Context: an optimization exercise on an open-source flow, tuned for small area, a short achievable clock period and few clock cycles per item. The choices shown serve that exercise and are no tape-out recipe. Function was checked by simulation only, so behaviour that the tests miss may differ from the original. The series may have gaps, and a smaller design here may also do less where the tests do not look.

## design.v

```verilog
module divider #(parameter S = 8, parameter W = 32 + S - 1, parameter STYLE = 0) (
  input  wire [31:0]  rem_in,
  input  wire [W-1:0] d,
  output wire [31:0]  rem_out,
  output wire [S-1:0] qbits
);
  wire [31:0] r [0:S];
  assign r[0] = rem_in;
  genvar t, i;
  generate
    for (t = 0; t < S; t = t + 1) begin : step
      wire [W-1:0] y = d >> t;
      wire         ovf;
      if (W - 1 >= 32 + t) begin : hi
        assign ovf = |y[W-1:32];
      end else begin : nohi
        assign ovf = 1'b0;
      end
      wire [31:0] diff;
      wire        nb;    
      if (STYLE == 0) begin : op
        wire [32:0] dd = {1'b0, r[t]} - {1'b0, y[31:0]};
        assign diff = dd[31:0];
        assign nb = ~dd[32];
      end else begin : rip
        wire [32:0] c;
        assign c[0] = 1'b1;
        for (i = 0; i < 32; i = i + 1) begin : b
          wire a = r[t][i];
          wire bb = ~y[i];
          assign diff[i] = a ^ bb ^ c[i];
          assign c[i+1] = (a & bb) | (a & c[i]) | (bb & c[i]);
        end
        assign nb = c[32];
      end
      wire        ge = nb & ~ovf;
      assign r[t+1] = ge ? diff : r[t];
      assign qbits[S-1-t] = ge;
    end
  endgenerate
  assign rem_out = r[S];
endmodule
module divider_top (
  input  wire        clk,
  input  wire        rst,
  input  wire        start,
  input  wire [31:0] dividend,
  input  wire [31:0] divisor,
  output wire        ready,
  output reg         done,
  output reg  [31:0] quotient
);
  localparam S  = 8;
  localparam W  = 32 + S - 1;
  localparam K  = (32 + S - 1) / S;           
  localparam CW = (K > 16) ? 5 : (K > 8) ? 4 : (K > 4) ? 3 : (K > 2) ? 2 : 1;
  reg  [31:0]   rem_r;     
  reg  [31:0]   q_r;       
  reg  [W-1:0]  d_r;       
  reg  [CW-1:0] cnt_r;     
  reg           busy_r;
  reg           ready_r;
  reg [CW-1:0] z;
  integer c;
  always @(*) begin
    z = K - 1;
    for (c = K - 2; c >= 0; c = c - 1)
      if ((divisor >> (32 - S * (c + 1))) != 32'd0) z = c;
  end
  wire [31:0] dnorm = divisor << (S * z);
  wire [31:0]  rem_n;
  wire [S-1:0] qb;
  divider #(.S(S)) u_div (.rem_in(rem_r), .d(d_r), .rem_out(rem_n), .qbits(qb));
  wire [31:0] q_n = (q_r << S) | qb;
  wire last   = (cnt_r == 0);
  wire accept = start & ready_r & ~rst;
  always @(posedge clk) begin
    if (ready_r) begin
      rem_r <= dividend;
      q_r   <= 32'd0;
      d_r   <= {dnorm, {(S-1){1'b0}}};
    end else begin
      rem_r <= rem_n;
      q_r   <= q_n;
      d_r   <= d_r >> S;
    end
    quotient <= q_n;
  end
  always @(posedge clk) begin
    if (rst) begin
      busy_r  <= 1'b0;
      done    <= 1'b0;
      ready_r <= 1'b1;
      cnt_r   <= 0;
    end else begin
      done <= busy_r & last;
      if (accept) begin
        busy_r  <= 1'b1;
        cnt_r   <= z;
        ready_r <= (z == 0);
      end else begin
        busy_r  <= busy_r & ~last;
        cnt_r   <= cnt_r - 1'b1;
        ready_r <= ~busy_r | last | (cnt_r == 1);
      end
    end
  end
  assign ready = ready_r;
endmodule
```

## constraint.sdc

```tcl
create_clock -name core_clock -period 130.0 [get_ports {clk}]
set_input_delay 26.0000 -clock core_clock [delete_from_list [all_inputs] [get_ports {clk}]]
set_output_delay 26.0000 -clock core_clock [all_outputs]
set_load 0.01 [all_outputs]
```

## config.mk

```make
export PLATFORM = sky130hd
export DESIGN_NAME = divider_top
export DESIGN_NICKNAME = divider_top
export VERILOG_FILES = /design/flow/design.v
export SDC_FILE = /design/flow/constraint.sdc
export NUM_CORES = 4
export LEC_CHECK = 0
export CAP_MARGIN = 20
export CORE_MARGIN = 2
export CORE_UTILIZATION = 40
export SLEW_MARGIN = 20
```

## run.sh

```bash
#!/bin/bash
# synth_recipe.tcl (not shown) runs the flow's synth.tcl, then flattens the netlist and writes it again
# the make line also repeats each setting of config.mk as NAME=value (left out here)
make -C /OpenROAD-flow-scripts/flow DESIGN_CONFIG=/design/flow/config.mk WORK_HOME=/design/flow/orfs CLKGATE_MAP_FILE= SYNTH_SCRIPT=/design/flow/synth_recipe.tcl finish
```

==> run_1/layer_met1.png <==
Bar = 50 um.
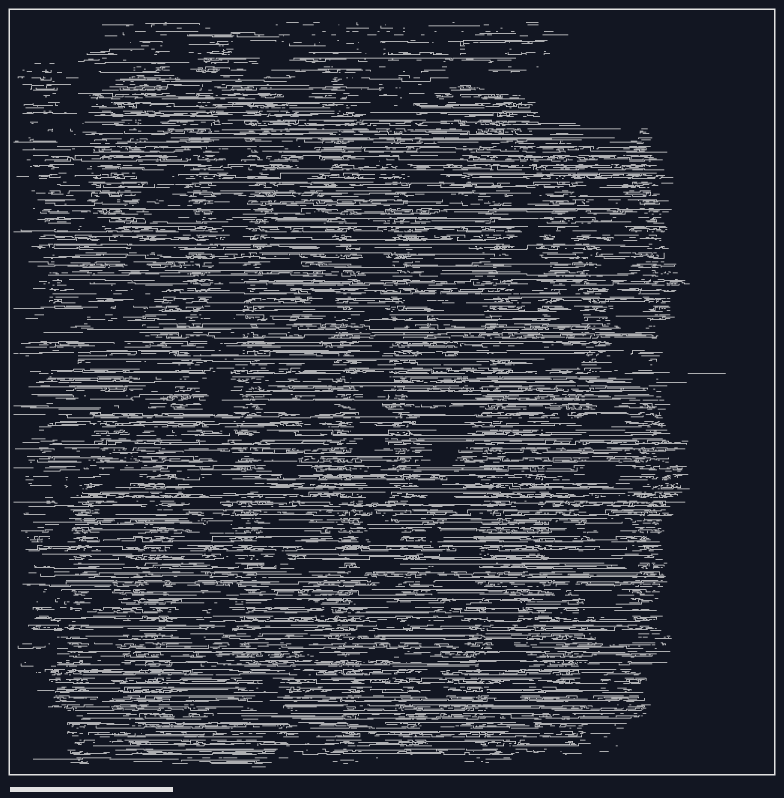
The layer holds 43% of the routed length. The longest straight run is 95.2 um.

==> run_1/layer_met2.png <==
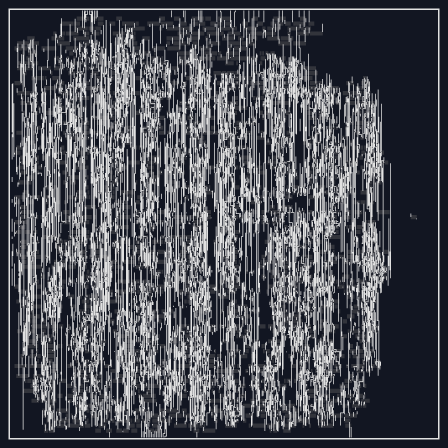
The wires run mostly vertical. The longest straight run is 98.1 um. The layer holds 46% of the routed length. The layer carries 38.0 mm of wire.

==> run_1/layer_met3.png <==
Bar = 50 um.
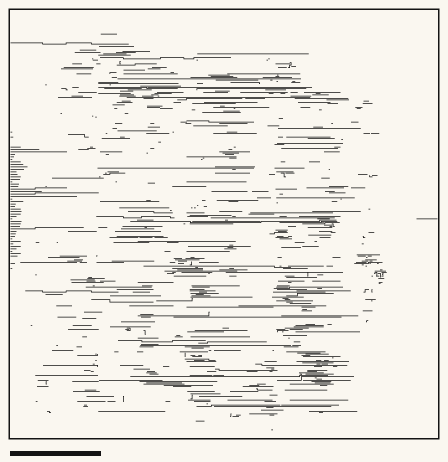
The layer carries 7630 um of wire. The longest straight run is 100 um. 427 nets have wire on it. The wires run mostly horizontal.

==> summary.txt, run 1 <==
Setup path
  • Worst path max stage delay: between 0.7 and 0.8 ns
  • R2R cell count: 98
  • Endpoint type of the worst setup path: flip-flop
  • Flop2flop setup slack: a little over 100 ns
  • Critical path class: flip-flop to flip-flop
  • Worst Setup SP: d_r[4]
  • CP bufs+invs: 22
  • Reg-to-Reg End: rem_r[0]

Hold path
  • Tightest Hold Check Type: flip-flop to flip-flop
  • Hold path start: q_r[20]

Floorplanning
  • Starting Density: 0.405
  • Core ar.: roughly 0.053 sq mm
  • Die area: 0.0550 sq mm

Global routing
  • Met3 Use GR: 0.0526
  • Global-route wire length before repair: ~130000 um
  • Vias in the first global route: 22048
  • GR met2 Demand/Resource: 0.496
  • Largest net degree at the start of global routing: 60
  • GRT Resource Usage Total: 0.299

Synthesis
  • Synth Instances: between 2000 and 3000
  • Top area cells in the synthesized netlist: ha_1 15%, dfxtp_1 12%, a21oi_1 7.0%
  • YS warnings: 2
  • #FFs+latches synth: approximately 130
  • Yosys top cell area share: 0.152
  • Unique masters post-synth: around 100
  • Synth Area in Compound Gates: 0.342
  • Adder-cell share of the synthesized area: 0.159

Clock tree
  • Clock Latency Late Sink: ~0.48 ns
  • Clock Tree Buf Depth: 2
  • Reg clk slew, reported paths: 0.08 ns
  • Clock net sink count: around 130
  • Htree depth: 4

Routing
  • DR top layer: met4
  • Vias after detailed routing: 23202
  • TritonRoute pass-1 iters: 6
  • Post-route DRC: 0

Cells and area
  • Clock-cell share: 0.0251
  • Commonest non-fill, non-tap cells in the layout: 296 x a21oi_1, 286 x nand2_1, 258 x ha_1
  • Fillcell total: between 5000 and 6000
  • Sequential Area: 0.00265 sq mm
  • Clock buffer cells: 18
  • Final Net Count: 3320
  • Regs by FF count: d_r x39, quotient x32, rem_r x32
  • Cell class with the largest area share: multi-input gates

STA
  • Max-slew violations: 0
  • RSZ-0062 raised after global routing: false
  • Setup TNS: 0 ns
  • Final worst path period share: 0.220
  • Slew margin rel.: 0.428
  • Final Hold Viols: 0
  • Peak Freq: 35.0 MHz

Outcome
  • Status: complete, no violations
Testbench counts for the RTL of run 1, summed over its fixed seeds: cycles 7,980, items 3,200.
==> run 2, diff against run 1 <==
--- a/design.v
+++ b/design.v
@@ -1,4 +1,4 @@
-module divider #(parameter S = 8, parameter W = 32 + S - 1, parameter STYLE = 0) (
+module divider #(parameter S = 8, parameter G = 4, parameter LOCAL = 0) (
   input  wire [31:0]  rem_in,
-  input  wire [W-1:0] d,
+  input  wire [31:0]  d,
   output wire [31:0]  rem_out,
@@ -6,11 +6,13 @@
 );
+  localparam NG = 32 / G;
   wire [31:0] r [0:S];
   assign r[0] = rem_in;
-  genvar t, i;
+  genvar t, i, j;
   generate
     for (t = 0; t < S; t = t + 1) begin : step
-      wire [W-1:0] y = d >> t;
-      wire         ovf;
-      if (W - 1 >= 32 + t) begin : hi
-        assign ovf = |y[W-1:32];
+      localparam SH = S - 1 - t;
+      wire [31:0] y = d << SH;
+      wire        ovf;
+      if (SH > 0) begin : hi
+        assign ovf = |d[31:32-SH];
       end else begin : nohi
@@ -18,20 +20,27 @@
       end
-      wire [31:0] diff;
-      wire        nb;    
-      if (STYLE == 0) begin : op
-        wire [32:0] dd = {1'b0, r[t]} - {1'b0, y[31:0]};
-        assign diff = dd[31:0];
-        assign nb = ~dd[32];
-      end else begin : rip
-        wire [32:0] c;
-        assign c[0] = 1'b1;
-        for (i = 0; i < 32; i = i + 1) begin : b
-          wire a = r[t][i];
-          wire bb = ~y[i];
-          assign diff[i] = a ^ bb ^ c[i];
-          assign c[i+1] = (a & bb) | (a & c[i]) | (bb & c[i]);
+      wire [31:0] p = r[t] ~^ y;
+      wire [31:0] g = r[t] & ~y;
+      wire [NG:0] gc;
+      wire [31:0] c;
+      assign gc[0] = 1'b1;
+      for (i = 0; i < NG; i = i + 1) begin : grp
+        wire [G-1:0] pg, gg;
+        assign pg[0] = p[G*i];
+        assign gg[0] = g[G*i];
+        for (j = 1; j < G; j = j + 1) begin : pre
+          assign gg[j] = g[G*i+j] | p[G*i+j] & gg[j-1];
+          assign pg[j] = p[G*i+j] & pg[j-1];
         end
-        assign nb = c[32];
+        assign gc[i+1] = gg[G-1] | pg[G-1] & gc[i];
+        assign c[G*i] = gc[i];
+        for (j = 1; j < G; j = j + 1) begin : lc
+          if (LOCAL == 0) begin : la
+            assign c[G*i+j] = gg[j-1] | pg[j-1] & gc[i];
+          end else begin : rp
+            assign c[G*i+j] = g[G*i+j-1] | p[G*i+j-1] & c[G*i+j-1];
+          end
+        end
       end
-      wire        ge = nb & ~ovf;
+      wire [31:0] diff = p ^ c;
+      wire        ge = gc[NG] & ~ovf;
       assign r[t+1] = ge ? diff : r[t];
@@ -53,3 +62,2 @@
   localparam S  = 8;
-  localparam W  = 32 + S - 1;
   localparam K  = (32 + S - 1) / S;           
@@ -57,4 +65,4 @@
   reg  [31:0]   rem_r;     
-  reg  [31:0]   q_r;       
-  reg  [W-1:0]  d_r;       
+  reg           first_r;   
+  reg  [31:0]   d_r;       
   reg  [CW-1:0] cnt_r;     
@@ -72,4 +80,4 @@
   wire [S-1:0] qb;
-  divider #(.S(S)) u_div (.rem_in(rem_r), .d(d_r), .rem_out(rem_n), .qbits(qb));
-  wire [31:0] q_n = (q_r << S) | qb;
+  divider #(.S(S), .G(4), .LOCAL(0)) u_div (.rem_in(rem_r), .d(d_r), .rem_out(rem_n), .qbits(qb));
+  wire [31:0] q_n = (first_r ? 32'd0 : (quotient << S)) | qb;
   wire last   = (cnt_r == 0);
@@ -79,9 +87,8 @@
       rem_r <= dividend;
-      q_r   <= 32'd0;
-      d_r   <= {dnorm, {(S-1){1'b0}}};
+      d_r   <= dnorm;
     end else begin
       rem_r <= rem_n;
-      q_r   <= q_n;
       d_r   <= d_r >> S;
     end
+    first_r  <= ready_r;
     quotient <= q_n;
==> run_2/layer_met4.png <==
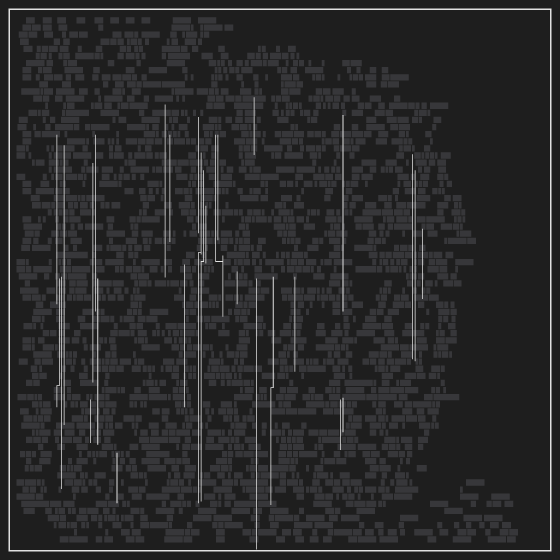
28 nets have wire on it. The layer holds 3.0% of the routed length. The longest straight run is 107 um. The layer carries 1700 um of wire. The wires run mostly vertical.

==> run_2/worst_path.png <==
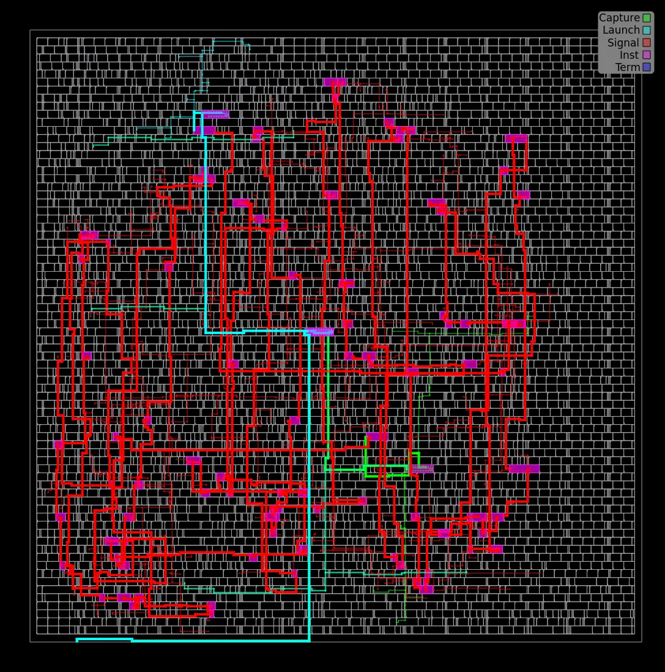
final core occ: 0.452
fin cells: 2673

==> summary.txt, run 2 <==
Setup path
  • CP bufs+invs: 22 (unchanged)
  • R2R cell count: 95 (-3.1%)
  • Flop2flop setup slack: 101.46 ns (+0.04 ns)
  • Reg-to-Reg End: rem_r[14]
  • Worst path max stage delay: 0.76 ns (+0.05 ns)
  • Worst Setup SP: d_r[14]
  • Endpoint type of the worst setup path: flip-flop

Synthesis
  • Unique masters post-synth: 94 (-7.8%)
  • Synth Instances: 2061 (-30%)
  • YS warnings: 2 (unchanged)
  • Synth Area in Compound Gates: 0.279 (-0.0630)
  • Adder-cell share of the synthesized area: 0.243 (+0.0835)

Global routing
  • Global-route wire length before repair: 86700 um (-32%)
  • Met3 Use GR: 0.0419 (-0.0107)
  • Vias in the first global route: 15219 (-31%)

STA
  • Max-slew violations: 0 (unchanged)
  • Peak Freq: 35.0 MHz (+0.16%)
  • Final worst path period share: 0.220 (-0.000346)

Clock tree
  • Clock Latency Late Sink: 0.40 ns (-0.08 ns)
  • Reg clk slew, reported paths: 0.08 ns (about the same)

Cells and area
  • Clock buffer cells: 11 (-7)
  • Clock-cell share: 0.0181 (-0.00696)
  • Final Net Count: 2489 (-25%)
  • Regs by FF count: d_r x32, quotient x32, rem_r x32
  • Fillcell total: 3986 (-25%)

Floorplanning
  • Die area: 0.0427 sq mm (-22%)
  • Starting Density: 0.404 (-0.000513)

Routing
  • TritonRoute pass-1 iters: 5 (-1)

Hold path
  • Tightest Hold Check Type: flip-flop to flip-flop

Outcome
  • Status: complete, no violations
Testbench counts for the RTL of run 2, summed over its fixed seeds: cycles 7,980, items 3,200.
==> run_2/layer_met1.png <==
Bar = 50 um.
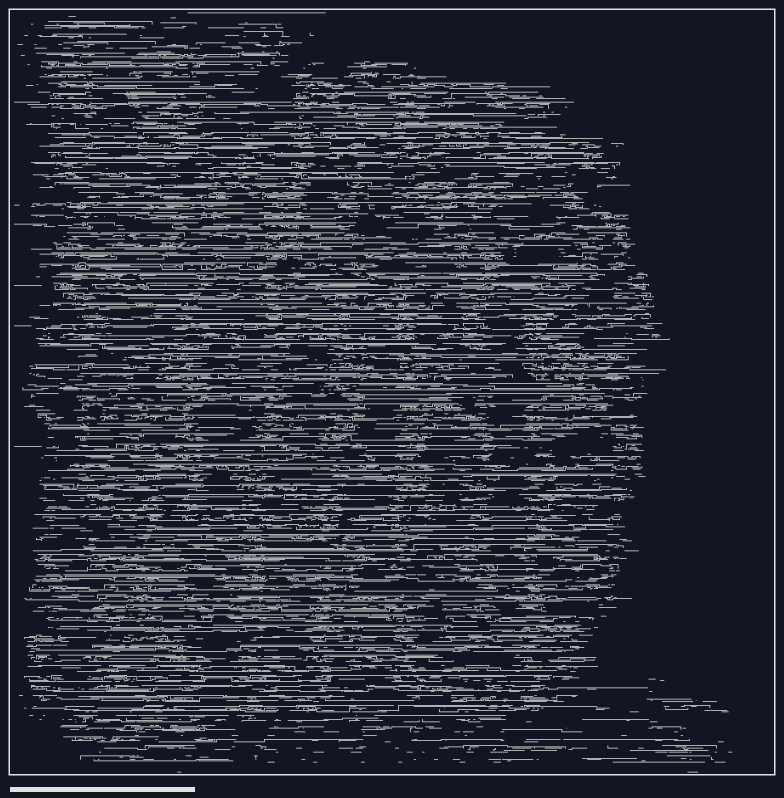
GR Layer Usage met1: 0.381
DRT Wirelength: 57000 um

==> run_2/layer_met2.png <==
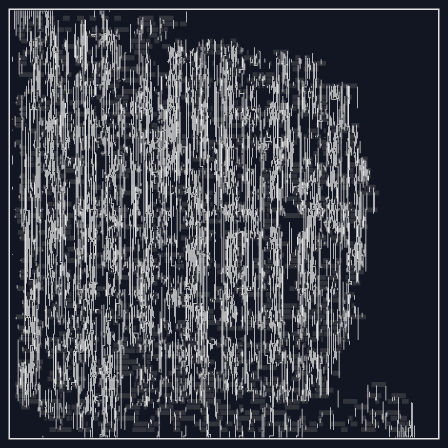
The layer carries 24.5 mm of wire. The wires run mostly vertical. The longest straight run is 120 um. The layer holds 43% of the routed length. 2074 nets have wire on it.

==> run 3, diff against run 2 <==
--- a/config.mk
+++ b/config.mk
@@ -7,2 +7,3 @@
 export LEC_CHECK = 0
+export ABC_AREA = 1
 export CAP_MARGIN = 20
==> run_3/layer_met2.png <==
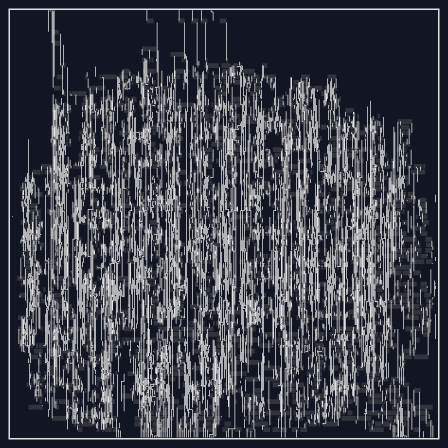
The longest straight run is 65.3 um. The layer carries 24.7 mm of wire. The wires run mostly vertical.

==> run_3/worst_path.png <==
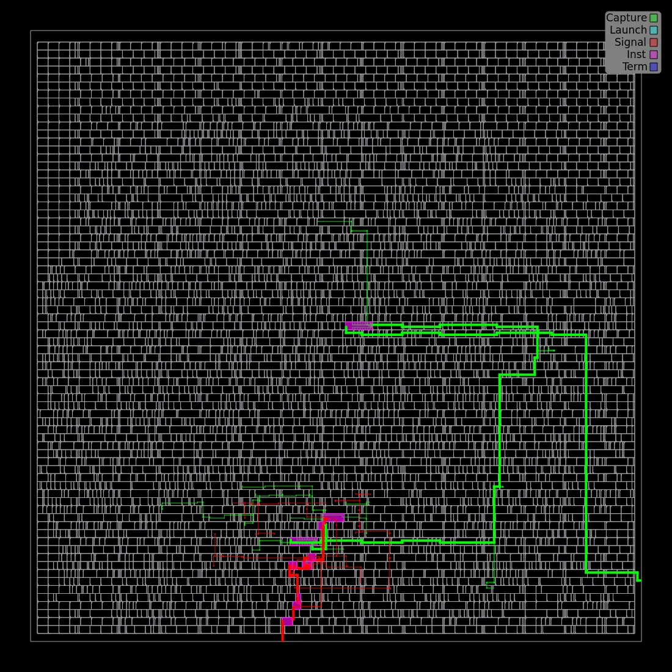
Setup WS post-layout: 101.42 ns
fin cells: 3144

==> summary.txt, run 3 <==
Global routing
  • Met3 Use GR: 0.0263 (-0.0157)
  • Largest net degree at the start of global routing: 48
  • Global-route wire length before repair: 79000 um (-8.9%)
  • Vias in the first global route: 15615 (+2.6%)
  • GR Layer Usage met1: 0.267 (-0.114)

Floorplanning
  • Die area: 0.0432 sq mm (+1.2%)
  • Starting Density: 0.406 (+0.00236)

Synthesis
  • Synth Cell Area: roughly 0.017 sq mm
  • Primary FF master, synth: dfxtp_1
  • Unique masters post-synth: 52 (-45%)
  • YS warnings: 2 (unchanged)
  • Synth Area in Compound Gates: 0.0937 (-0.185)
  • Adder-cell share of the synthesized area: 0.240 (-0.00305)
  • Synth Instances: 2539 (+23%)

Hold path
  • Tightest Hold Check Type: flip-flop to flip-flop

Cells and area
  • Final core occ: 0.447 (-0.00487)
  • Regs by FF count: d_r x32, quotient x32, rem_r x32
  • Clock buffer cells: 10 (-1)
  • Fillcell total: 4324 (+8.5%)
  • Clock-cell share: 0.0161 (-0.00205)

Setup path
  • Reg-to-Reg End: rem_r[16]
  • Flop2flop setup slack: 105.26 ns (+3.80 ns)
  • CP bufs+invs: 3 (-86%)
  • Worst flop-to-flop path startpoint: d_r[2]
  • Worst path max stage delay: 0.61 ns (-0.15 ns)
  • Worst Setup SP: divisor[25]
  • R2R cell count: 190 (+100%)
  • Endpoint type of the worst setup path: flip-flop

STA
  • Peak Freq: 35.0 MHz (-0.16%)
  • Max-slew violations: 0 (unchanged)
  • RSZ-0062 raised after global routing: false
  • Final Hold Viols: 0
  • Final worst path period share: 0.220 (+0.000346)

Placement
  • Hpwl dp: 39700 um

Routing
  • TritonRoute pass-1 iters: 6 (+1)
  • DRT Wirelength: 49900 um (-13%)

Outcome
  • Status: complete, no violations

Clock tree
  • Clock Latency Late Sink: 0.39 ns (about the same)
  • Hold buffers post-CTS: 0
  • Reg clk slew, reported paths: 0.09 ns (about the same)
==> run_3/layer_met4.png <==
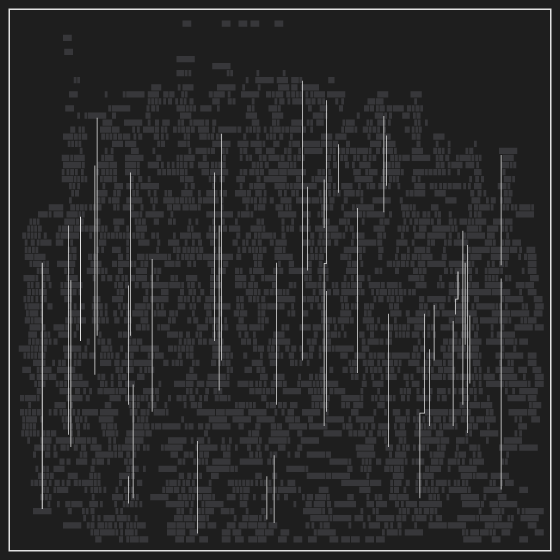
The layer carries 2030 um of wire. The layer holds 4.1% of the routed length. The wires run mostly vertical. 37 nets have wire on it. The longest straight run is 107 um.

==> run_3/layer_met3.png <==
Bar = 50 um.
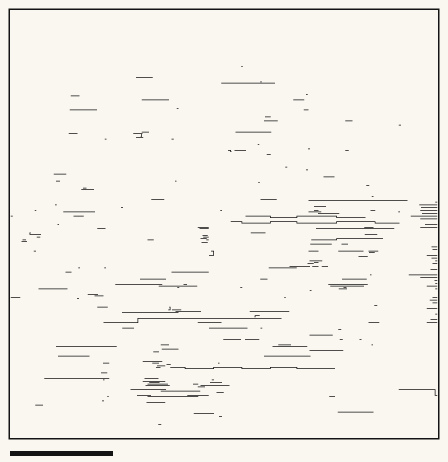
The layer carries 1620 um of wire. 148 nets have wire on it.

==> run 4, diff against run 3 <==
--- a/config.mk
+++ b/config.mk
@@ -7,6 +7,5 @@
 export LEC_CHECK = 0
-export ABC_AREA = 1
 export CAP_MARGIN = 20
 export CORE_MARGIN = 2
-export CORE_UTILIZATION = 40
+export CORE_UTILIZATION = 65
 export SLEW_MARGIN = 20
==> run_4/layer_met2.png <==
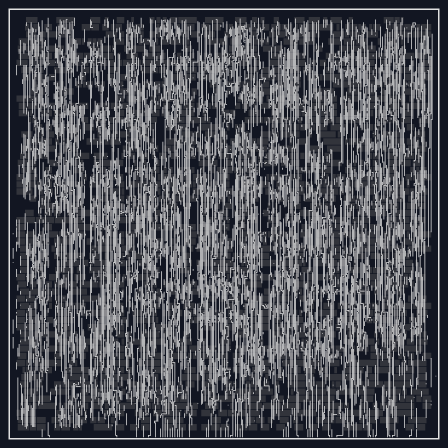
The longest straight run is 85.3 um. 2190 nets have wire on it. The layer holds 44% of the routed length. The wires run mostly vertical. The layer carries 24.3 mm of wire.

==> run_4/layer_met3.png <==
Bar = 50 um.
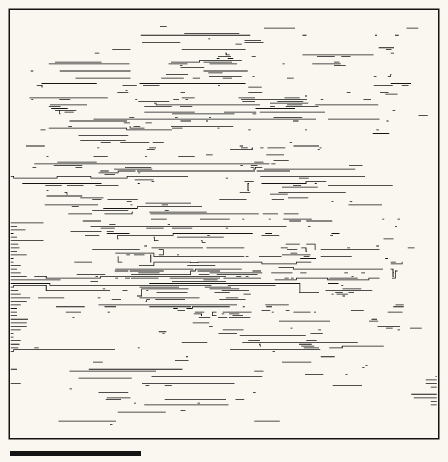
met3 Use GR: 0.0682
vias after detailed routing: 16506
DRT Wirelength: 54700 um

==> summary.txt, run 4 <==
Setup path
  • Critical Path RT: 130.21 ns
  • Endpoint type of the worst setup path: flip-flop
  • Worst Setup SP: d_r[14]
  • CP bufs+invs: 18 (+15)
  • Worst flop-to-flop path startpoint: d_r[14]
  • Worst path max stage delay: 0.83 ns (+0.22 ns)
  • Flop2flop setup slack: 101.06 ns (-4.20 ns)
  • R2R cell count: 88 (-54%)

Hold path
  • Tightest Hold Check Type: flip-flop to flip-flop

Placement
  • Hpwl dp: 44800 um (+13%)

Synthesis
  • Synth Instances: 2061 (-19%)
  • Largest family of logic cells by synthesized area: compound AO/OA/AOI/OAI gates
  • Sequential area share after synthesis: 0.125
  • Synth Area in Compound Gates: 0.279 (+0.185)
  • YS warnings: 2 (unchanged)
  • Adder-cell share of the synthesized area: 0.243 (+0.00305)
  • Unique masters post-synth: 94 (+81%)
  • Primary FF master, synth: dfxtp_1

Cells and area
  • Clock buffer cells: 9 (-1)
  • Fillcell total: 2015 (-53%)
  • Clock-cell share: 0.0172 (+0.00113)
  • Fin area: between 0.015 and 0.02 sq mm
  • Regs by FF count: d_r x32, quotient x32, rem_r x32

Clock tree
  • Hold buffers post-CTS: 0 (unchanged)
  • Clock Latency Late Sink: 0.37 ns (-0.02 ns)
  • Reg clk slew, reported paths: 0.08 ns (about the same)

STA
  • Final Hold Viols: 0 (unchanged)
  • Final Setup Violations: 0
  • Peak Freq: 34.6 MHz (-1.2%)
  • Final worst path period share: 0.223 (+0.00273)
  • Max-slew violations: 0 (unchanged)

Global routing
  • Vias in the first global route: 15782 (+1.1%)
  • Global-route wire length before repair: 84300 um (+6.7%)
  • Largest net degree at the start of global routing: 73 (+52%)
  • GR Layer Usage met1: 0.493 (+0.226)

Floorplanning
  • Starting Density: 0.658 (+0.251)
  • Die area: 0.0266 sq mm (-39%)

Routing
  • TritonRoute pass-1 iters: 7 (+1)

Outcome
  • Status: complete, no violations
==> run_4/layer_met1.png <==
Bar = 50 um.
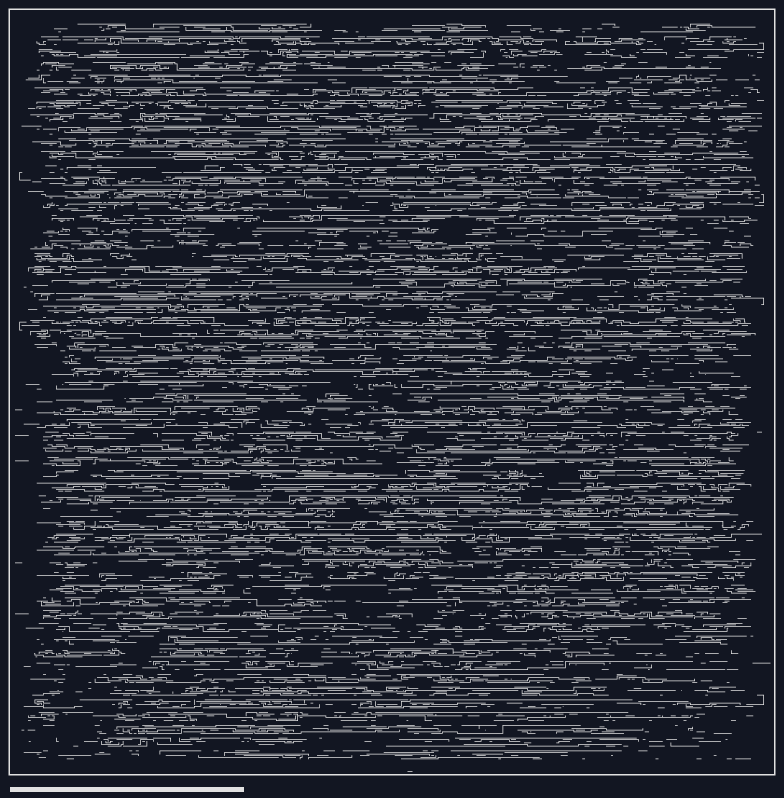
2363 nets have wire on it. The layer carries 21.4 mm of wire. The layer holds 39% of the routed length. The wires run mostly horizontal. The longest straight run is 53.8 um.

==> run_4/worst_path.png <==
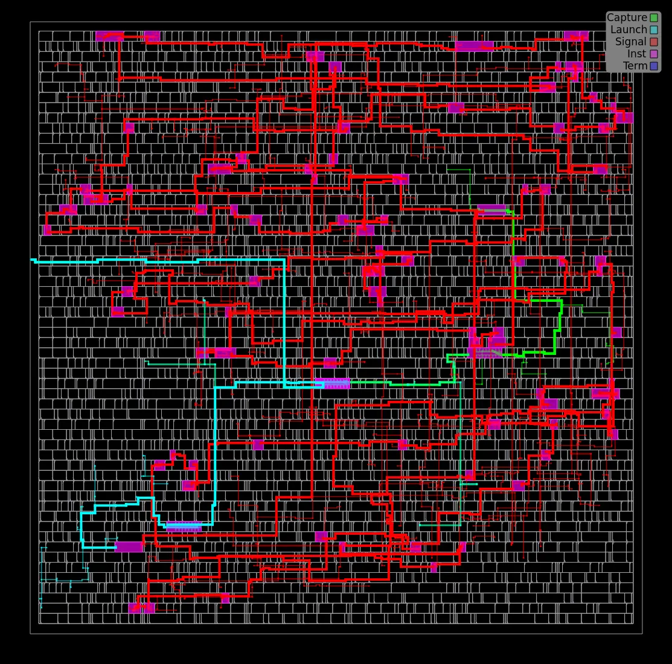
fin cells: 2464
Setup TNS: 0 ns
Setup WS post-layout: 101.06 ns

==> run 5, diff against run 4 <==
--- a/design.v
+++ b/design.v
@@ -7,5 +7,6 @@
   localparam NG = 32 / G;
+  localparam LV = (NG > 16) ? 5 : (NG > 8) ? 4 : (NG > 4) ? 3 : (NG > 2) ? 2 : 1;
   wire [31:0] r [0:S];
   assign r[0] = rem_in;
-  genvar t, i, j;
+  genvar t, i, j, lv;
   generate
@@ -25,2 +26,19 @@
       assign gc[0] = 1'b1;
+      wire [NG-1:0] GGa, GPa;
+      wire [NG-1:0] GL [0:LV];
+      wire [NG-1:0] PL [0:LV];
+      assign GL[0] = {GGa[NG-1:1], GGa[0] | GPa[0]};
+      assign PL[0] = GPa;
+      for (lv = 0; lv < LV; lv = lv + 1) begin : lvl
+        for (i = 0; i < NG; i = i + 1) begin : nd
+          if ((i >> lv) & 1) begin : cmb
+            localparam integer SRC = ((i >> lv) << lv) - 1;
+            assign GL[lv+1][i] = GL[lv][i] | PL[lv][i] & GL[lv][SRC];
+            assign PL[lv+1][i] = PL[lv][i] & PL[lv][SRC];
+          end else begin : pass
+            assign GL[lv+1][i] = GL[lv][i];
+            assign PL[lv+1][i] = PL[lv][i];
+          end
+        end
+      end
       for (i = 0; i < NG; i = i + 1) begin : grp
@@ -33,3 +51,9 @@
         end
-        assign gc[i+1] = gg[G-1] | pg[G-1] & gc[i];
+        assign GGa[i] = gg[G-1];
+        assign GPa[i] = pg[G-1];
+        if (LOCAL == 2) begin : pfx
+          assign gc[i+1] = GL[LV][i];
+        end else begin : rip
+          assign gc[i+1] = gg[G-1] | pg[G-1] & gc[i];
+        end
         assign c[G*i] = gc[i];
@@ -61,3 +85,3 @@
 );
-  localparam S  = 8;
+  localparam S  = 7;
   localparam K  = (32 + S - 1) / S;           
@@ -77,3 +101,8 @@
   end
-  wire [31:0] dnorm = divisor << (S * z);
+  reg [31:0] dnorm;
+  always @(*) begin
+    dnorm = 32'd0;
+    for (c = 0; c < K; c = c + 1)
+      if (z == c) dnorm = divisor << (S * c);
+  end
   wire [31:0]  rem_n;
--- a/config.mk
+++ b/config.mk
@@ -9,3 +9,3 @@
 export CORE_MARGIN = 2
-export CORE_UTILIZATION = 65
+export CORE_UTILIZATION = 40
 export SLEW_MARGIN = 20
==> run_5/worst_path.png <==
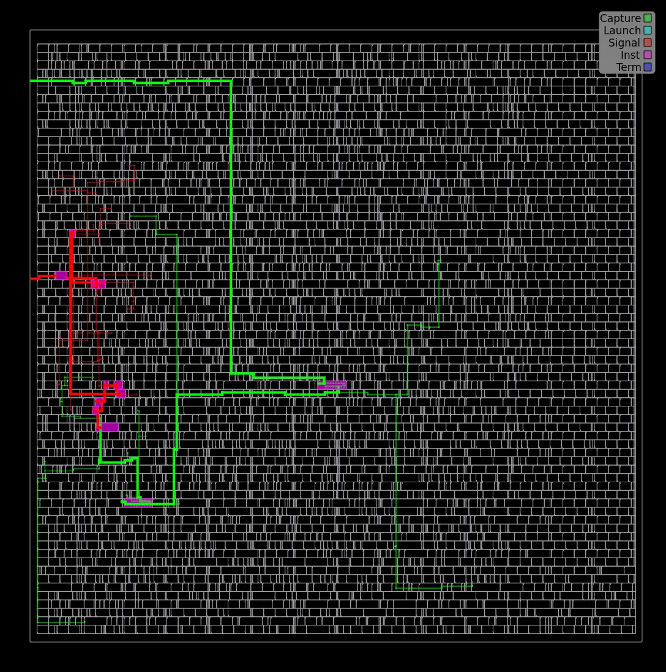
post-route minimum period: 28.34 ns
final core occ: 0.455
fin cells: 2430

==> run_5/layer_met4.png <==
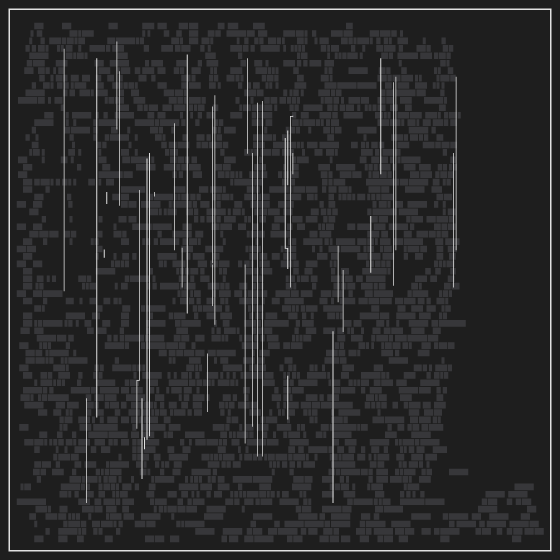
The layer holds 4.0% of the routed length. The layer carries 2040 um of wire. The wires run mostly vertical.

==> summary.txt, run 5 <==
Global routing
  • Met3 Use GR: 0.0367 (-0.0315)
  • Global-route wire length before repair: 78800 um (-6.6%)
  • GR Layer Usage met1: 0.365 (-0.128)
  • Vias in the first global route: 14072 (-11%)
  • Largest net degree at the start of global routing: 68 (-6.8%)

Hold path
  • Tightest Hold Check Type: flip-flop to flip-flop

Placement
  • Buffers on Ports: 100
  • Hpwl dp: 41800 um (-6.9%)
  • RePlAce Congestion: roughly 0.90

Setup path
  • Critical Path RT: 130.31 ns (+0.10 ns)
  • CP endpoint: cnt_r[0]
  • R2R cell count: 78 (-11%)
  • Worst flop-to-flop path startpoint: d_r[0]
  • CP bufs+invs: 2 (-16)
  • Flop2flop setup slack: 104.36 ns (+3.30 ns)
  • Endpoint type of the worst setup path: flip-flop
  • Worst path max stage delay: 0.48 ns (-0.35 ns)
  • Worst Setup SP: divisor[22]

Cells and area
  • Regs by FF count: d_r x32, quotient x32, rem_r x32
  • Clock buffer cells: 11 (+2)
  • Clock-cell share: 0.0178 (+0.000587)
  • Fillcell total: 3711 (+84%)
  • Fin area: 0.0167 sq mm (-7.2%)

STA
  • Final Hold Viols: 0 (unchanged)
  • Setup TNS: 0 ns (unchanged)
  • Max-slew violations: 0 (unchanged)
  • Peak Freq: 35.3 MHz (+2.1%)
  • Final worst path period share: 0.218 (-0.00460)
  • Final Setup Violations: 0 (unchanged)

Routing
  • TritonRoute pass-1 iters: 6 (-1)
  • DRT Wirelength: 50500 um (-7.7%)
  • Vias after detailed routing: 14450 (-12%)

Synthesis
  • Primary FF master, synth: dfxtp_1
  • Synth Area in XOR/XNOR: 0.0712
  • Synth Instances: 1886 (-8.5%)
  • Largest family of logic cells by synthesized area: compound AO/OA/AOI/OAI gates
  • Synth Area in Compound Gates: 0.274 (-0.00450)
  • Sequential area share after synthesis: 0.138 (+0.0132)
  • Adder-cell share of the synthesized area: 0.238 (-0.00491)
  • Unique masters post-synth: 104 (+11%)
  • YS warnings: 2 (unchanged)

Clock tree
  • Reg clk slew, reported paths: 0.08 ns (about the same)
  • Clock Latency Late Sink: 0.38 ns (about the same)
  • Hold buffers post-CTS: 0 (unchanged)

Floorplanning
  • Starting Density: 0.408 (-0.250)
  • Die area: 0.0391 sq mm (+47%)

Flow run
  • Max_cap viols: 0

Outcome
  • Status: complete, no violations
Testbench counts for the RTL of run 5, summed over its fixed seeds: cycles 8,917, items 3,200.
==> run_5/layer_met2.png <==
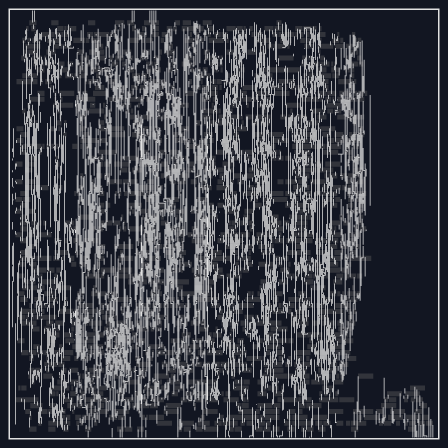
The longest straight run is 92.5 um. The wires run mostly vertical. The layer carries 21.6 mm of wire.

==> run_5/layer_met3.png <==
Bar = 50 um.
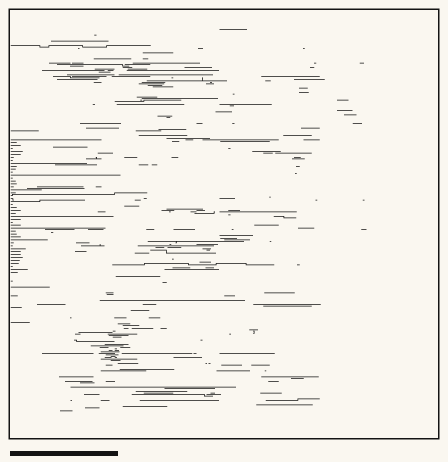
The layer carries 3100 um of wire. The longest straight run is 76.1 um. The layer holds 6.1% of the routed length. The wires run mostly horizontal.

==> run 6, diff against run 5 <==
--- a/design.v
+++ b/design.v
@@ -85,3 +85,3 @@
 );
-  localparam S  = 7;
+  localparam S  = 8;
   localparam K  = (32 + S - 1) / S;           
@@ -89,19 +89,20 @@
   reg  [31:0]   rem_r;     
-  reg           first_r;   
   reg  [31:0]   d_r;       
   reg  [CW-1:0] cnt_r;     
+  reg           first_r;   
   reg           busy_r;
   reg           ready_r;
-  reg [CW-1:0] z;
+  reg [CW-1:0] zf;
   integer c;
   always @(*) begin
-    z = K - 1;
+    zf = K - 1;
     for (c = K - 2; c >= 0; c = c - 1)
-      if ((divisor >> (32 - S * (c + 1))) != 32'd0) z = c;
+      if ((d_r >> (32 - S * (c + 1))) != 32'd0) zf = c;
   end
-  reg [31:0] dnorm;
+  wire [CW-1:0] z = first_r ? zf : {CW{1'b0}};
+  reg [31:0] dn;
   always @(*) begin
-    dnorm = 32'd0;
+    dn = 32'd0;
     for (c = 0; c < K; c = c + 1)
-      if (z == c) dnorm = divisor << (S * c);
+      if (z == c) dn = d_r << (S * c);
   end
@@ -109,16 +110,17 @@
   wire [S-1:0] qb;
-  divider #(.S(S), .G(4), .LOCAL(0)) u_div (.rem_in(rem_r), .d(d_r), .rem_out(rem_n), .qbits(qb));
-  wire [31:0] q_n = (first_r ? 32'd0 : (quotient << S)) | qb;
-  wire last   = (cnt_r == 0);
-  wire accept = start & ready_r & ~rst;
+  divider #(.S(S), .G(4), .LOCAL(0)) u_div (.rem_in(rem_r), .d(dn), .rem_out(rem_n), .qbits(qb));
+  wire [CW-1:0] cur  = first_r ? zf : cnt_r;
+  wire          last = (cur == 0);
+  wire          ld   = ~busy_r | last;       
+  wire          accept = start & ready_r & ~rst;
   always @(posedge clk) begin
-    if (ready_r) begin
+    if (ld) begin
       rem_r <= dividend;
-      d_r   <= dnorm;
+      d_r   <= divisor;
     end else begin
       rem_r <= rem_n;
-      d_r   <= d_r >> S;
+      d_r   <= dn >> S;
     end
-    first_r  <= ready_r;
-    quotient <= q_n;
+    first_r <= ld;
+    quotient <= (first_r ? 32'd0 : (quotient << S)) | qb;
   end
@@ -129,3 +131,2 @@
       ready_r <= 1'b1;
-      cnt_r   <= 0;
     end else begin
@@ -134,10 +135,9 @@
         busy_r  <= 1'b1;
-        cnt_r   <= z;
-        ready_r <= (z == 0);
+        ready_r <= ((divisor >> (32 - S)) != 32'd0);   
       end else begin
         busy_r  <= busy_r & ~last;
-        cnt_r   <= cnt_r - 1'b1;
-        ready_r <= ~busy_r | last | (cnt_r == 1);
+        ready_r <= ~busy_r | last | (cur == 1);
       end
     end
+    cnt_r <= cur - 1'b1;
   end
--- a/config.mk
+++ b/config.mk
@@ -7,2 +7,3 @@
 export LEC_CHECK = 0
+export ABC_AREA = 1
 export CAP_MARGIN = 20
==> run_6/layer_met4.png <==
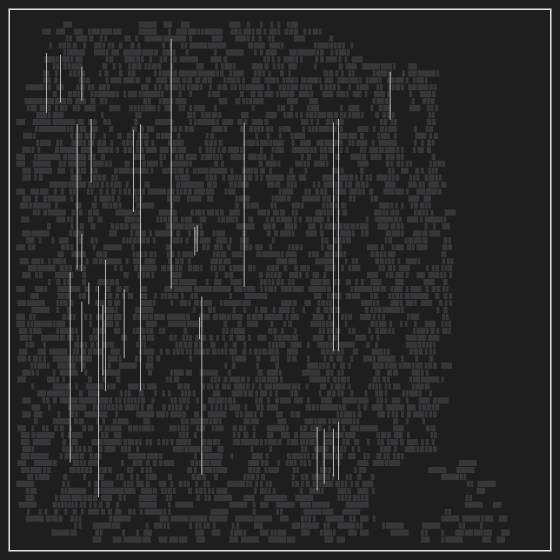
The longest straight run is 104 um. 26 nets have wire on it. The layer carries 1130 um of wire. The layer holds 2.1% of the routed length. The wires run mostly vertical.

==> run_6/layer_met3.png <==
Bar = 50 um.
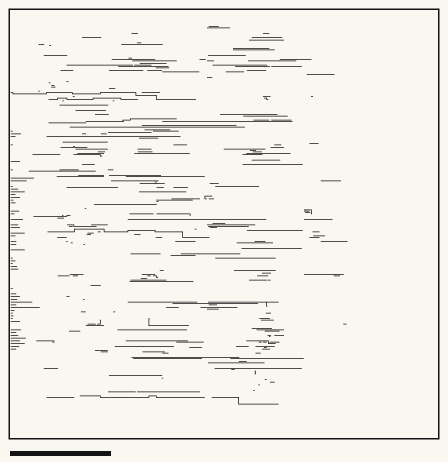
220 nets have wire on it. The longest straight run is 86.0 um. The wires run mostly horizontal. The layer carries 3420 um of wire. The layer holds 6.4% of the routed length.

==> summary.txt, run 6 <==
Clock tree
  • Hold buffers post-CTS: 0 (unchanged)
  • Clock Latency Late Sink: 0.40 ns (+0.02 ns)

Global routing
  • GR Layer Usage met1: 0.352 (-0.0129)
  • Largest net degree at the start of global routing: 91 (+34%)
  • Global-route wire length before repair: 85900 um (+9.1%)
  • Vias in the first global route: 16239 (+15%)

Placement
  • RePlAce Congestion: 0.980 (+8.8%)
  • Buffers on Ports: 100 (unchanged)

STA
  • Peak Freq: 36.5 MHz (+3.5%)
  • Setup TNS: 0 ns (unchanged)
  • Max-slew violations: 0 (unchanged)
  • Final Setup Violations: 0 (unchanged)
  • Final worst path period share: 0.211 (-0.00739)

Floorplanning
  • Starting Density: 0.407 (-0.000620)
  • Die area: 0.0446 sq mm (+14%)

Synthesis
  • YS warnings: 2 (unchanged)
  • Unique masters post-synth: 60 (-42%)
  • Adder-cell share of the synthesized area: 0.233 (-0.00538)
  • Synth Area in XOR/XNOR: 0.0439 (-0.0273)
  • Synth Area in Compound Gates: 0.0900 (-0.184)
  • Primary FF master, synth: dfxtp_1
  • Sequential area share after synthesis: 0.120 (-0.0185)

Routing
  • TritonRoute pass-1 iters: 5 (-1)
  • Vias after detailed routing: 17000 (+18%)
  • DRT Wirelength: 53500 um (+5.9%)

Cells and area
  • Fillcell total: 4276 (+15%)
  • Regs by FF count: d_r x32, quotient x32, rem_r x32
  • Fin area: 0.0188 sq mm (+12%)
  • Clock buffer cells: 12 (+1)

Setup path
  • Critical Path RT: 104.00 ns (-26.31 ns)
  • Worst path max stage delay: 0.56 ns (+0.08 ns)
  • Flop2flop setup slack: 103.62 ns (-0.74 ns)
  • Worst Setup SP: quotient[4]
  • CP endpoint: quotient[4]
  • Worst flop-to-flop path startpoint: d_r[24]
  • R2R cell count: 192 (+150%)
  • CP bufs+invs: 1 (-1)

Hold path
  • Tightest Hold Check Type: flip-flop to flip-flop

Outcome
  • Status: complete, no violations

Flow run
  • Max_cap viols: 0 (unchanged)
Testbench counts for the RTL of run 6, summed over its fixed seeds: cycles 7,980, items 3,200.
==> run_6/worst_path.png <==
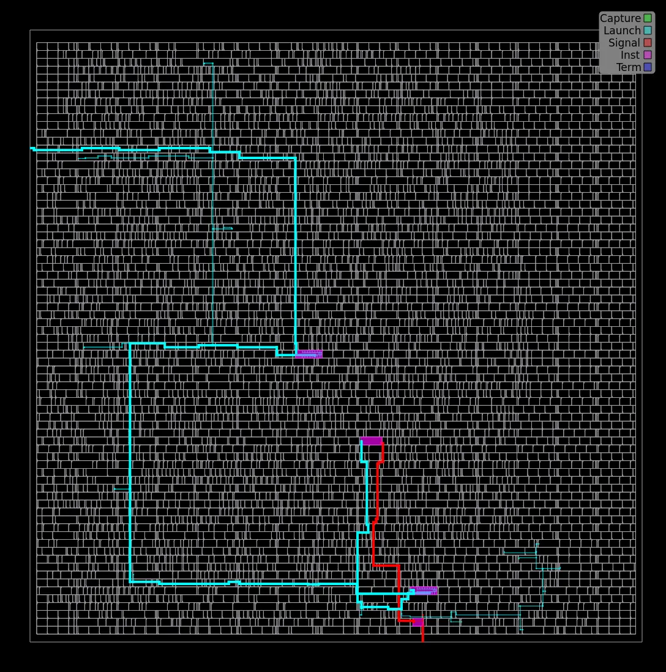
final core occ: 0.447
fin cells: 3242

==> run_6/layer_met1.png <==
Bar = 50 um.
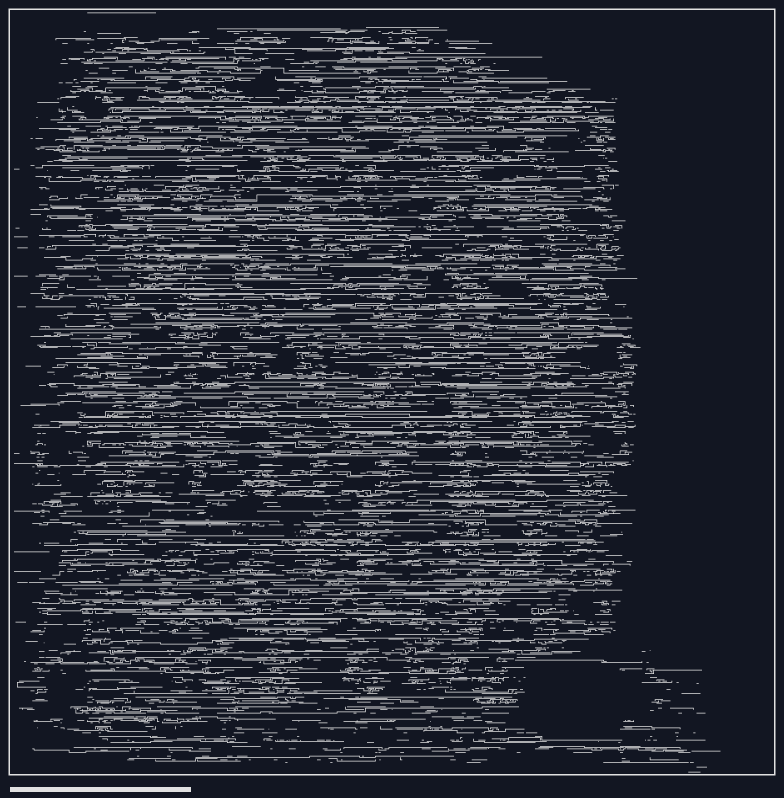
The layer holds 49% of the routed length. The wires run mostly horizontal. The layer carries 26.1 mm of wire. 2895 nets have wire on it. The longest straight run is 77.3 um.

==> run 7, diff against run 6 <==
--- a/design.v
+++ b/design.v
@@ -110,3 +110,3 @@
   wire [S-1:0] qb;
-  divider #(.S(S), .G(4), .LOCAL(0)) u_div (.rem_in(rem_r), .d(dn), .rem_out(rem_n), .qbits(qb));
+  divider #(.S(S), .G(8), .LOCAL(0)) u_div (.rem_in(rem_r), .d(dn), .rem_out(rem_n), .qbits(qb));
   wire [CW-1:0] cur  = first_r ? zf : cnt_r;
==> run_7/layer_met1.png <==
Bar = 50 um.
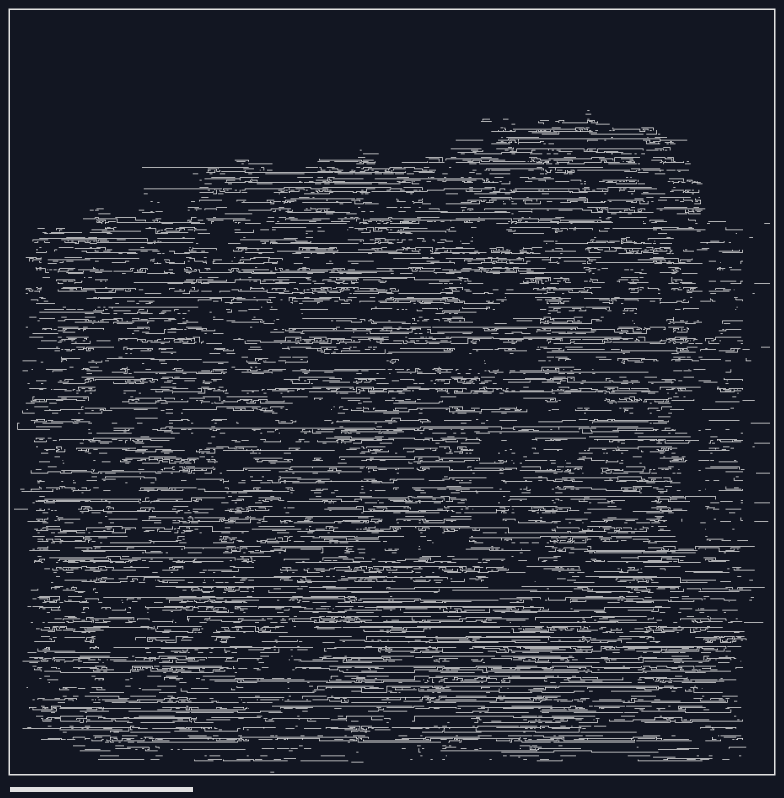
vias after detailed routing: 16726
GR Layer Usage met1: 0.268
DRT Wirelength: 49500 um

==> run_7/layer_met3.png <==
Bar = 50 um.
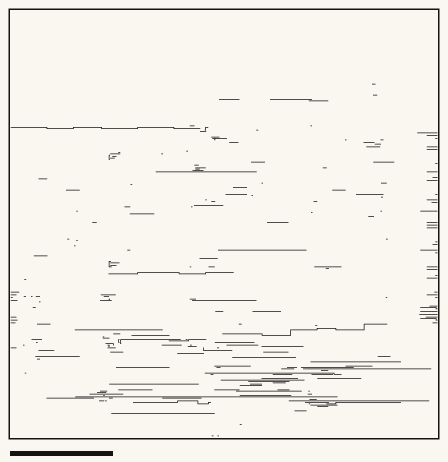
The layer holds 4.4% of the routed length. The longest straight run is 127 um.

==> summary.txt, run 7 <==
Setup path
  • CP bufs+invs: 1 (unchanged)
  • R2R cell count: 179 (-6.8%)
  • Arr. time, crit path: 1.25 ns
  • Worst path max stage delay: 0.53 ns (-0.03 ns)
  • CP endpoint: quotient[16]
  • Worst Setup SP: quotient[16]
  • Flop2flop setup slack: 103.32 ns (-0.30 ns)
  • Critical Path RT: 104.00 ns (about the same)
  • Worst flop-to-flop path startpoint: first_r

STA
  • Slew @ Worst Pin: 0.872 ns
  • Final Setup Violations: 0 (unchanged)
  • Setup TNS: 0 ns (unchanged)
  • Peak Freq: 36.7 MHz (+0.47%)
  • Final worst path period share: 0.210 (-0.000985)
  • Max-slew violations: 0 (unchanged)

Flow run
  • Max_cap viols: 0 (unchanged)

Cells and area
  • Clock buffer cells: 9 (-3)
  • Most common cell after layout, fill and taps aside: nand2_1
  • Fillcell total: 4354 (+1.8%)
  • Fin area: 0.0185 sq mm (-1.9%)
  • Regs by FF count: d_r x32, quotient x32, rem_r x32

Global routing
  • Largest net degree at the start of global routing: 86 (-5.5%)
  • GRT busiest layer: met2
  • Vias in the first global route: 15723 (-3.2%)

Synthesis
  • Primary FF master, synth: dfxtp_1
  • Unique masters post-synth: 59 (-1.7%)
  • Synth Cell Area: between 0.015 and 0.02 sq mm
  • Synth Area in XOR/XNOR: 0.0571 (+0.0132)
  • Yosys top cell area share: 0.173
  • Sequential area share after synthesis: 0.123 (+0.00313)
  • Avg Synthesized Cell Area: between 6 and 7 sq um
  • Adder-cell share of the synthesized area: 0.202 (-0.0309)
  • Top area cells in the synthesized netlist: ha_1 17%, nand2_1 16%, dfxtp_1 12%
  • Synth Area in Compound Gates: 0.0985 (+0.00849)

Hold path
  • Tightest Hold Check Type: flip-flop to flip-flop
  • Hold Path Depth: 2

Clock tree
  • Hold buffers post-CTS: 0 (unchanged)
  • Clock Latency Late Sink: 0.38 ns (-0.02 ns)

Routing
  • DRT antenna net count: 0

Placement
  • Buffers on Ports: 100 (unchanged)
  • Inst Count DP: 3217
  • RePlAce Congestion: 0.903 (-7.9%)

Floorplanning
  • Starting Density: 0.408 (+0.000443)
  • Die width: 208 um
  • Die area: 0.0434 sq mm (-2.5%)

Outcome
  • Status: complete, no violations
Testbench counts for the RTL of run 7, summed over its fixed seeds: cycles 7,980, items 3,200.
==> run_7/layer_met2.png <==
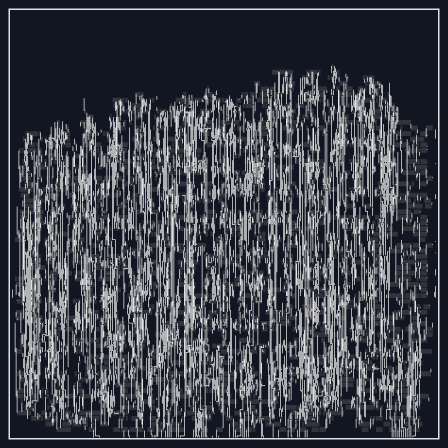
The layer carries 24.4 mm of wire. The longest straight run is 100 um. The layer holds 49% of the routed length. 2521 nets have wire on it.

==> run_7/worst_path.png <==
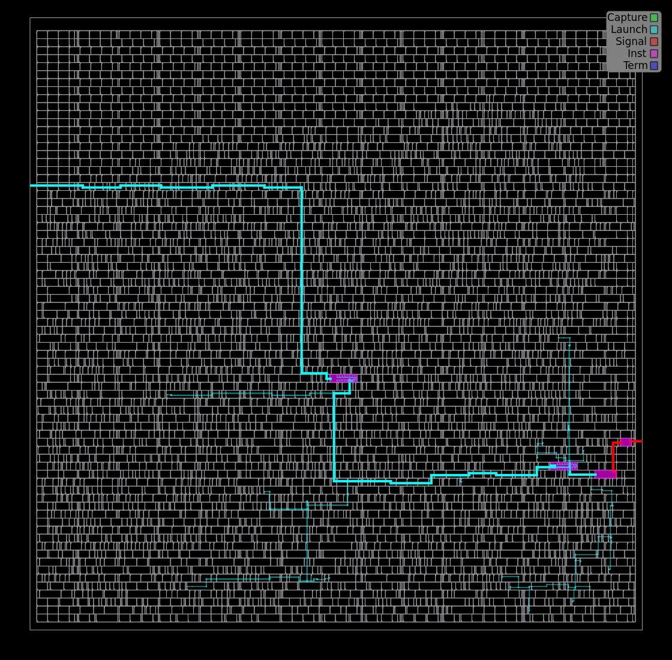
Setup WS post-layout: 102.75 ns
fin cells: 3233
post-route minimum period: 27.25 ns
final core occ: 0.450

==> run 8, diff against run 7 <==
--- a/design.v
+++ b/design.v
@@ -110,3 +110,3 @@
   wire [S-1:0] qb;
-  divider #(.S(S), .G(8), .LOCAL(0)) u_div (.rem_in(rem_r), .d(dn), .rem_out(rem_n), .qbits(qb));
+  divider #(.S(S), .G(4), .LOCAL(0)) u_div (.rem_in(rem_r), .d(dn), .rem_out(rem_n), .qbits(qb));
   wire [CW-1:0] cur  = first_r ? zf : cnt_r;
==> flow/run.sh (new file) <==
#!/bin/bash
# The standard layout, with the port buffers made from the plain buffer cell
# (buf_1) rather than the delay buffer the resizer picks by default.
set -euo pipefail
export BUFFER_PORTS_ARGS="-buffer_cell sky130_fd_sc_hd__buf_1"
bash standard.sh > standard.log 2>&1
==> standard.sh (new file) <==
#!/bin/bash
# synth_recipe.tcl (not shown) runs the flow's synth.tcl, then flattens the netlist and writes it again
# the make line also repeats each setting of config.mk as NAME=value (left out here)
make -C /OpenROAD-flow-scripts/flow DESIGN_CONFIG=/design/flow/config.mk WORK_HOME=/design/flow/orfs CLKGATE_MAP_FILE= SYNTH_SCRIPT=/design/flow/synth_recipe.tcl "${@:-finish}"
removed: run.sh
==> run_8/layer_met2.png <==
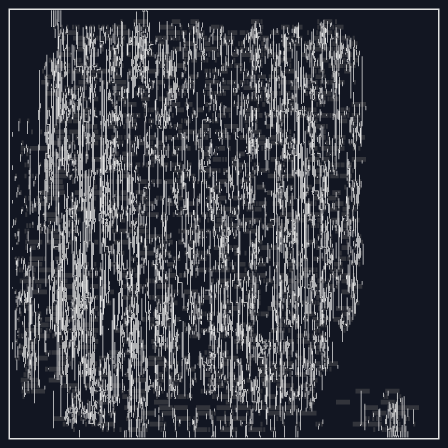
2364 nets have wire on it. The layer carries 21.6 mm of wire. The longest straight run is 97.6 um. The layer holds 41% of the routed length. The wires run mostly vertical.

==> run_8/layer_met3.png <==
Bar = 50 um.
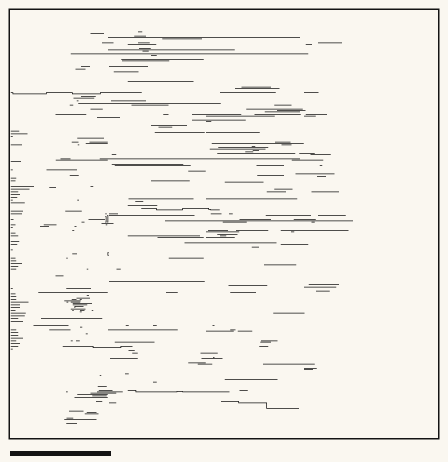
207 nets have wire on it. The layer holds 6.2% of the routed length. The wires run mostly horizontal. The layer carries 3230 um of wire.

==> summary.txt, run 8 <==
Setup path
  • CP endpoint: rem_r[24]
  • Arr. time, crit path: 29.31 ns (+28.06 ns)
  • Critical path class: flip-flop to flip-flop
  • Worst flop-to-flop path startpoint: first_r
  • Worst Setup SP: first_r
  • CP bufs+invs: 19 (+18)
  • R2R cell count: 189 (+5.6%)
  • Worst path max stage delay: 0.95 ns (+0.42 ns)
  • Flop2flop setup slack: 101.04 ns (-2.28 ns)

Synthesis
  • Adder-cell share of the synthesized area: 0.233 (+0.0309)
  • Synth Area in Compound Gates: 0.0900 (-0.00849)
  • Avg Synthesized Cell Area: 6.56 sq um (+2.9%)
  • Sequential area share after synthesis: 0.120 (-0.00313)
  • Yosys top cell area share: 0.171 (-0.00221)
  • Synth Area in XOR/XNOR: 0.0439 (-0.0132)
  • Top area cells in the synthesized netlist: ha_1 17%, nand2_1 16%, dfxtp_1 12%
  • Primary FF master, synth: dfxtp_1
  • Synth Cell Area: 0.0172 sq mm (+2.6%)
  • Unique masters post-synth: 60 (+1.7%)

Placement
  • Inst Count DP: 3226 (+0.28%)
  • RePlAce Congestion: 0.986 (+9.2%)
  • Buffers on Ports: 100 (unchanged)

Cells and area
  • Seq/total area: 0.113
  • Clock buffer cells: 9 (unchanged)
  • Fin area: 0.0182 sq mm (-1.6%)
  • Fillcell total: 4377 (+0.53%)
  • Regs by FF count: d_r x32, quotient x32, rem_r x32

Outcome
  • Status: complete, no violations

Floorplanning
  • Die area: 0.0446 sq mm (+2.6%)
  • Starting Density: 0.407 (-0.000443)

STA
  • Peak Freq: 34.5 MHz (-5.9%)
  • Slew @ Worst Pin: 0.956 ns (+0.0840 ns)
  • Setup TNS: 0 ns (unchanged)
  • Final worst path period share: 0.223 (+0.0132)
  • Max-slew violations: 0 (unchanged)

Clock tree
  • Clock Latency Late Sink: 0.41 ns (+0.03 ns)

Flow run
  • Max_cap viols: 0 (unchanged)

Routing
  • DRT antenna net count: 0 (unchanged)

Hold path
  • Hold Path Depth: 2 (unchanged)
  • Tightest Hold Check Type: flip-flop to flip-flop

Global routing
  • GR met2 Demand/Resource: 0.361
  • GRT busiest layer: met2
  • Vias in the first global route: 15844 (+0.77%)
  • GR Layer Usage met1: 0.352 (+0.0846)
Testbench counts for the RTL of run 8, summed over its fixed seeds: cycles 7,980, items 3,200.
==> run_8/layer_met4.png <==
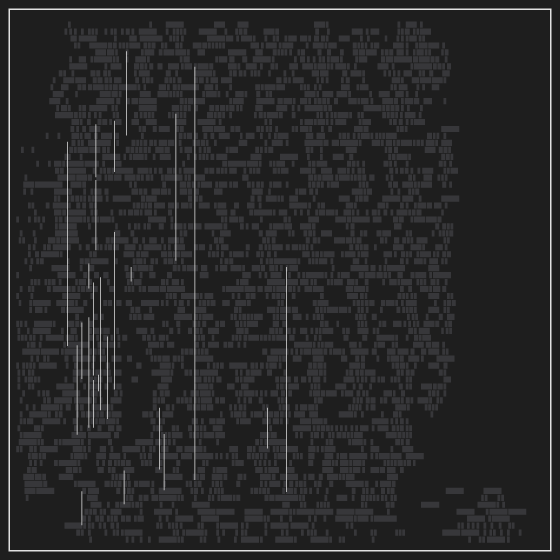
DRT Wirelength: 52100 um
vias after detailed routing: 16779

==> run_8/worst_path.png <==
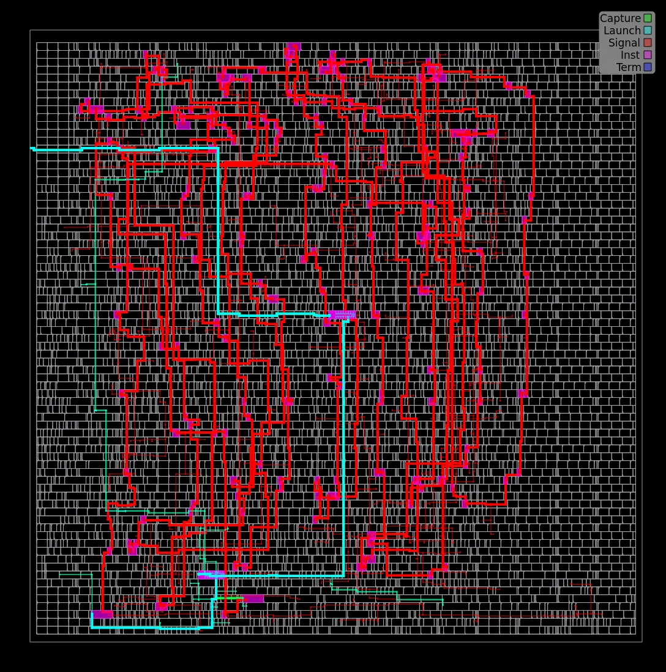
fin cells: 3242
Setup WS post-layout: 101.04 ns
final core occ: 0.432
post-route minimum period: 28.96 ns

==> run 9, diff against run 8 <==
--- a/design.v
+++ b/design.v
@@ -94,10 +94,10 @@
   reg           ready_r;
-  reg [CW-1:0] zf;
+  reg [CW-1:0] zin;
   integer c;
   always @(*) begin
-    zf = K - 1;
+    zin = K - 1;
     for (c = K - 2; c >= 0; c = c - 1)
-      if ((d_r >> (32 - S * (c + 1))) != 32'd0) zf = c;
+      if ((divisor >> (32 - S * (c + 1))) != 32'd0) zin = c;
   end
-  wire [CW-1:0] z = first_r ? zf : {CW{1'b0}};
+  wire [CW-1:0] z = first_r ? cnt_r : {CW{1'b0}};
   reg [31:0] dn;
@@ -111,6 +111,5 @@
   divider #(.S(S), .G(4), .LOCAL(0)) u_div (.rem_in(rem_r), .d(dn), .rem_out(rem_n), .qbits(qb));
-  wire [CW-1:0] cur  = first_r ? zf : cnt_r;
-  wire          last = (cur == 0);
-  wire          ld   = ~busy_r | last;       
-  wire          accept = start & ready_r & ~rst;
+  wire last   = (cnt_r == 0);
+  wire ld     = ~busy_r | last;              
+  wire accept = start & ready_r & ~rst;
   always @(posedge clk) begin
@@ -119,2 +118,3 @@
       d_r   <= divisor;
+      cnt_r <= zin;
     end else begin
@@ -122,2 +122,3 @@
       d_r   <= dn >> S;
+      cnt_r <= cnt_r - 1'b1;
     end
@@ -135,9 +136,8 @@
         busy_r  <= 1'b1;
-        ready_r <= ((divisor >> (32 - S)) != 32'd0);   
+        ready_r <= (zin == 0);
       end else begin
         busy_r  <= busy_r & ~last;
-        ready_r <= ~busy_r | last | (cur == 1);
+        ready_r <= ~busy_r | last | (cnt_r == 1);
       end
     end
-    cnt_r <= cur - 1'b1;
   end
==> run_9/worst_path.png <==
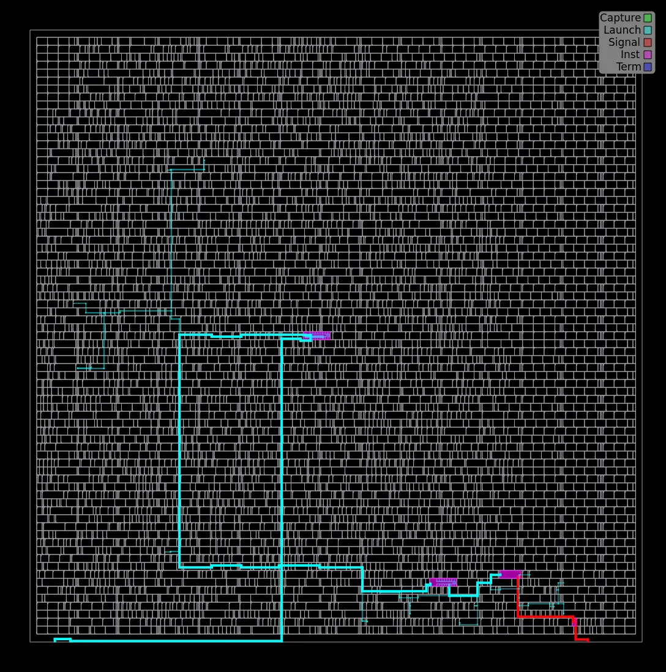
Setup WS post-layout: 103.09 ns
post-route minimum period: 26.91 ns
final core occ: 0.433
fin cells: 3214

==> run_9/layer_met1.png <==
Bar = 50 um.
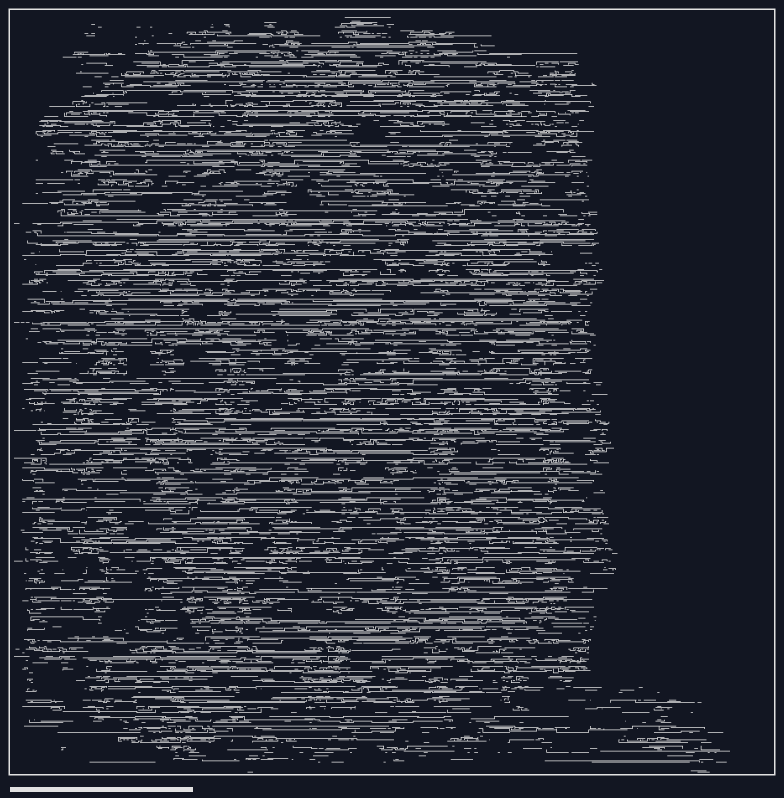
GR Layer Usage met1: 0.348
DRT Wirelength: 52500 um
vias after detailed routing: 16870

==> summary.txt, run 9 <==
Outcome
  • Status: complete, no violations

Synthesis
  • Adder-cell share of the synthesized area: 0.237 (+0.00420)
  • Primary FF master, synth: dfxtp_1
  • Synth Area in XOR/XNOR: 0.0478 (+0.00391)
  • Unique masters post-synth: 51 (-15%)
  • Yosys top cell area share: 0.174 (+0.00308)
  • Sequential area share after synthesis: 0.122 (+0.00216)

Setup path
  • Critical path class: flip-flop to primary output
  • Arr. time, crit path: 0.91 ns (-28.40 ns)
  • Flop2flop setup slack: 103.51 ns (+2.47 ns)
  • Worst flop-to-flop path startpoint: first_r
  • CP bufs+invs: 1 (-18)
  • CP endpoint: quotient[6]

Placement
  • Buffers on Ports: 100 (unchanged)

Flow run
  • Max_cap viols: 0 (unchanged)

Cells and area
  • Seq/total area: 0.114 (+0.000835)
  • Fillcell total: 4363 (-0.32%)
  • Fin area: 0.0181 sq mm (-0.67%)
  • Clock buffer cells: 11 (+2)

Global routing
  • Vias in the first global route: 15932 (+0.56%)

Floorplanning
  • Starting Density: 0.403 (-0.00362)
  • Die area: 0.0438 sq mm (-1.7%)

STA
  • Final worst path period share: 0.207 (-0.0158)

Routing
  • DRT antenna net count: 0 (unchanged)

Hold path
  • Tightest Hold Check Type: flip-flop to flip-flop
Testbench counts for the RTL of run 9, summed over its fixed seeds: cycles 7,980, items 3,200.
==> run_9/layer_met2.png <==
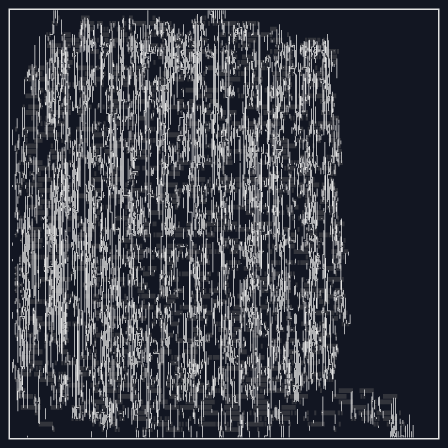
The wires run mostly vertical. The layer holds 43% of the routed length. 2410 nets have wire on it. The layer carries 22.9 mm of wire.

==> run_9/layer_met3.png <==
Bar = 50 um.
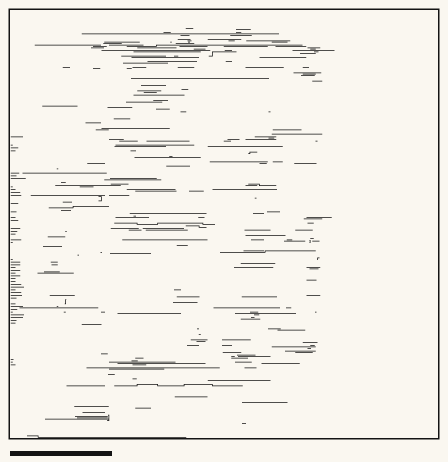
The layer holds 6.2% of the routed length. 211 nets have wire on it. The wires run mostly horizontal. The longest straight run is 96.1 um.

==> run 10, diff against run 9 <==
--- a/design.v
+++ b/design.v
@@ -85,3 +85,3 @@
 );
-  localparam S  = 8;
+  localparam S  = 7;
   localparam K  = (32 + S - 1) / S;           
@@ -110,3 +110,3 @@
   wire [S-1:0] qb;
-  divider #(.S(S), .G(4), .LOCAL(0)) u_div (.rem_in(rem_r), .d(dn), .rem_out(rem_n), .qbits(qb));
+  divider #(.S(S), .G(8), .LOCAL(0)) u_div (.rem_in(rem_r), .d(dn), .rem_out(rem_n), .qbits(qb));
   wire last   = (cnt_r == 0);
==> run_10/layer_met2.png <==
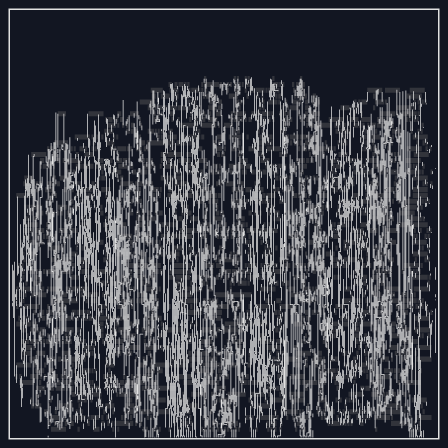
DRT Wirelength: 45300 um
vias after detailed routing: 15544
GR met2 Demand/Resource: 0.435

==> run_10/worst_path.png <==
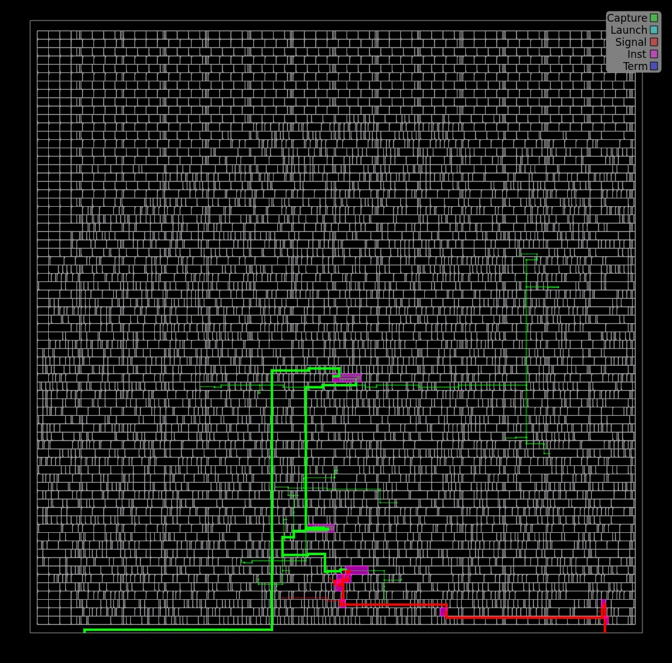
fin cells: 3055
Setup WS post-layout: 102.83 ns
post-route minimum period: 27.17 ns

==> summary.txt, run 10 <==
Synthesis
  • Synth Area in XOR/XNOR: 0.0546 (+0.00676)
  • Adder-cell share of the synthesized area: 0.198 (-0.0393)
  • Primary FF master, synth: dfxtp_1
  • Post-synthesis simple-gate area fraction: 0.393
  • Yosys top cell area share: 0.172 (-0.00189)
  • Unique masters post-synth: 52 (+2.0%)
  • Synth Area in Compound Gates: 0.103
  • Async S/R FF share, synth: 0
  • Sequential area share after synthesis: 0.136 (+0.0141)

Cells and area
  • Cell class with the largest area share: multi-input gates
  • Final core occ: 0.435 (+0.00285)
  • Clock buffer cells: 11 (unchanged)
  • Seq/total area: 0.127 (+0.0130)
  • Fillcell total: 4065 (-6.8%)
  • Multi-input logic portion of the cell area: 0.697

Setup path
  • CP endpoint: cnt_r[0]
  • Slowest cell on the critical path: nor3_1
  • CP bufs+invs: 1 (unchanged)
  • Worst flop-to-flop path startpoint: first_r
  • Arr. time, crit path: 27.42 ns (+26.51 ns)
  • Flop2flop setup slack: 104.91 ns (+1.40 ns)
  • Cell family with most CP delay: simple AND/OR/NAND/NOR gates

Hold path
  • Tightest Hold Check Type: flip-flop to flip-flop
  • Hold path start: quotient[17]
  • Hold Path Depth: 2

Outcome
  • Status: complete, no violations

Floorplanning
  • # Taps: between 500 and 600
  • Die width: ~200 um
  • Die area: 0.0397 sq mm (-9.3%)

Placement
  • RePlAce Congestion: around 0.91

Flow run
  • Max_cap viols: 0 (unchanged)

STA
  • Max-slew violations: 0
  • Final worst path period share: 0.209 (+0.00199)

Routing
  • DRT antenna net count: 0 (unchanged)
  • Wl on met1: 20000 um

Global routing
  • GR Layer Usage met1: 0.278 (-0.0705)

Clock tree
  • Htree depth: 3
Testbench counts for the RTL of run 10, summed over its fixed seeds: cycles 8,917, items 3,200.
==> run_10/layer_met3.png <==
Bar = 50 um.
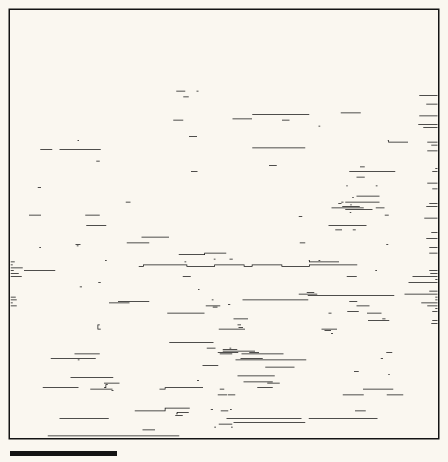
The longest straight run is 61.0 um. 150 nets have wire on it.

==> run_10/layer_met1.png <==
Bar = 50 um.
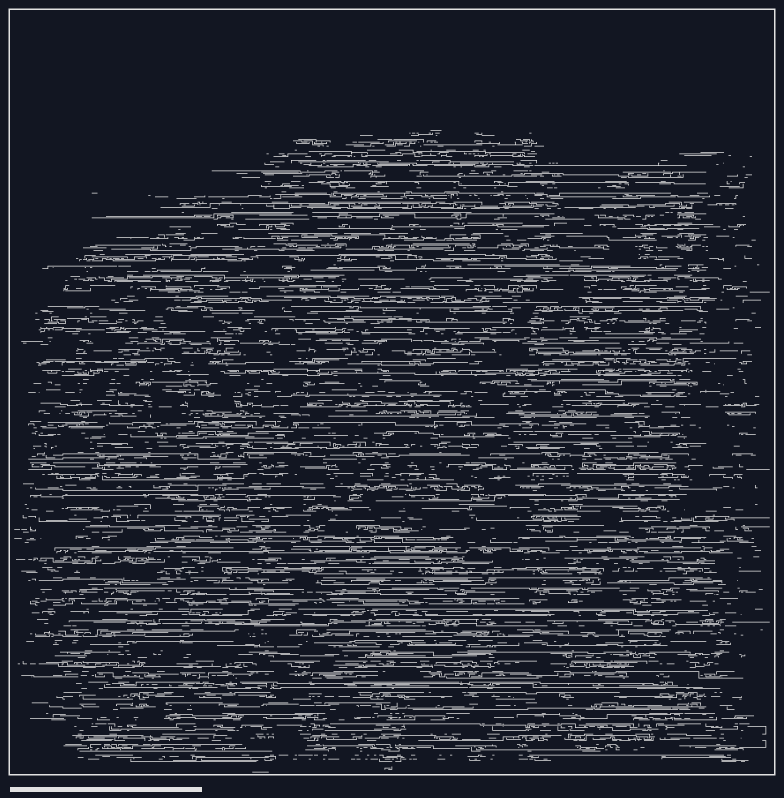
The longest straight run is 68.5 um. The layer carries 20.0 mm of wire. The layer holds 44% of the routed length. 2667 nets have wire on it.

==> run 11, diff against run 10 <==
--- a/design.v
+++ b/design.v
@@ -90,2 +90,3 @@
   reg  [31:0]   d_r;       
+  reg  [K-2:0]  nz_r;      
   reg  [CW-1:0] cnt_r;     
@@ -94,10 +95,18 @@
   reg           ready_r;
-  reg [CW-1:0] zin;
+  wire [K-2:0] nz_in;
+  genvar gi;
+  generate
+    for (gi = 0; gi < K - 1; gi = gi + 1) begin : chunk
+      assign nz_in[gi] = |divisor[31 - S * gi : 32 - S * (gi + 1)];
+    end
+  endgenerate
+  reg [CW-1:0] zf;
   integer c;
   always @(*) begin
-    zin = K - 1;
+    zf = K - 1;
     for (c = K - 2; c >= 0; c = c - 1)
-      if ((divisor >> (32 - S * (c + 1))) != 32'd0) zin = c;
+      if (nz_r[c]) zf = c;
   end
-  wire [CW-1:0] z = first_r ? cnt_r : {CW{1'b0}};
+  wire [CW-1:0] z   = first_r ? zf : {CW{1'b0}};
+  wire [CW-1:0] cur = first_r ? zf : cnt_r;
   reg [31:0] dn;
@@ -111,3 +120,3 @@
   divider #(.S(S), .G(8), .LOCAL(0)) u_div (.rem_in(rem_r), .d(dn), .rem_out(rem_n), .qbits(qb));
-  wire last   = (cnt_r == 0);
+  wire last   = (cur == 0);
   wire ld     = ~busy_r | last;              
@@ -118,3 +127,2 @@
       d_r   <= divisor;
-      cnt_r <= zin;
     end else begin
@@ -122,4 +130,5 @@
       d_r   <= dn >> S;
-      cnt_r <= cnt_r - 1'b1;
     end
+    nz_r    <= nz_in;
+    cnt_r   <= cur - 1'b1;
     first_r <= ld;
@@ -136,6 +145,6 @@
         busy_r  <= 1'b1;
-        ready_r <= (zin == 0);
+        ready_r <= nz_in[0];
       end else begin
         busy_r  <= busy_r & ~last;
-        ready_r <= ~busy_r | last | (cnt_r == 1);
+        ready_r <= ~busy_r | last | (cur == 1);
       end
==> run_11/worst_path.png <==
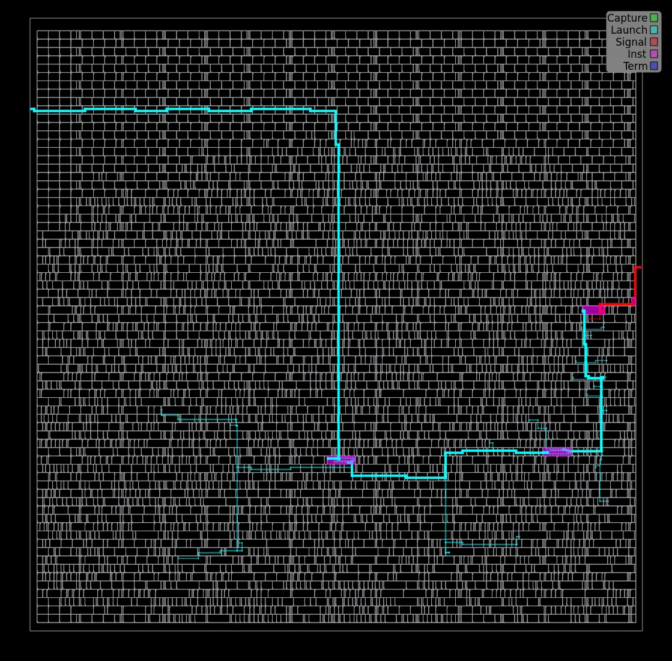
final core occ: 0.433
fin cells: 3043
Setup WS post-layout: 103.13 ns
post-route minimum period: 26.87 ns

==> run_11/layer_met4.png <==
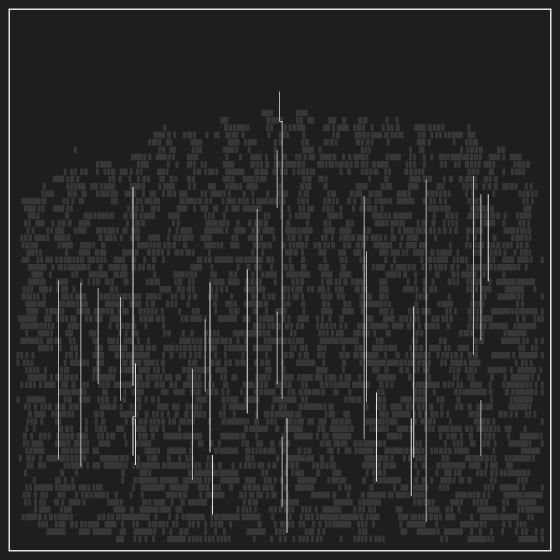
The layer carries 1410 um of wire. The longest straight run is 127 um. 26 nets have wire on it. The wires run mostly vertical. The layer holds 3.2% of the routed length.

==> summary.txt, run 11 <==
Outcome
  • Status: complete, no violations

Clock tree
  • Htree depth: 3 (unchanged)
  • Clock net sink count: 107
  • CTS resizes: 0

Hold path
  • Tightest Hold Check Type: flip-flop to flip-flop
  • Hold path start: quotient[8]
  • Hold Path Depth: 2 (unchanged)

Floorplanning
  • # Taps: 511 (unchanged)
  • Die width: 200 um (+0.38%)

Flow run
  • Max_cap viols: 0 (unchanged)

Setup path
  • CP endpoint: quotient[0]
  • Worst path max stage delay: between 0.3 and 0.4 ns
  • Cell family with most CP delay: flip-flops
  • Slowest cell on the critical path: dfxtp_1
  • CP Max Fanout: 2
  • Worst flop-to-flop path startpoint: first_r
  • CP bufs+invs: 1 (unchanged)

Cells and area
  • Cell class with the largest area share: multi-input gates
  • Fillcell total: 4078 (+0.32%)
  • Clock buffer cells: 10 (-1)
  • P&R area growth vs syn: 6.45%
  • Clock-cell share: 0.0174
  • Multi-input logic portion of the cell area: 0.692 (-0.00534)
  • Seq/total area: 0.132 (+0.00491)

Synthesis
  • Primary FF master, synth: dfxtp_1
  • Sequential area share after synthesis: 0.140 (+0.00417)
  • Synth Area in XOR/XNOR: 0.0513 (-0.00327)
  • Synth Area in Compound Gates: 0.107 (+0.00312)
  • Post-synthesis simple-gate area fraction: 0.382 (-0.0107)
  • Adder-cell share of the synthesized area: 0.196 (-0.00151)
  • Async S/R FF share, synth: 0 (unchanged)

Routing
  • DRT Wirelength: 44700 um (-1.4%)
  • DRT antenna net count: 0 (unchanged)
  • Post-route DRC: 0
  • Vias after detailed routing: 15337 (-1.3%)

STA
  • Max-slew violations: 0 (unchanged)
  • Final worst path period share: 0.207 (-0.00232)

Global routing
  • GR Layer Usage met1: 0.272 (-0.00592)
  • GR met2 Demand/Resource: 0.431 (-0.00421)

Placement
  • RePlAce Congestion: 0.907 (about the same)
Testbench counts for the RTL of run 11, summed over its fixed seeds: cycles 8,917, items 3,200.
==> run_11/layer_met3.png <==
Bar = 50 um.
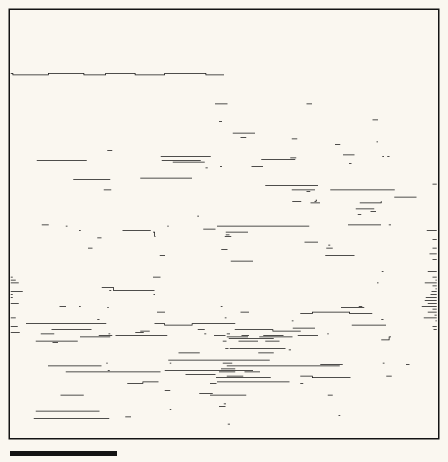
The layer holds 3.5% of the routed length. The longest straight run is 52.4 um. 138 nets have wire on it. The layer carries 1570 um of wire. The wires run mostly horizontal.

==> run_11/layer_met1.png <==
Bar = 50 um.
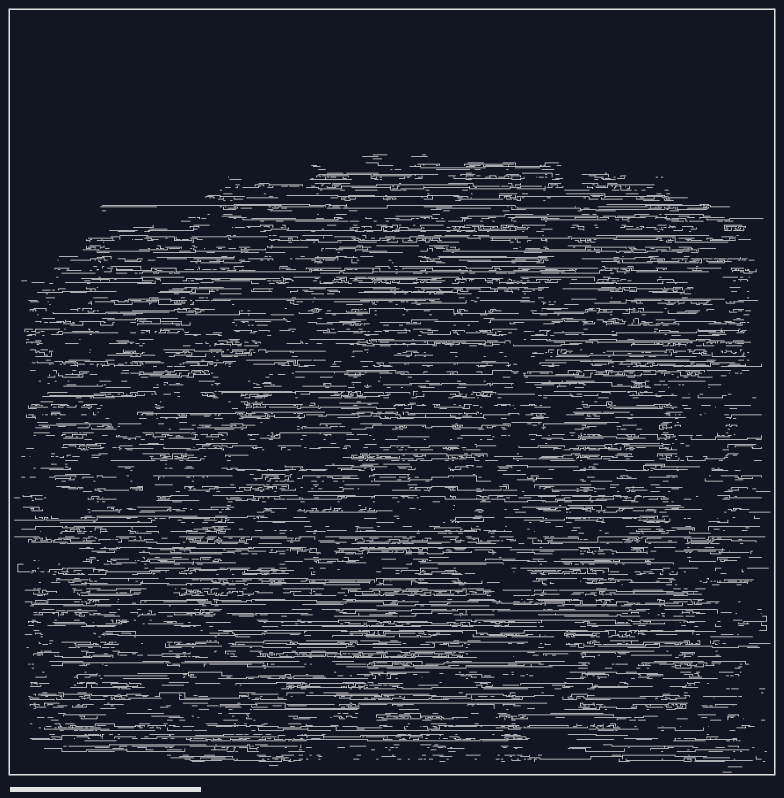
The wires run mostly horizontal. The layer carries 19500 um of wire. 2669 nets have wire on it.

==> run 12, diff against run 11 <==
--- a/config.mk
+++ b/config.mk
@@ -11,2 +11,3 @@
 export CORE_UTILIZATION = 40
+export CTS_BUF_LIST = sky130_fd_sc_hd__clkbuf_4 sky130_fd_sc_hd__clkbuf_8
 export SLEW_MARGIN = 20
==> run_12/layer_met4.png <==
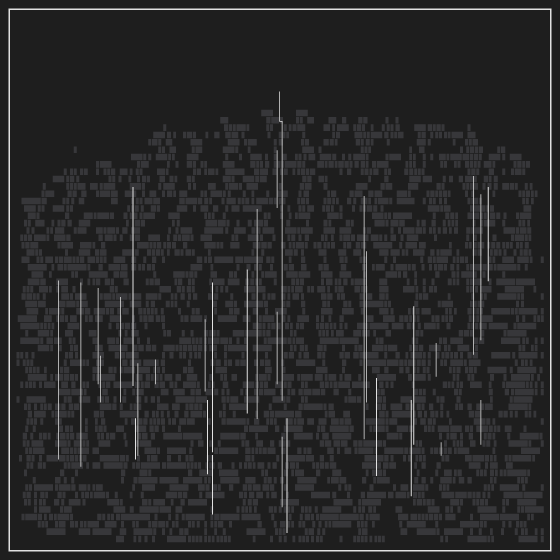
DRT Wirelength: 44800 um
vias after detailed routing: 15369

==> run_12/layer_met2.png <==
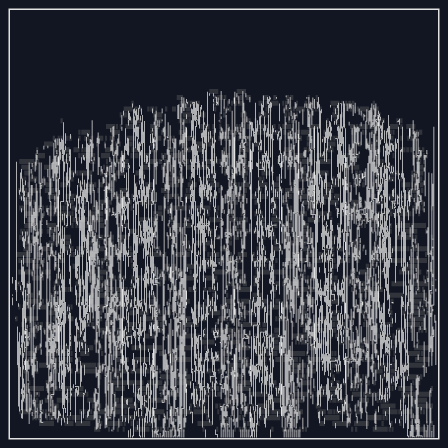
GR met2 Demand/Resource: 0.432

==> summary.txt, run 12 <==
Cells and area
  • Fillcell total: 4090 (+0.29%)
  • Clock-cell share: 0.0112 (-0.00613)
  • Multi-input logic portion of the cell area: 0.696 (+0.00421)
  • Cell class with the largest area share: multi-input gates
  • Final core occ: 0.430 (-0.00262)

Setup path
  • CP endpoint: quotient[4]
  • Slowest cell on the critical path: dfxtp_1
  • Worst path max stage delay: 0.36 ns (+0.03 ns)
  • CP bufs+invs: 1 (unchanged)
  • Cell family with most CP delay: flip-flops
  • CP Max Fanout: 2 (unchanged)

Hold path
  • Hold Path Depth: 2 (unchanged)

Outcome
  • Status: complete, no violations

Floorplanning
  • Die width: 200 um (unchanged)

Placement
  • RePlAce Congestion: 0.907 (unchanged)

STA
  • Final worst path period share: 0.207 (+0.000462)

Flow run
  • Max_cap viols: 0 (unchanged)

Synthesis
  • Synth Area in XOR/XNOR: 0.0513 (unchanged)
  • Primary FF master, synth: dfxtp_1
  • Sequential area share after synthesis: 0.140 (unchanged)
  • Async S/R FF share, synth: 0 (unchanged)

Routing
  • DRT antenna net count: 0 (unchanged)
==> run_12/layer_met1.png <==
Bar = 50 um.
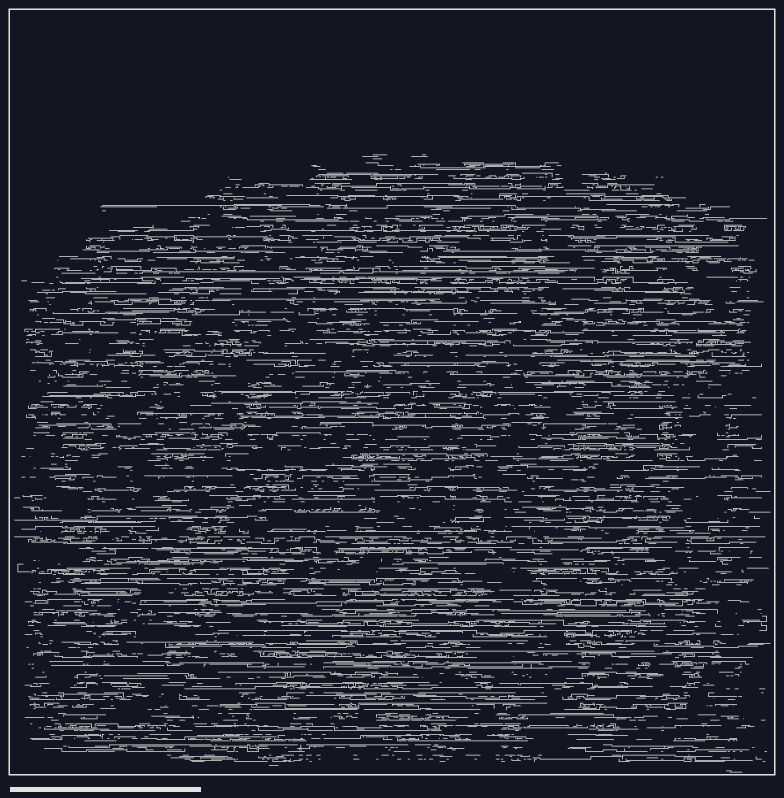
The layer holds 44% of the routed length. The wires run mostly horizontal. 2680 nets have wire on it.

==> run_12/layer_met3.png <==
Bar = 50 um.
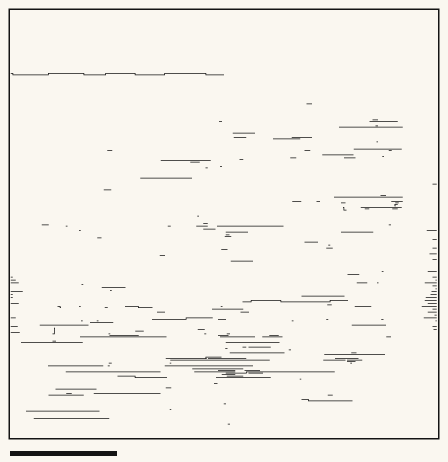
The layer carries 1600 um of wire. The layer holds 3.6% of the routed length.

==> run 13, diff against run 12 <==
--- a/config.mk
+++ b/config.mk
@@ -11,3 +11,3 @@
 export CORE_UTILIZATION = 40
-export CTS_BUF_LIST = sky130_fd_sc_hd__clkbuf_4 sky130_fd_sc_hd__clkbuf_8
+export CTS_BUF_LIST = sky130_fd_sc_hd__clkbuf_8
 export SLEW_MARGIN = 20
==> run_13/worst_path.png <==
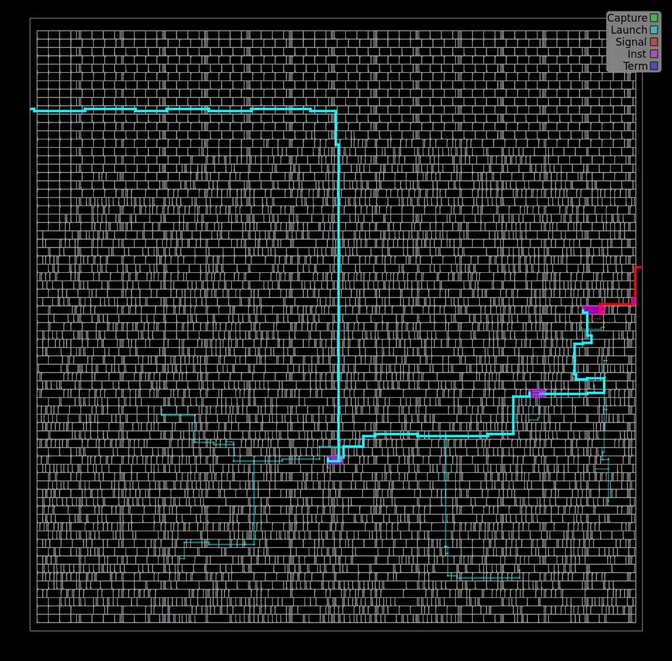
post-route minimum period: 26.93 ns
Setup WS post-layout: 103.07 ns
final core occ: 0.430
fin cells: 3044

==> summary.txt, run 13 <==
Synthesis
  • Synth Area in XOR/XNOR: 0.0513 (unchanged)
  • Unique masters post-synth: 56
  • YS warnings: 2
  • Async S/R FF share, synth: 0 (unchanged)
  • Sequential area share after synthesis: 0.140 (unchanged)
  • Primary FF master, synth: dfxtp_1
  • Post-synthesis simple-gate area fraction: 0.382
  • Synth Instances: between 2000 and 2500
  • Number of synthesized flops with an enable pin: 1

STA
  • Slew @ Worst Pin: ~0.94 ns
  • Final worst path period share: 0.207 (unchanged)
  • Max-slew violations: 0
  • Final Setup Violations: 0

Floorplanning
  • IO Count: just over 100
  • Die width: 200 um (unchanged)
  • Starting Density: 0.407
  • Core ar.: about 0.038 sq mm

Cells and area
  • Sequential Area: 0.00215 sq mm
  • Cell class with the largest area share: multi-input gates
  • Clock-cell share: 0.0112 (unchanged)
  • Multi-input logic portion of the cell area: 0.696 (unchanged)
  • Fillcell total: 4090 (unchanged)

Setup path
  • Critical path class: flip-flop to primary output
  • Cell family with most CP delay: flip-flops
  • CP Max Fanout: 2 (unchanged)
  • Slowest cell on the critical path: dfxtp_1
  • R2R cell count: roughly 160
  • Flop2flop setup slack: approximately 100 ns
  • CP endpoint: quotient[4]
  • CP bufs+invs: 1 (unchanged)
  • Worst path max stage delay: 0.36 ns (about the same)

Hold path
  • Hold endpoint: quotient[15]
  • Hold Path Depth: 2 (unchanged)

Global routing
  • Met3 Use GR: 0.0262
  • Grt ovf: 0
  • GRT busiest layer: met2
  • GR met2 Demand/Resource: 0.432 (unchanged)

Routing
  • DRT Wirelength: 44800 um (unchanged)
  • Vias after detailed routing: 15369 (unchanged)
  • Post-route DRC: 0
  • DRT antenna net count: 0 (unchanged)
  • Drt initial violations: 797
  • Routed len/inst: 14.7 um

Outcome
  • Status: complete, no violations

Clock tree
  • CTS resizes: 0
  • Reg clk slew, reported paths: about 0.11 ns
  • CTS tree: done

Placement
  • RePlAce Congestion: 0.907 (unchanged)
  • Hpwl dp: around 37000 um
  • Placed cell areas: between 0.015 and 0.02 sq mm

Flow run
  • Max_cap viols: 0 (unchanged)
==> run 14, diff against run 13 <==
--- a/design.v
+++ b/design.v
@@ -119,3 +119,3 @@
   wire [S-1:0] qb;
-  divider #(.S(S), .G(8), .LOCAL(0)) u_div (.rem_in(rem_r), .d(dn), .rem_out(rem_n), .qbits(qb));
+  divider #(.S(S), .G(4), .LOCAL(0)) u_div (.rem_in(rem_r), .d(dn), .rem_out(rem_n), .qbits(qb));
   wire last   = (cur == 0);
--- a/config.mk
+++ b/config.mk
@@ -11,3 +11,2 @@
 export CORE_UTILIZATION = 40
-export CTS_BUF_LIST = sky130_fd_sc_hd__clkbuf_8
 export SLEW_MARGIN = 20
==> run_14/layer_met3.png <==
Bar = 50 um.
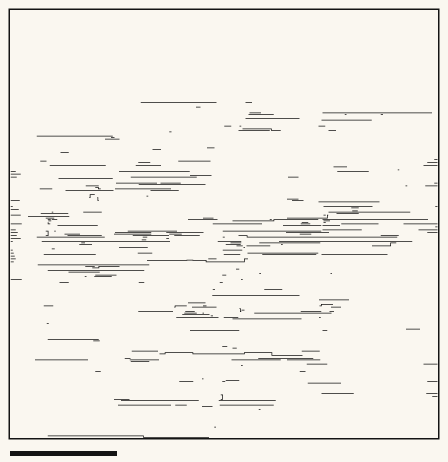
The layer carries 2750 um of wire. 160 nets have wire on it. The longest straight run is 69.7 um.

==> run_14/layer_met2.png <==
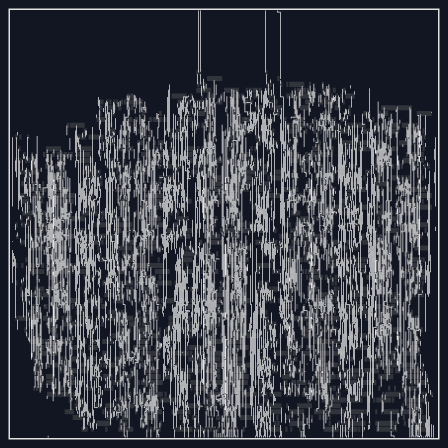
The layer holds 47% of the routed length. The longest straight run is 70.9 um.

==> summary.txt, run 14 <==
Cells and area
  • Fillcell total: 4040 (-1.2%)
  • Sequential Area: 0.00215 sq mm (unchanged)
  • Multi-input logic portion of the cell area: 0.695 (-0.00108)
  • Cell class with the largest area share: multi-input gates
  • Final core occ: 0.437 (+0.00650)
  • Clock-cell share: 0.0200 (+0.00872)

Setup path
  • Flop2flop setup slack: 104.52 ns (-0.17 ns)
  • CP endpoint: quotient[24]
  • R2R cell count: 161 (+3.2%)
  • CP Max Fanout: 2 (unchanged)
  • Cell family with most CP delay: flip-flops
  • Critical path class: flip-flop to primary output
  • Worst path max stage delay: 0.38 ns (+0.02 ns)
  • Slowest cell on the critical path: dfxtp_1

STA
  • Final Setup Violations: 0 (unchanged)
  • Final Hold Viols: 0
  • Slew @ Worst Pin: 0.861 ns (-0.0781 ns)
  • Max-slew violations: 0 (unchanged)

Routing
  • Post-route DRC: 0 (unchanged)
  • DRT antenna net count: 0 (unchanged)
  • Routed len/inst: 16.5 um (+12%)

Global routing
  • GR met2 Demand/Resource: 0.435 (+0.00254)
  • Met3 Use GR: 0.0292 (+0.00299)
  • Grt ovf: 0 (unchanged)

Hold path
  • Hold Path Depth: 2 (unchanged)
  • Hold endpoint: quotient[9]

Clock tree
  • Reg clk slew, reported paths: 0.10 ns (about the same)
  • CTS resizes: 0 (unchanged)
  • CTS tree: done

Floorplanning
  • Starting Density: 0.405 (-0.00137)
  • Die width: 199 um (-0.40%)
  • Core ar.: 0.0376 sq mm (-0.47%)

Placement
  • RePlAce Congestion: 0.907 (about the same)
  • Placed cell areas: 0.0161 sq mm (+0.14%)

Synthesis
  • Async S/R FF share, synth: 0 (unchanged)
  • Unique masters post-synth: 50 (-11%)
  • Number of synthesized flops with an enable pin: 1 (unchanged)
  • YS warnings: 2 (unchanged)

Outcome
  • Status: complete, no violations

Flow run
  • Max_cap viols: 0 (unchanged)
Testbench counts for the RTL of run 14, summed over its fixed seeds: cycles 8,917, items 3,200.
==> run_14/layer_met1.png <==
Bar = 50 um.
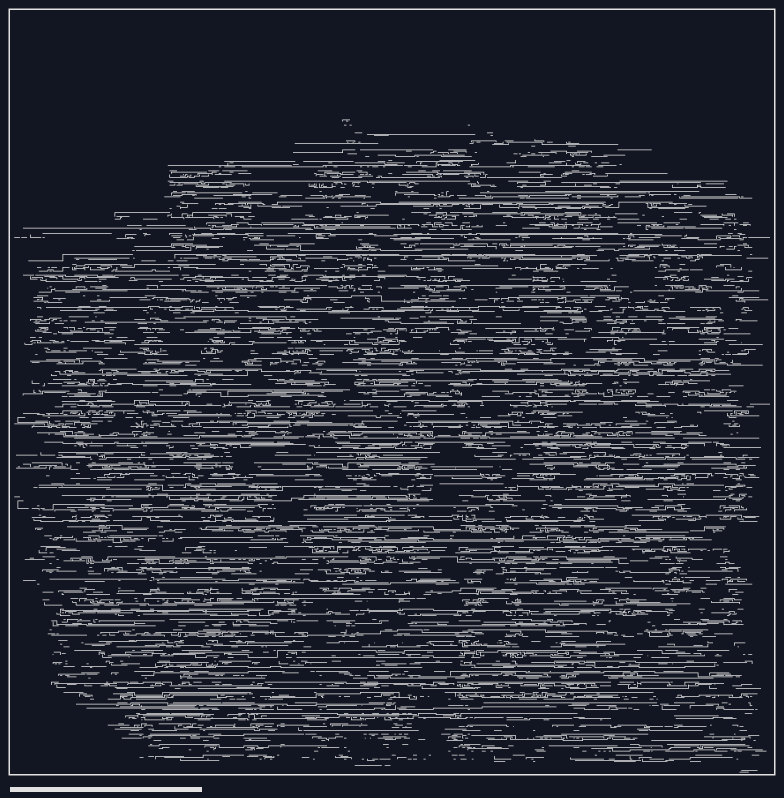
vias after detailed routing: 15528
DRT Wirelength: 49100 um
GR Layer Usage met1: 0.329

==> run_14/worst_path.png <==
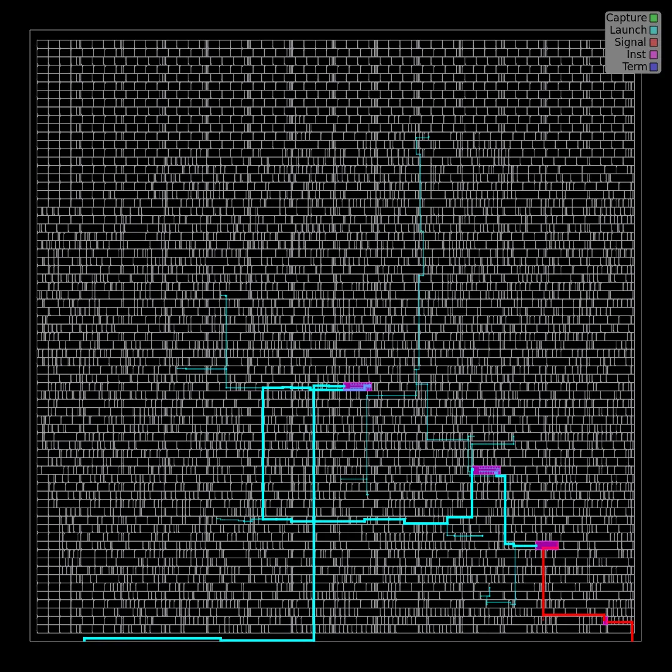
post-route minimum period: 26.95 ns
fin cells: 2974
Setup WS post-layout: 103.05 ns

==> run 15, diff against run 14 <==
--- a/design.v
+++ b/design.v
@@ -1,2 +1,2 @@
-module divider #(parameter S = 8, parameter G = 4, parameter LOCAL = 0) (
+module divider #(parameter S = 8, parameter G = 4, parameter LOCAL = 0, parameter MUXF = 0, parameter PROP = 0) (
   input  wire [31:0]  rem_in,
@@ -21,3 +21,3 @@
       end
-      wire [31:0] p = r[t] ~^ y;
+      wire [31:0] p = (PROP == 0) ? (r[t] ~^ y) : (r[t] | ~y);
       wire [31:0] g = r[t] & ~y;
@@ -67,5 +67,9 @@
       end
-      wire [31:0] diff = p ^ c;
+      wire [31:0] diff = (PROP == 0) ? (p ^ c) : (r[t] ^ (~y ^ c));
       wire        ge = gc[NG] & ~ovf;
-      assign r[t+1] = ge ? diff : r[t];
+      if (MUXF == 0) begin : mx
+        assign r[t+1] = ge ? diff : r[t];
+      end else begin : xm
+        assign r[t+1] = r[t] ^ ({32{ge}} & (~y ^ c));
+      end
       assign qbits[S-1-t] = ge;
@@ -85,3 +89,3 @@
 );
-  localparam S  = 7;
+  localparam S  = 8;
   localparam K  = (32 + S - 1) / S;           
@@ -119,3 +123,3 @@
   wire [S-1:0] qb;
-  divider #(.S(S), .G(4), .LOCAL(0)) u_div (.rem_in(rem_r), .d(dn), .rem_out(rem_n), .qbits(qb));
+  divider #(.S(S), .G(4), .LOCAL(0), .MUXF(0), .PROP(1)) u_div (.rem_in(rem_r), .d(dn), .rem_out(rem_n), .qbits(qb));
   wire last   = (cur == 0);
==> run_15/layer_met4.png <==
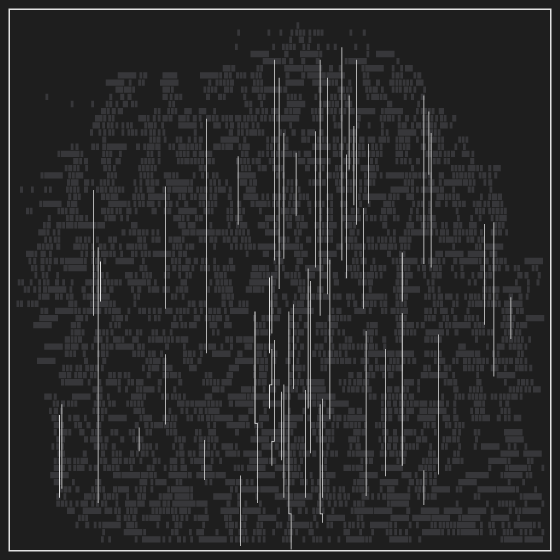
DRT Wirelength: 56100 um
vias after detailed routing: 17891

==> run_15/layer_met1.png <==
Bar = 50 um.
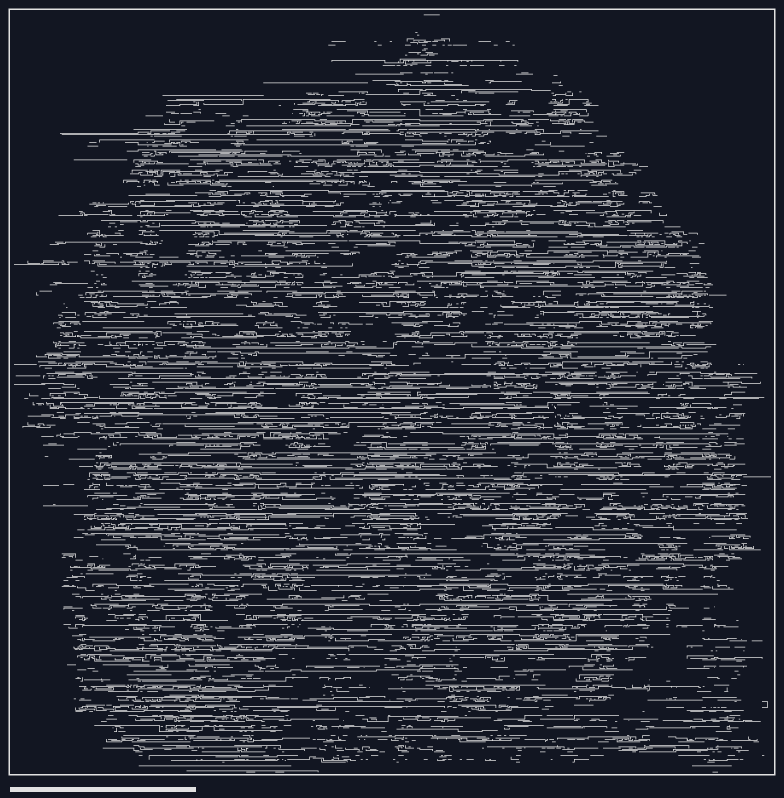
The wires run mostly horizontal. The layer holds 44% of the routed length. 2905 nets have wire on it. The longest straight run is 62.6 um. The layer carries 24.8 mm of wire.

==> summary.txt, run 15 <==
Setup path
  • Worst path max stage delay: 0.35 ns (-0.03 ns)
  • CP endpoint: quotient[23]
  • CP Max Fanout: 2 (unchanged)
  • Cell family with most CP delay: flip-flops
  • Slowest cell on the critical path: dfxtp_1
  • Critical path class: flip-flop to primary output
  • Flop2flop setup slack: 106.51 ns (+1.99 ns)

Hold path
  • Hold Path Depth: 2 (unchanged)

Synthesis
  • Async S/R FF share, synth: 0 (unchanged)
  • Unique masters post-synth: 59 (+18%)
  • Number of synthesized flops with an enable pin: 1 (unchanged)

Cells and area
  • Clock-cell share: 0.0184 (-0.00160)
  • Multi-input logic portion of the cell area: 0.683 (-0.0118)
  • Final core occ: 0.431 (-0.00613)

Outcome
  • Status: complete, no violations

STA
  • Final Hold Viols: 0 (unchanged)
  • Post-route minimum period: 26.92 ns (-0.0270 ns)
  • Max-slew violations: 0 (unchanged)

Placement
  • RePlAce Congestion: 0.929 (+2.4%)

Floorplanning
  • Die width: 206 um (+3.3%)
  • Starting Density: 0.407 (+0.00178)

Routing
  • Routed len/inst: 16.1 um (-2.8%)
  • DRT antenna net count: 0 (unchanged)

Global routing
  • GR Layer Usage met1: 0.338 (+0.00943)

Clock tree
  • CTS resizes: 0 (unchanged)
Testbench counts for the RTL of run 15, summed over its fixed seeds: cycles 7,980, items 3,200.
==> run_15/layer_met2.png <==
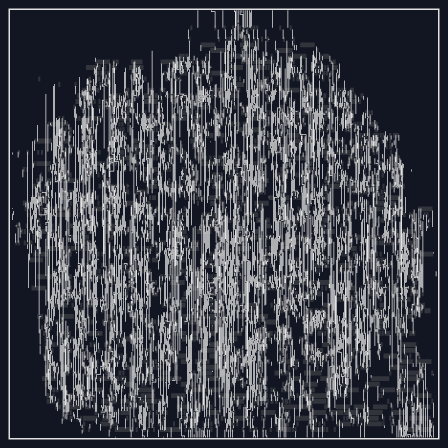
2411 nets have wire on it. The layer carries 25.8 mm of wire. The layer holds 46% of the routed length.

==> run_15/layer_met3.png <==
Bar = 50 um.
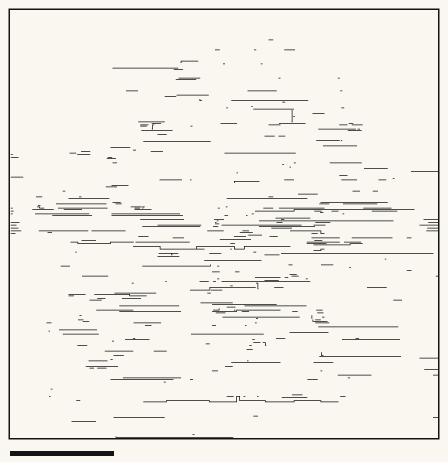
met3 Use GR: 0.0293

==> run 16, diff against run 15 <==
--- a/design.v
+++ b/design.v
@@ -1,2 +1,2 @@
-module divider #(parameter S = 8, parameter G = 4, parameter LOCAL = 0, parameter MUXF = 0, parameter PROP = 0) (
+module divider #(parameter S = 8, parameter G = 4, parameter LOCAL = 0, parameter MUXF = 0, parameter PROP = 0, parameter P2MASK = 0) (
   input  wire [31:0]  rem_in,
@@ -14,2 +14,3 @@
       localparam SH = S - 1 - t;
+      localparam PR = ((P2MASK >> t) & 1) ? 2 : PROP;
       wire [31:0] y = d << SH;
@@ -21,7 +22,7 @@
       end
-      wire [31:0] p = (PROP == 0) ? (r[t] ~^ y) : (r[t] | ~y);
-      wire [31:0] g = r[t] & ~y;
+      wire [31:0] p = (PR == 0) ? (r[t] ~^ y) : (PR == 1) ? (r[t] | ~y) : (~r[t] | y);
+      wire [31:0] g = (PR == 2) ? (~r[t] & y) : (r[t] & ~y);
       wire [NG:0] gc;
       wire [31:0] c;
-      assign gc[0] = 1'b1;
+      assign gc[0] = (PR == 2) ? 1'b0 : 1'b1;
       wire [NG-1:0] GGa, GPa;
@@ -29,3 +30,3 @@
       wire [NG-1:0] PL [0:LV];
-      assign GL[0] = {GGa[NG-1:1], GGa[0] | GPa[0]};
+      assign GL[0] = (PR == 2) ? GGa : {GGa[NG-1:1], GGa[0] | GPa[0]};
       assign PL[0] = GPa;
@@ -67,4 +68,4 @@
       end
-      wire [31:0] diff = (PROP == 0) ? (p ^ c) : (r[t] ^ (~y ^ c));
-      wire        ge = gc[NG] & ~ovf;
+      wire [31:0] diff = (PR == 0) ? (p ^ c) : (PR == 1) ? (r[t] ^ (~y ^ c)) : (r[t] ^ (y ^ c));
+      wire        ge = ((PR == 2) ? ~gc[NG] : gc[NG]) & ~ovf;
       if (MUXF == 0) begin : mx
@@ -123,3 +124,3 @@
   wire [S-1:0] qb;
-  divider #(.S(S), .G(4), .LOCAL(0), .MUXF(0), .PROP(1)) u_div (.rem_in(rem_r), .d(dn), .rem_out(rem_n), .qbits(qb));
+  divider #(.S(S), .G(4), .LOCAL(0), .MUXF(1), .PROP(1), .P2MASK(0)) u_div (.rem_in(rem_r), .d(dn), .rem_out(rem_n), .qbits(qb));
   wire last   = (cur == 0);
==> run_16/layer_met1.png <==
Bar = 50 um.
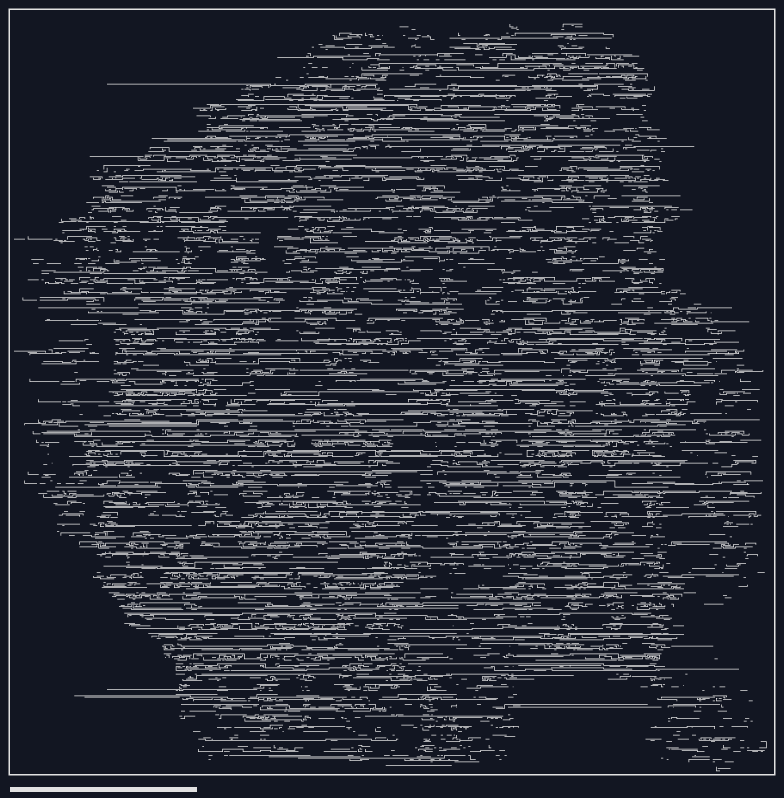
The layer holds 46% of the routed length. The wires run mostly horizontal. The layer carries 23.3 mm of wire.

==> run_16/layer_met2.png <==
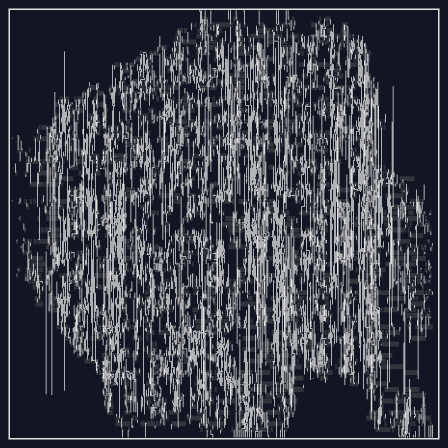
The layer holds 46% of the routed length. The wires run mostly vertical. The longest straight run is 75.1 um. 2243 nets have wire on it. The layer carries 23.1 mm of wire.

==> summary.txt, run 16 <==
Outcome
  • Status: complete, no violations

Routing
  • DRT antenna net count: 0 (unchanged)
  • Routed len/inst: 15.2 um (-5.1%)
  • DRT Wirelength: 50500 um (-9.9%)
  • Vias after detailed routing: 17286 (-3.4%)

Floorplanning
  • Die width: 204 um (-0.77%)
  • Starting Density: 0.405 (-0.00265)

Global routing
  • Met3 Use GR: 0.0290 (-0.000282)
  • GR Layer Usage met1: 0.315 (-0.0230)

Cells and area
  • Multi-input combinational cell count: between 2000 and 2500
  • Clock-cell share: 0.0194 (+0.00101)

Setup path
  • CP endpoint: quotient[3]
  • Worst path max stage delay: 0.35 ns (about the same)
  • Critical path class: flip-flop to primary output
  • Flop2flop setup slack: 108.72 ns (+2.21 ns)
  • CP Max Fanout: 2 (unchanged)
  • R2R cell count: 145
  • Cell family with most CP delay: flip-flops
  • Slowest cell on the critical path: dfxtp_1

Synthesis
  • Synth Area in XOR/XNOR: 0.143
  • Unique masters post-synth: 70 (+19%)
  • Async S/R FF share, synth: 0 (unchanged)
  • Post-synthesis simple-gate area fraction: 0.461
  • Avg Synthesized Cell Area: 5.83 sq um
  • Number of synthesized flops with an enable pin: 0 (-1)
  • Synth Area in Compound Gates: 0.136
  • Top-count cell post-synth: nand2_1

STA
  • Post-route minimum period: 26.92 ns (-0.00800 ns)
  • Final Hold Viols: 0 (unchanged)
  • Setup TNS: 0 ns

Clock tree
  • CTS resizes: 0 (unchanged)
  • Htree depth: 3

Placement
  • RePlAce Congestion: 0.936 (+0.81%)

Hold path
  • Hold Path Depth: 2 (unchanged)
  • Hold path start: quotient[23]
Testbench counts for the RTL of run 16, summed over its fixed seeds: cycles 7,980, items 3,200.
==> run_16/layer_met4.png <==
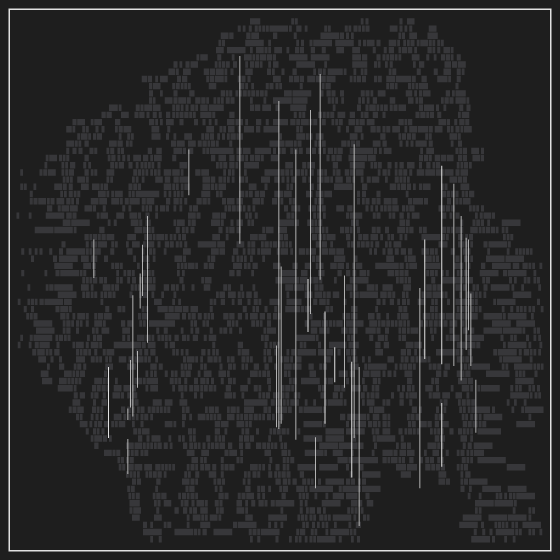
The layer holds 3.2% of the routed length. The wires run mostly vertical. The longest straight run is 124 um. 31 nets have wire on it. The layer carries 1600 um of wire.

==> run_16/worst_path.png <==
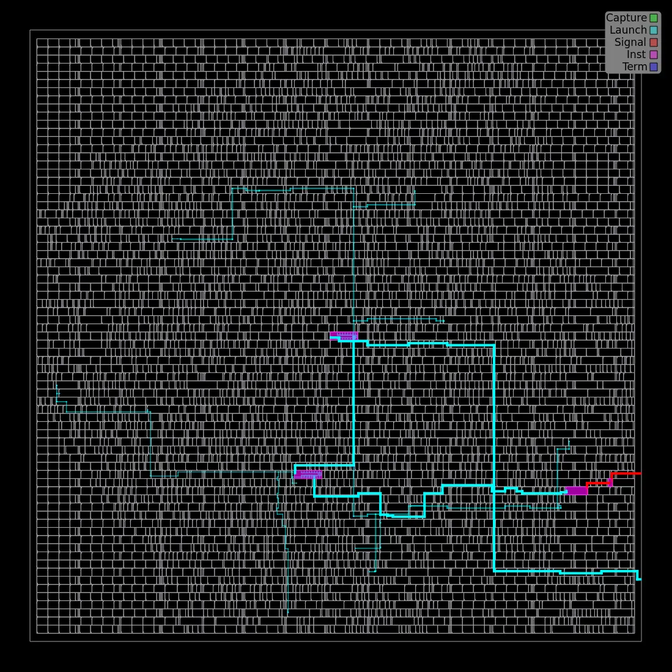
final core occ: 0.427
Setup WS post-layout: 103.09 ns

==> what the ideal ports hide <==
The results above use ideal ports. As a check the final layouts listed here were re-extracted and re-timed, cells and wires unchanged. Step 1 sets driving cells, clkbuf_16 on the clock port and buf_2 on the other inputs (assumed; they add their load-dependent delay and slew). Step 2 adds t to the input delays and takes it off the output delays; t is the mean of the earliest and latest rising clock arrival at the registers after step 1. Input paths then give back, and output paths get back, about the clock's delay inside the block. Three values: ideal, step 1, step 2; two values: the first two.
| run | t, ns | setup WS [ns] | clock arrival spread, ns | worst register clock-pin slew, ns |
|---|---|---|---|---|
| run 1 | 0.526 | 101.418 / 101.418 / 101.260 | 0.021 / 0.021 | 0.08 / 0.08 |
| run 2 | 0.442 | 101.463 / 101.463 / 101.463 | 0.020 / 0.020 | 0.08 / 0.08 |
| run 3 | 0.431 | 101.418 / 101.448 / 101.017 | 0.024 / 0.023 | 0.10 / 0.10 |
| run 4 | 0.412 | 101.063 / 101.063 / 101.063 | 0.018 / 0.018 | 0.09 / 0.09 |
| run 5 | 0.433 | 101.661 / 101.698 / 101.264 | 0.013 / 0.013 | 0.08 / 0.08 |
| run 6 | 0.444 | 102.622 / 102.570 / 102.945 | 0.019 / 0.019 | 0.08 / 0.08 |
| run 7 | 0.427 | 102.750 / 102.700 / 102.968 | 0.015 / 0.015 | 0.09 / 0.09 |
| run 8 | 0.447 | 101.036 / 101.036 / 101.036 | 0.022 / 0.022 | 0.09 / 0.09 |
| run 9 | 0.434 | 103.087 / 103.034 / 103.008 | 0.019 / 0.019 | 0.09 / 0.09 |
| run 10 | 0.422 | 102.828 / 102.861 / 102.438 | 0.011 / 0.011 | 0.08 / 0.08 |
| run 11 | 0.419 | 103.130 / 103.074 / 103.075 | 0.008 / 0.008 | 0.08 / 0.08 |
| run 12 | 0.462 | 103.070 / 103.015 / 103.096 | 0.012 / 0.012 | 0.11 / 0.11 |
| run 13 | 0.462 | 103.070 / 103.015 / 103.096 | 0.012 / 0.012 | 0.11 / 0.11 |
| run 14 | 0.429 | 103.050 / 103.002 / 102.936 | 0.022 / 0.022 | 0.10 / 0.10 |
| run 15 | 0.453 | 103.077 / 103.029 / 102.932 | 0.023 / 0.023 | 0.11 / 0.11 |
| run 16 | 0.451 | 103.085 / 103.031 / 102.931 | 0.029 / 0.029 | 0.11 / 0.11 |
After both steps setup and hold are still met in every run listed. For run 3, which loses most, drivers alone change the setup slack by +0.030 ns; drivers and shift together by -0.401 ns.
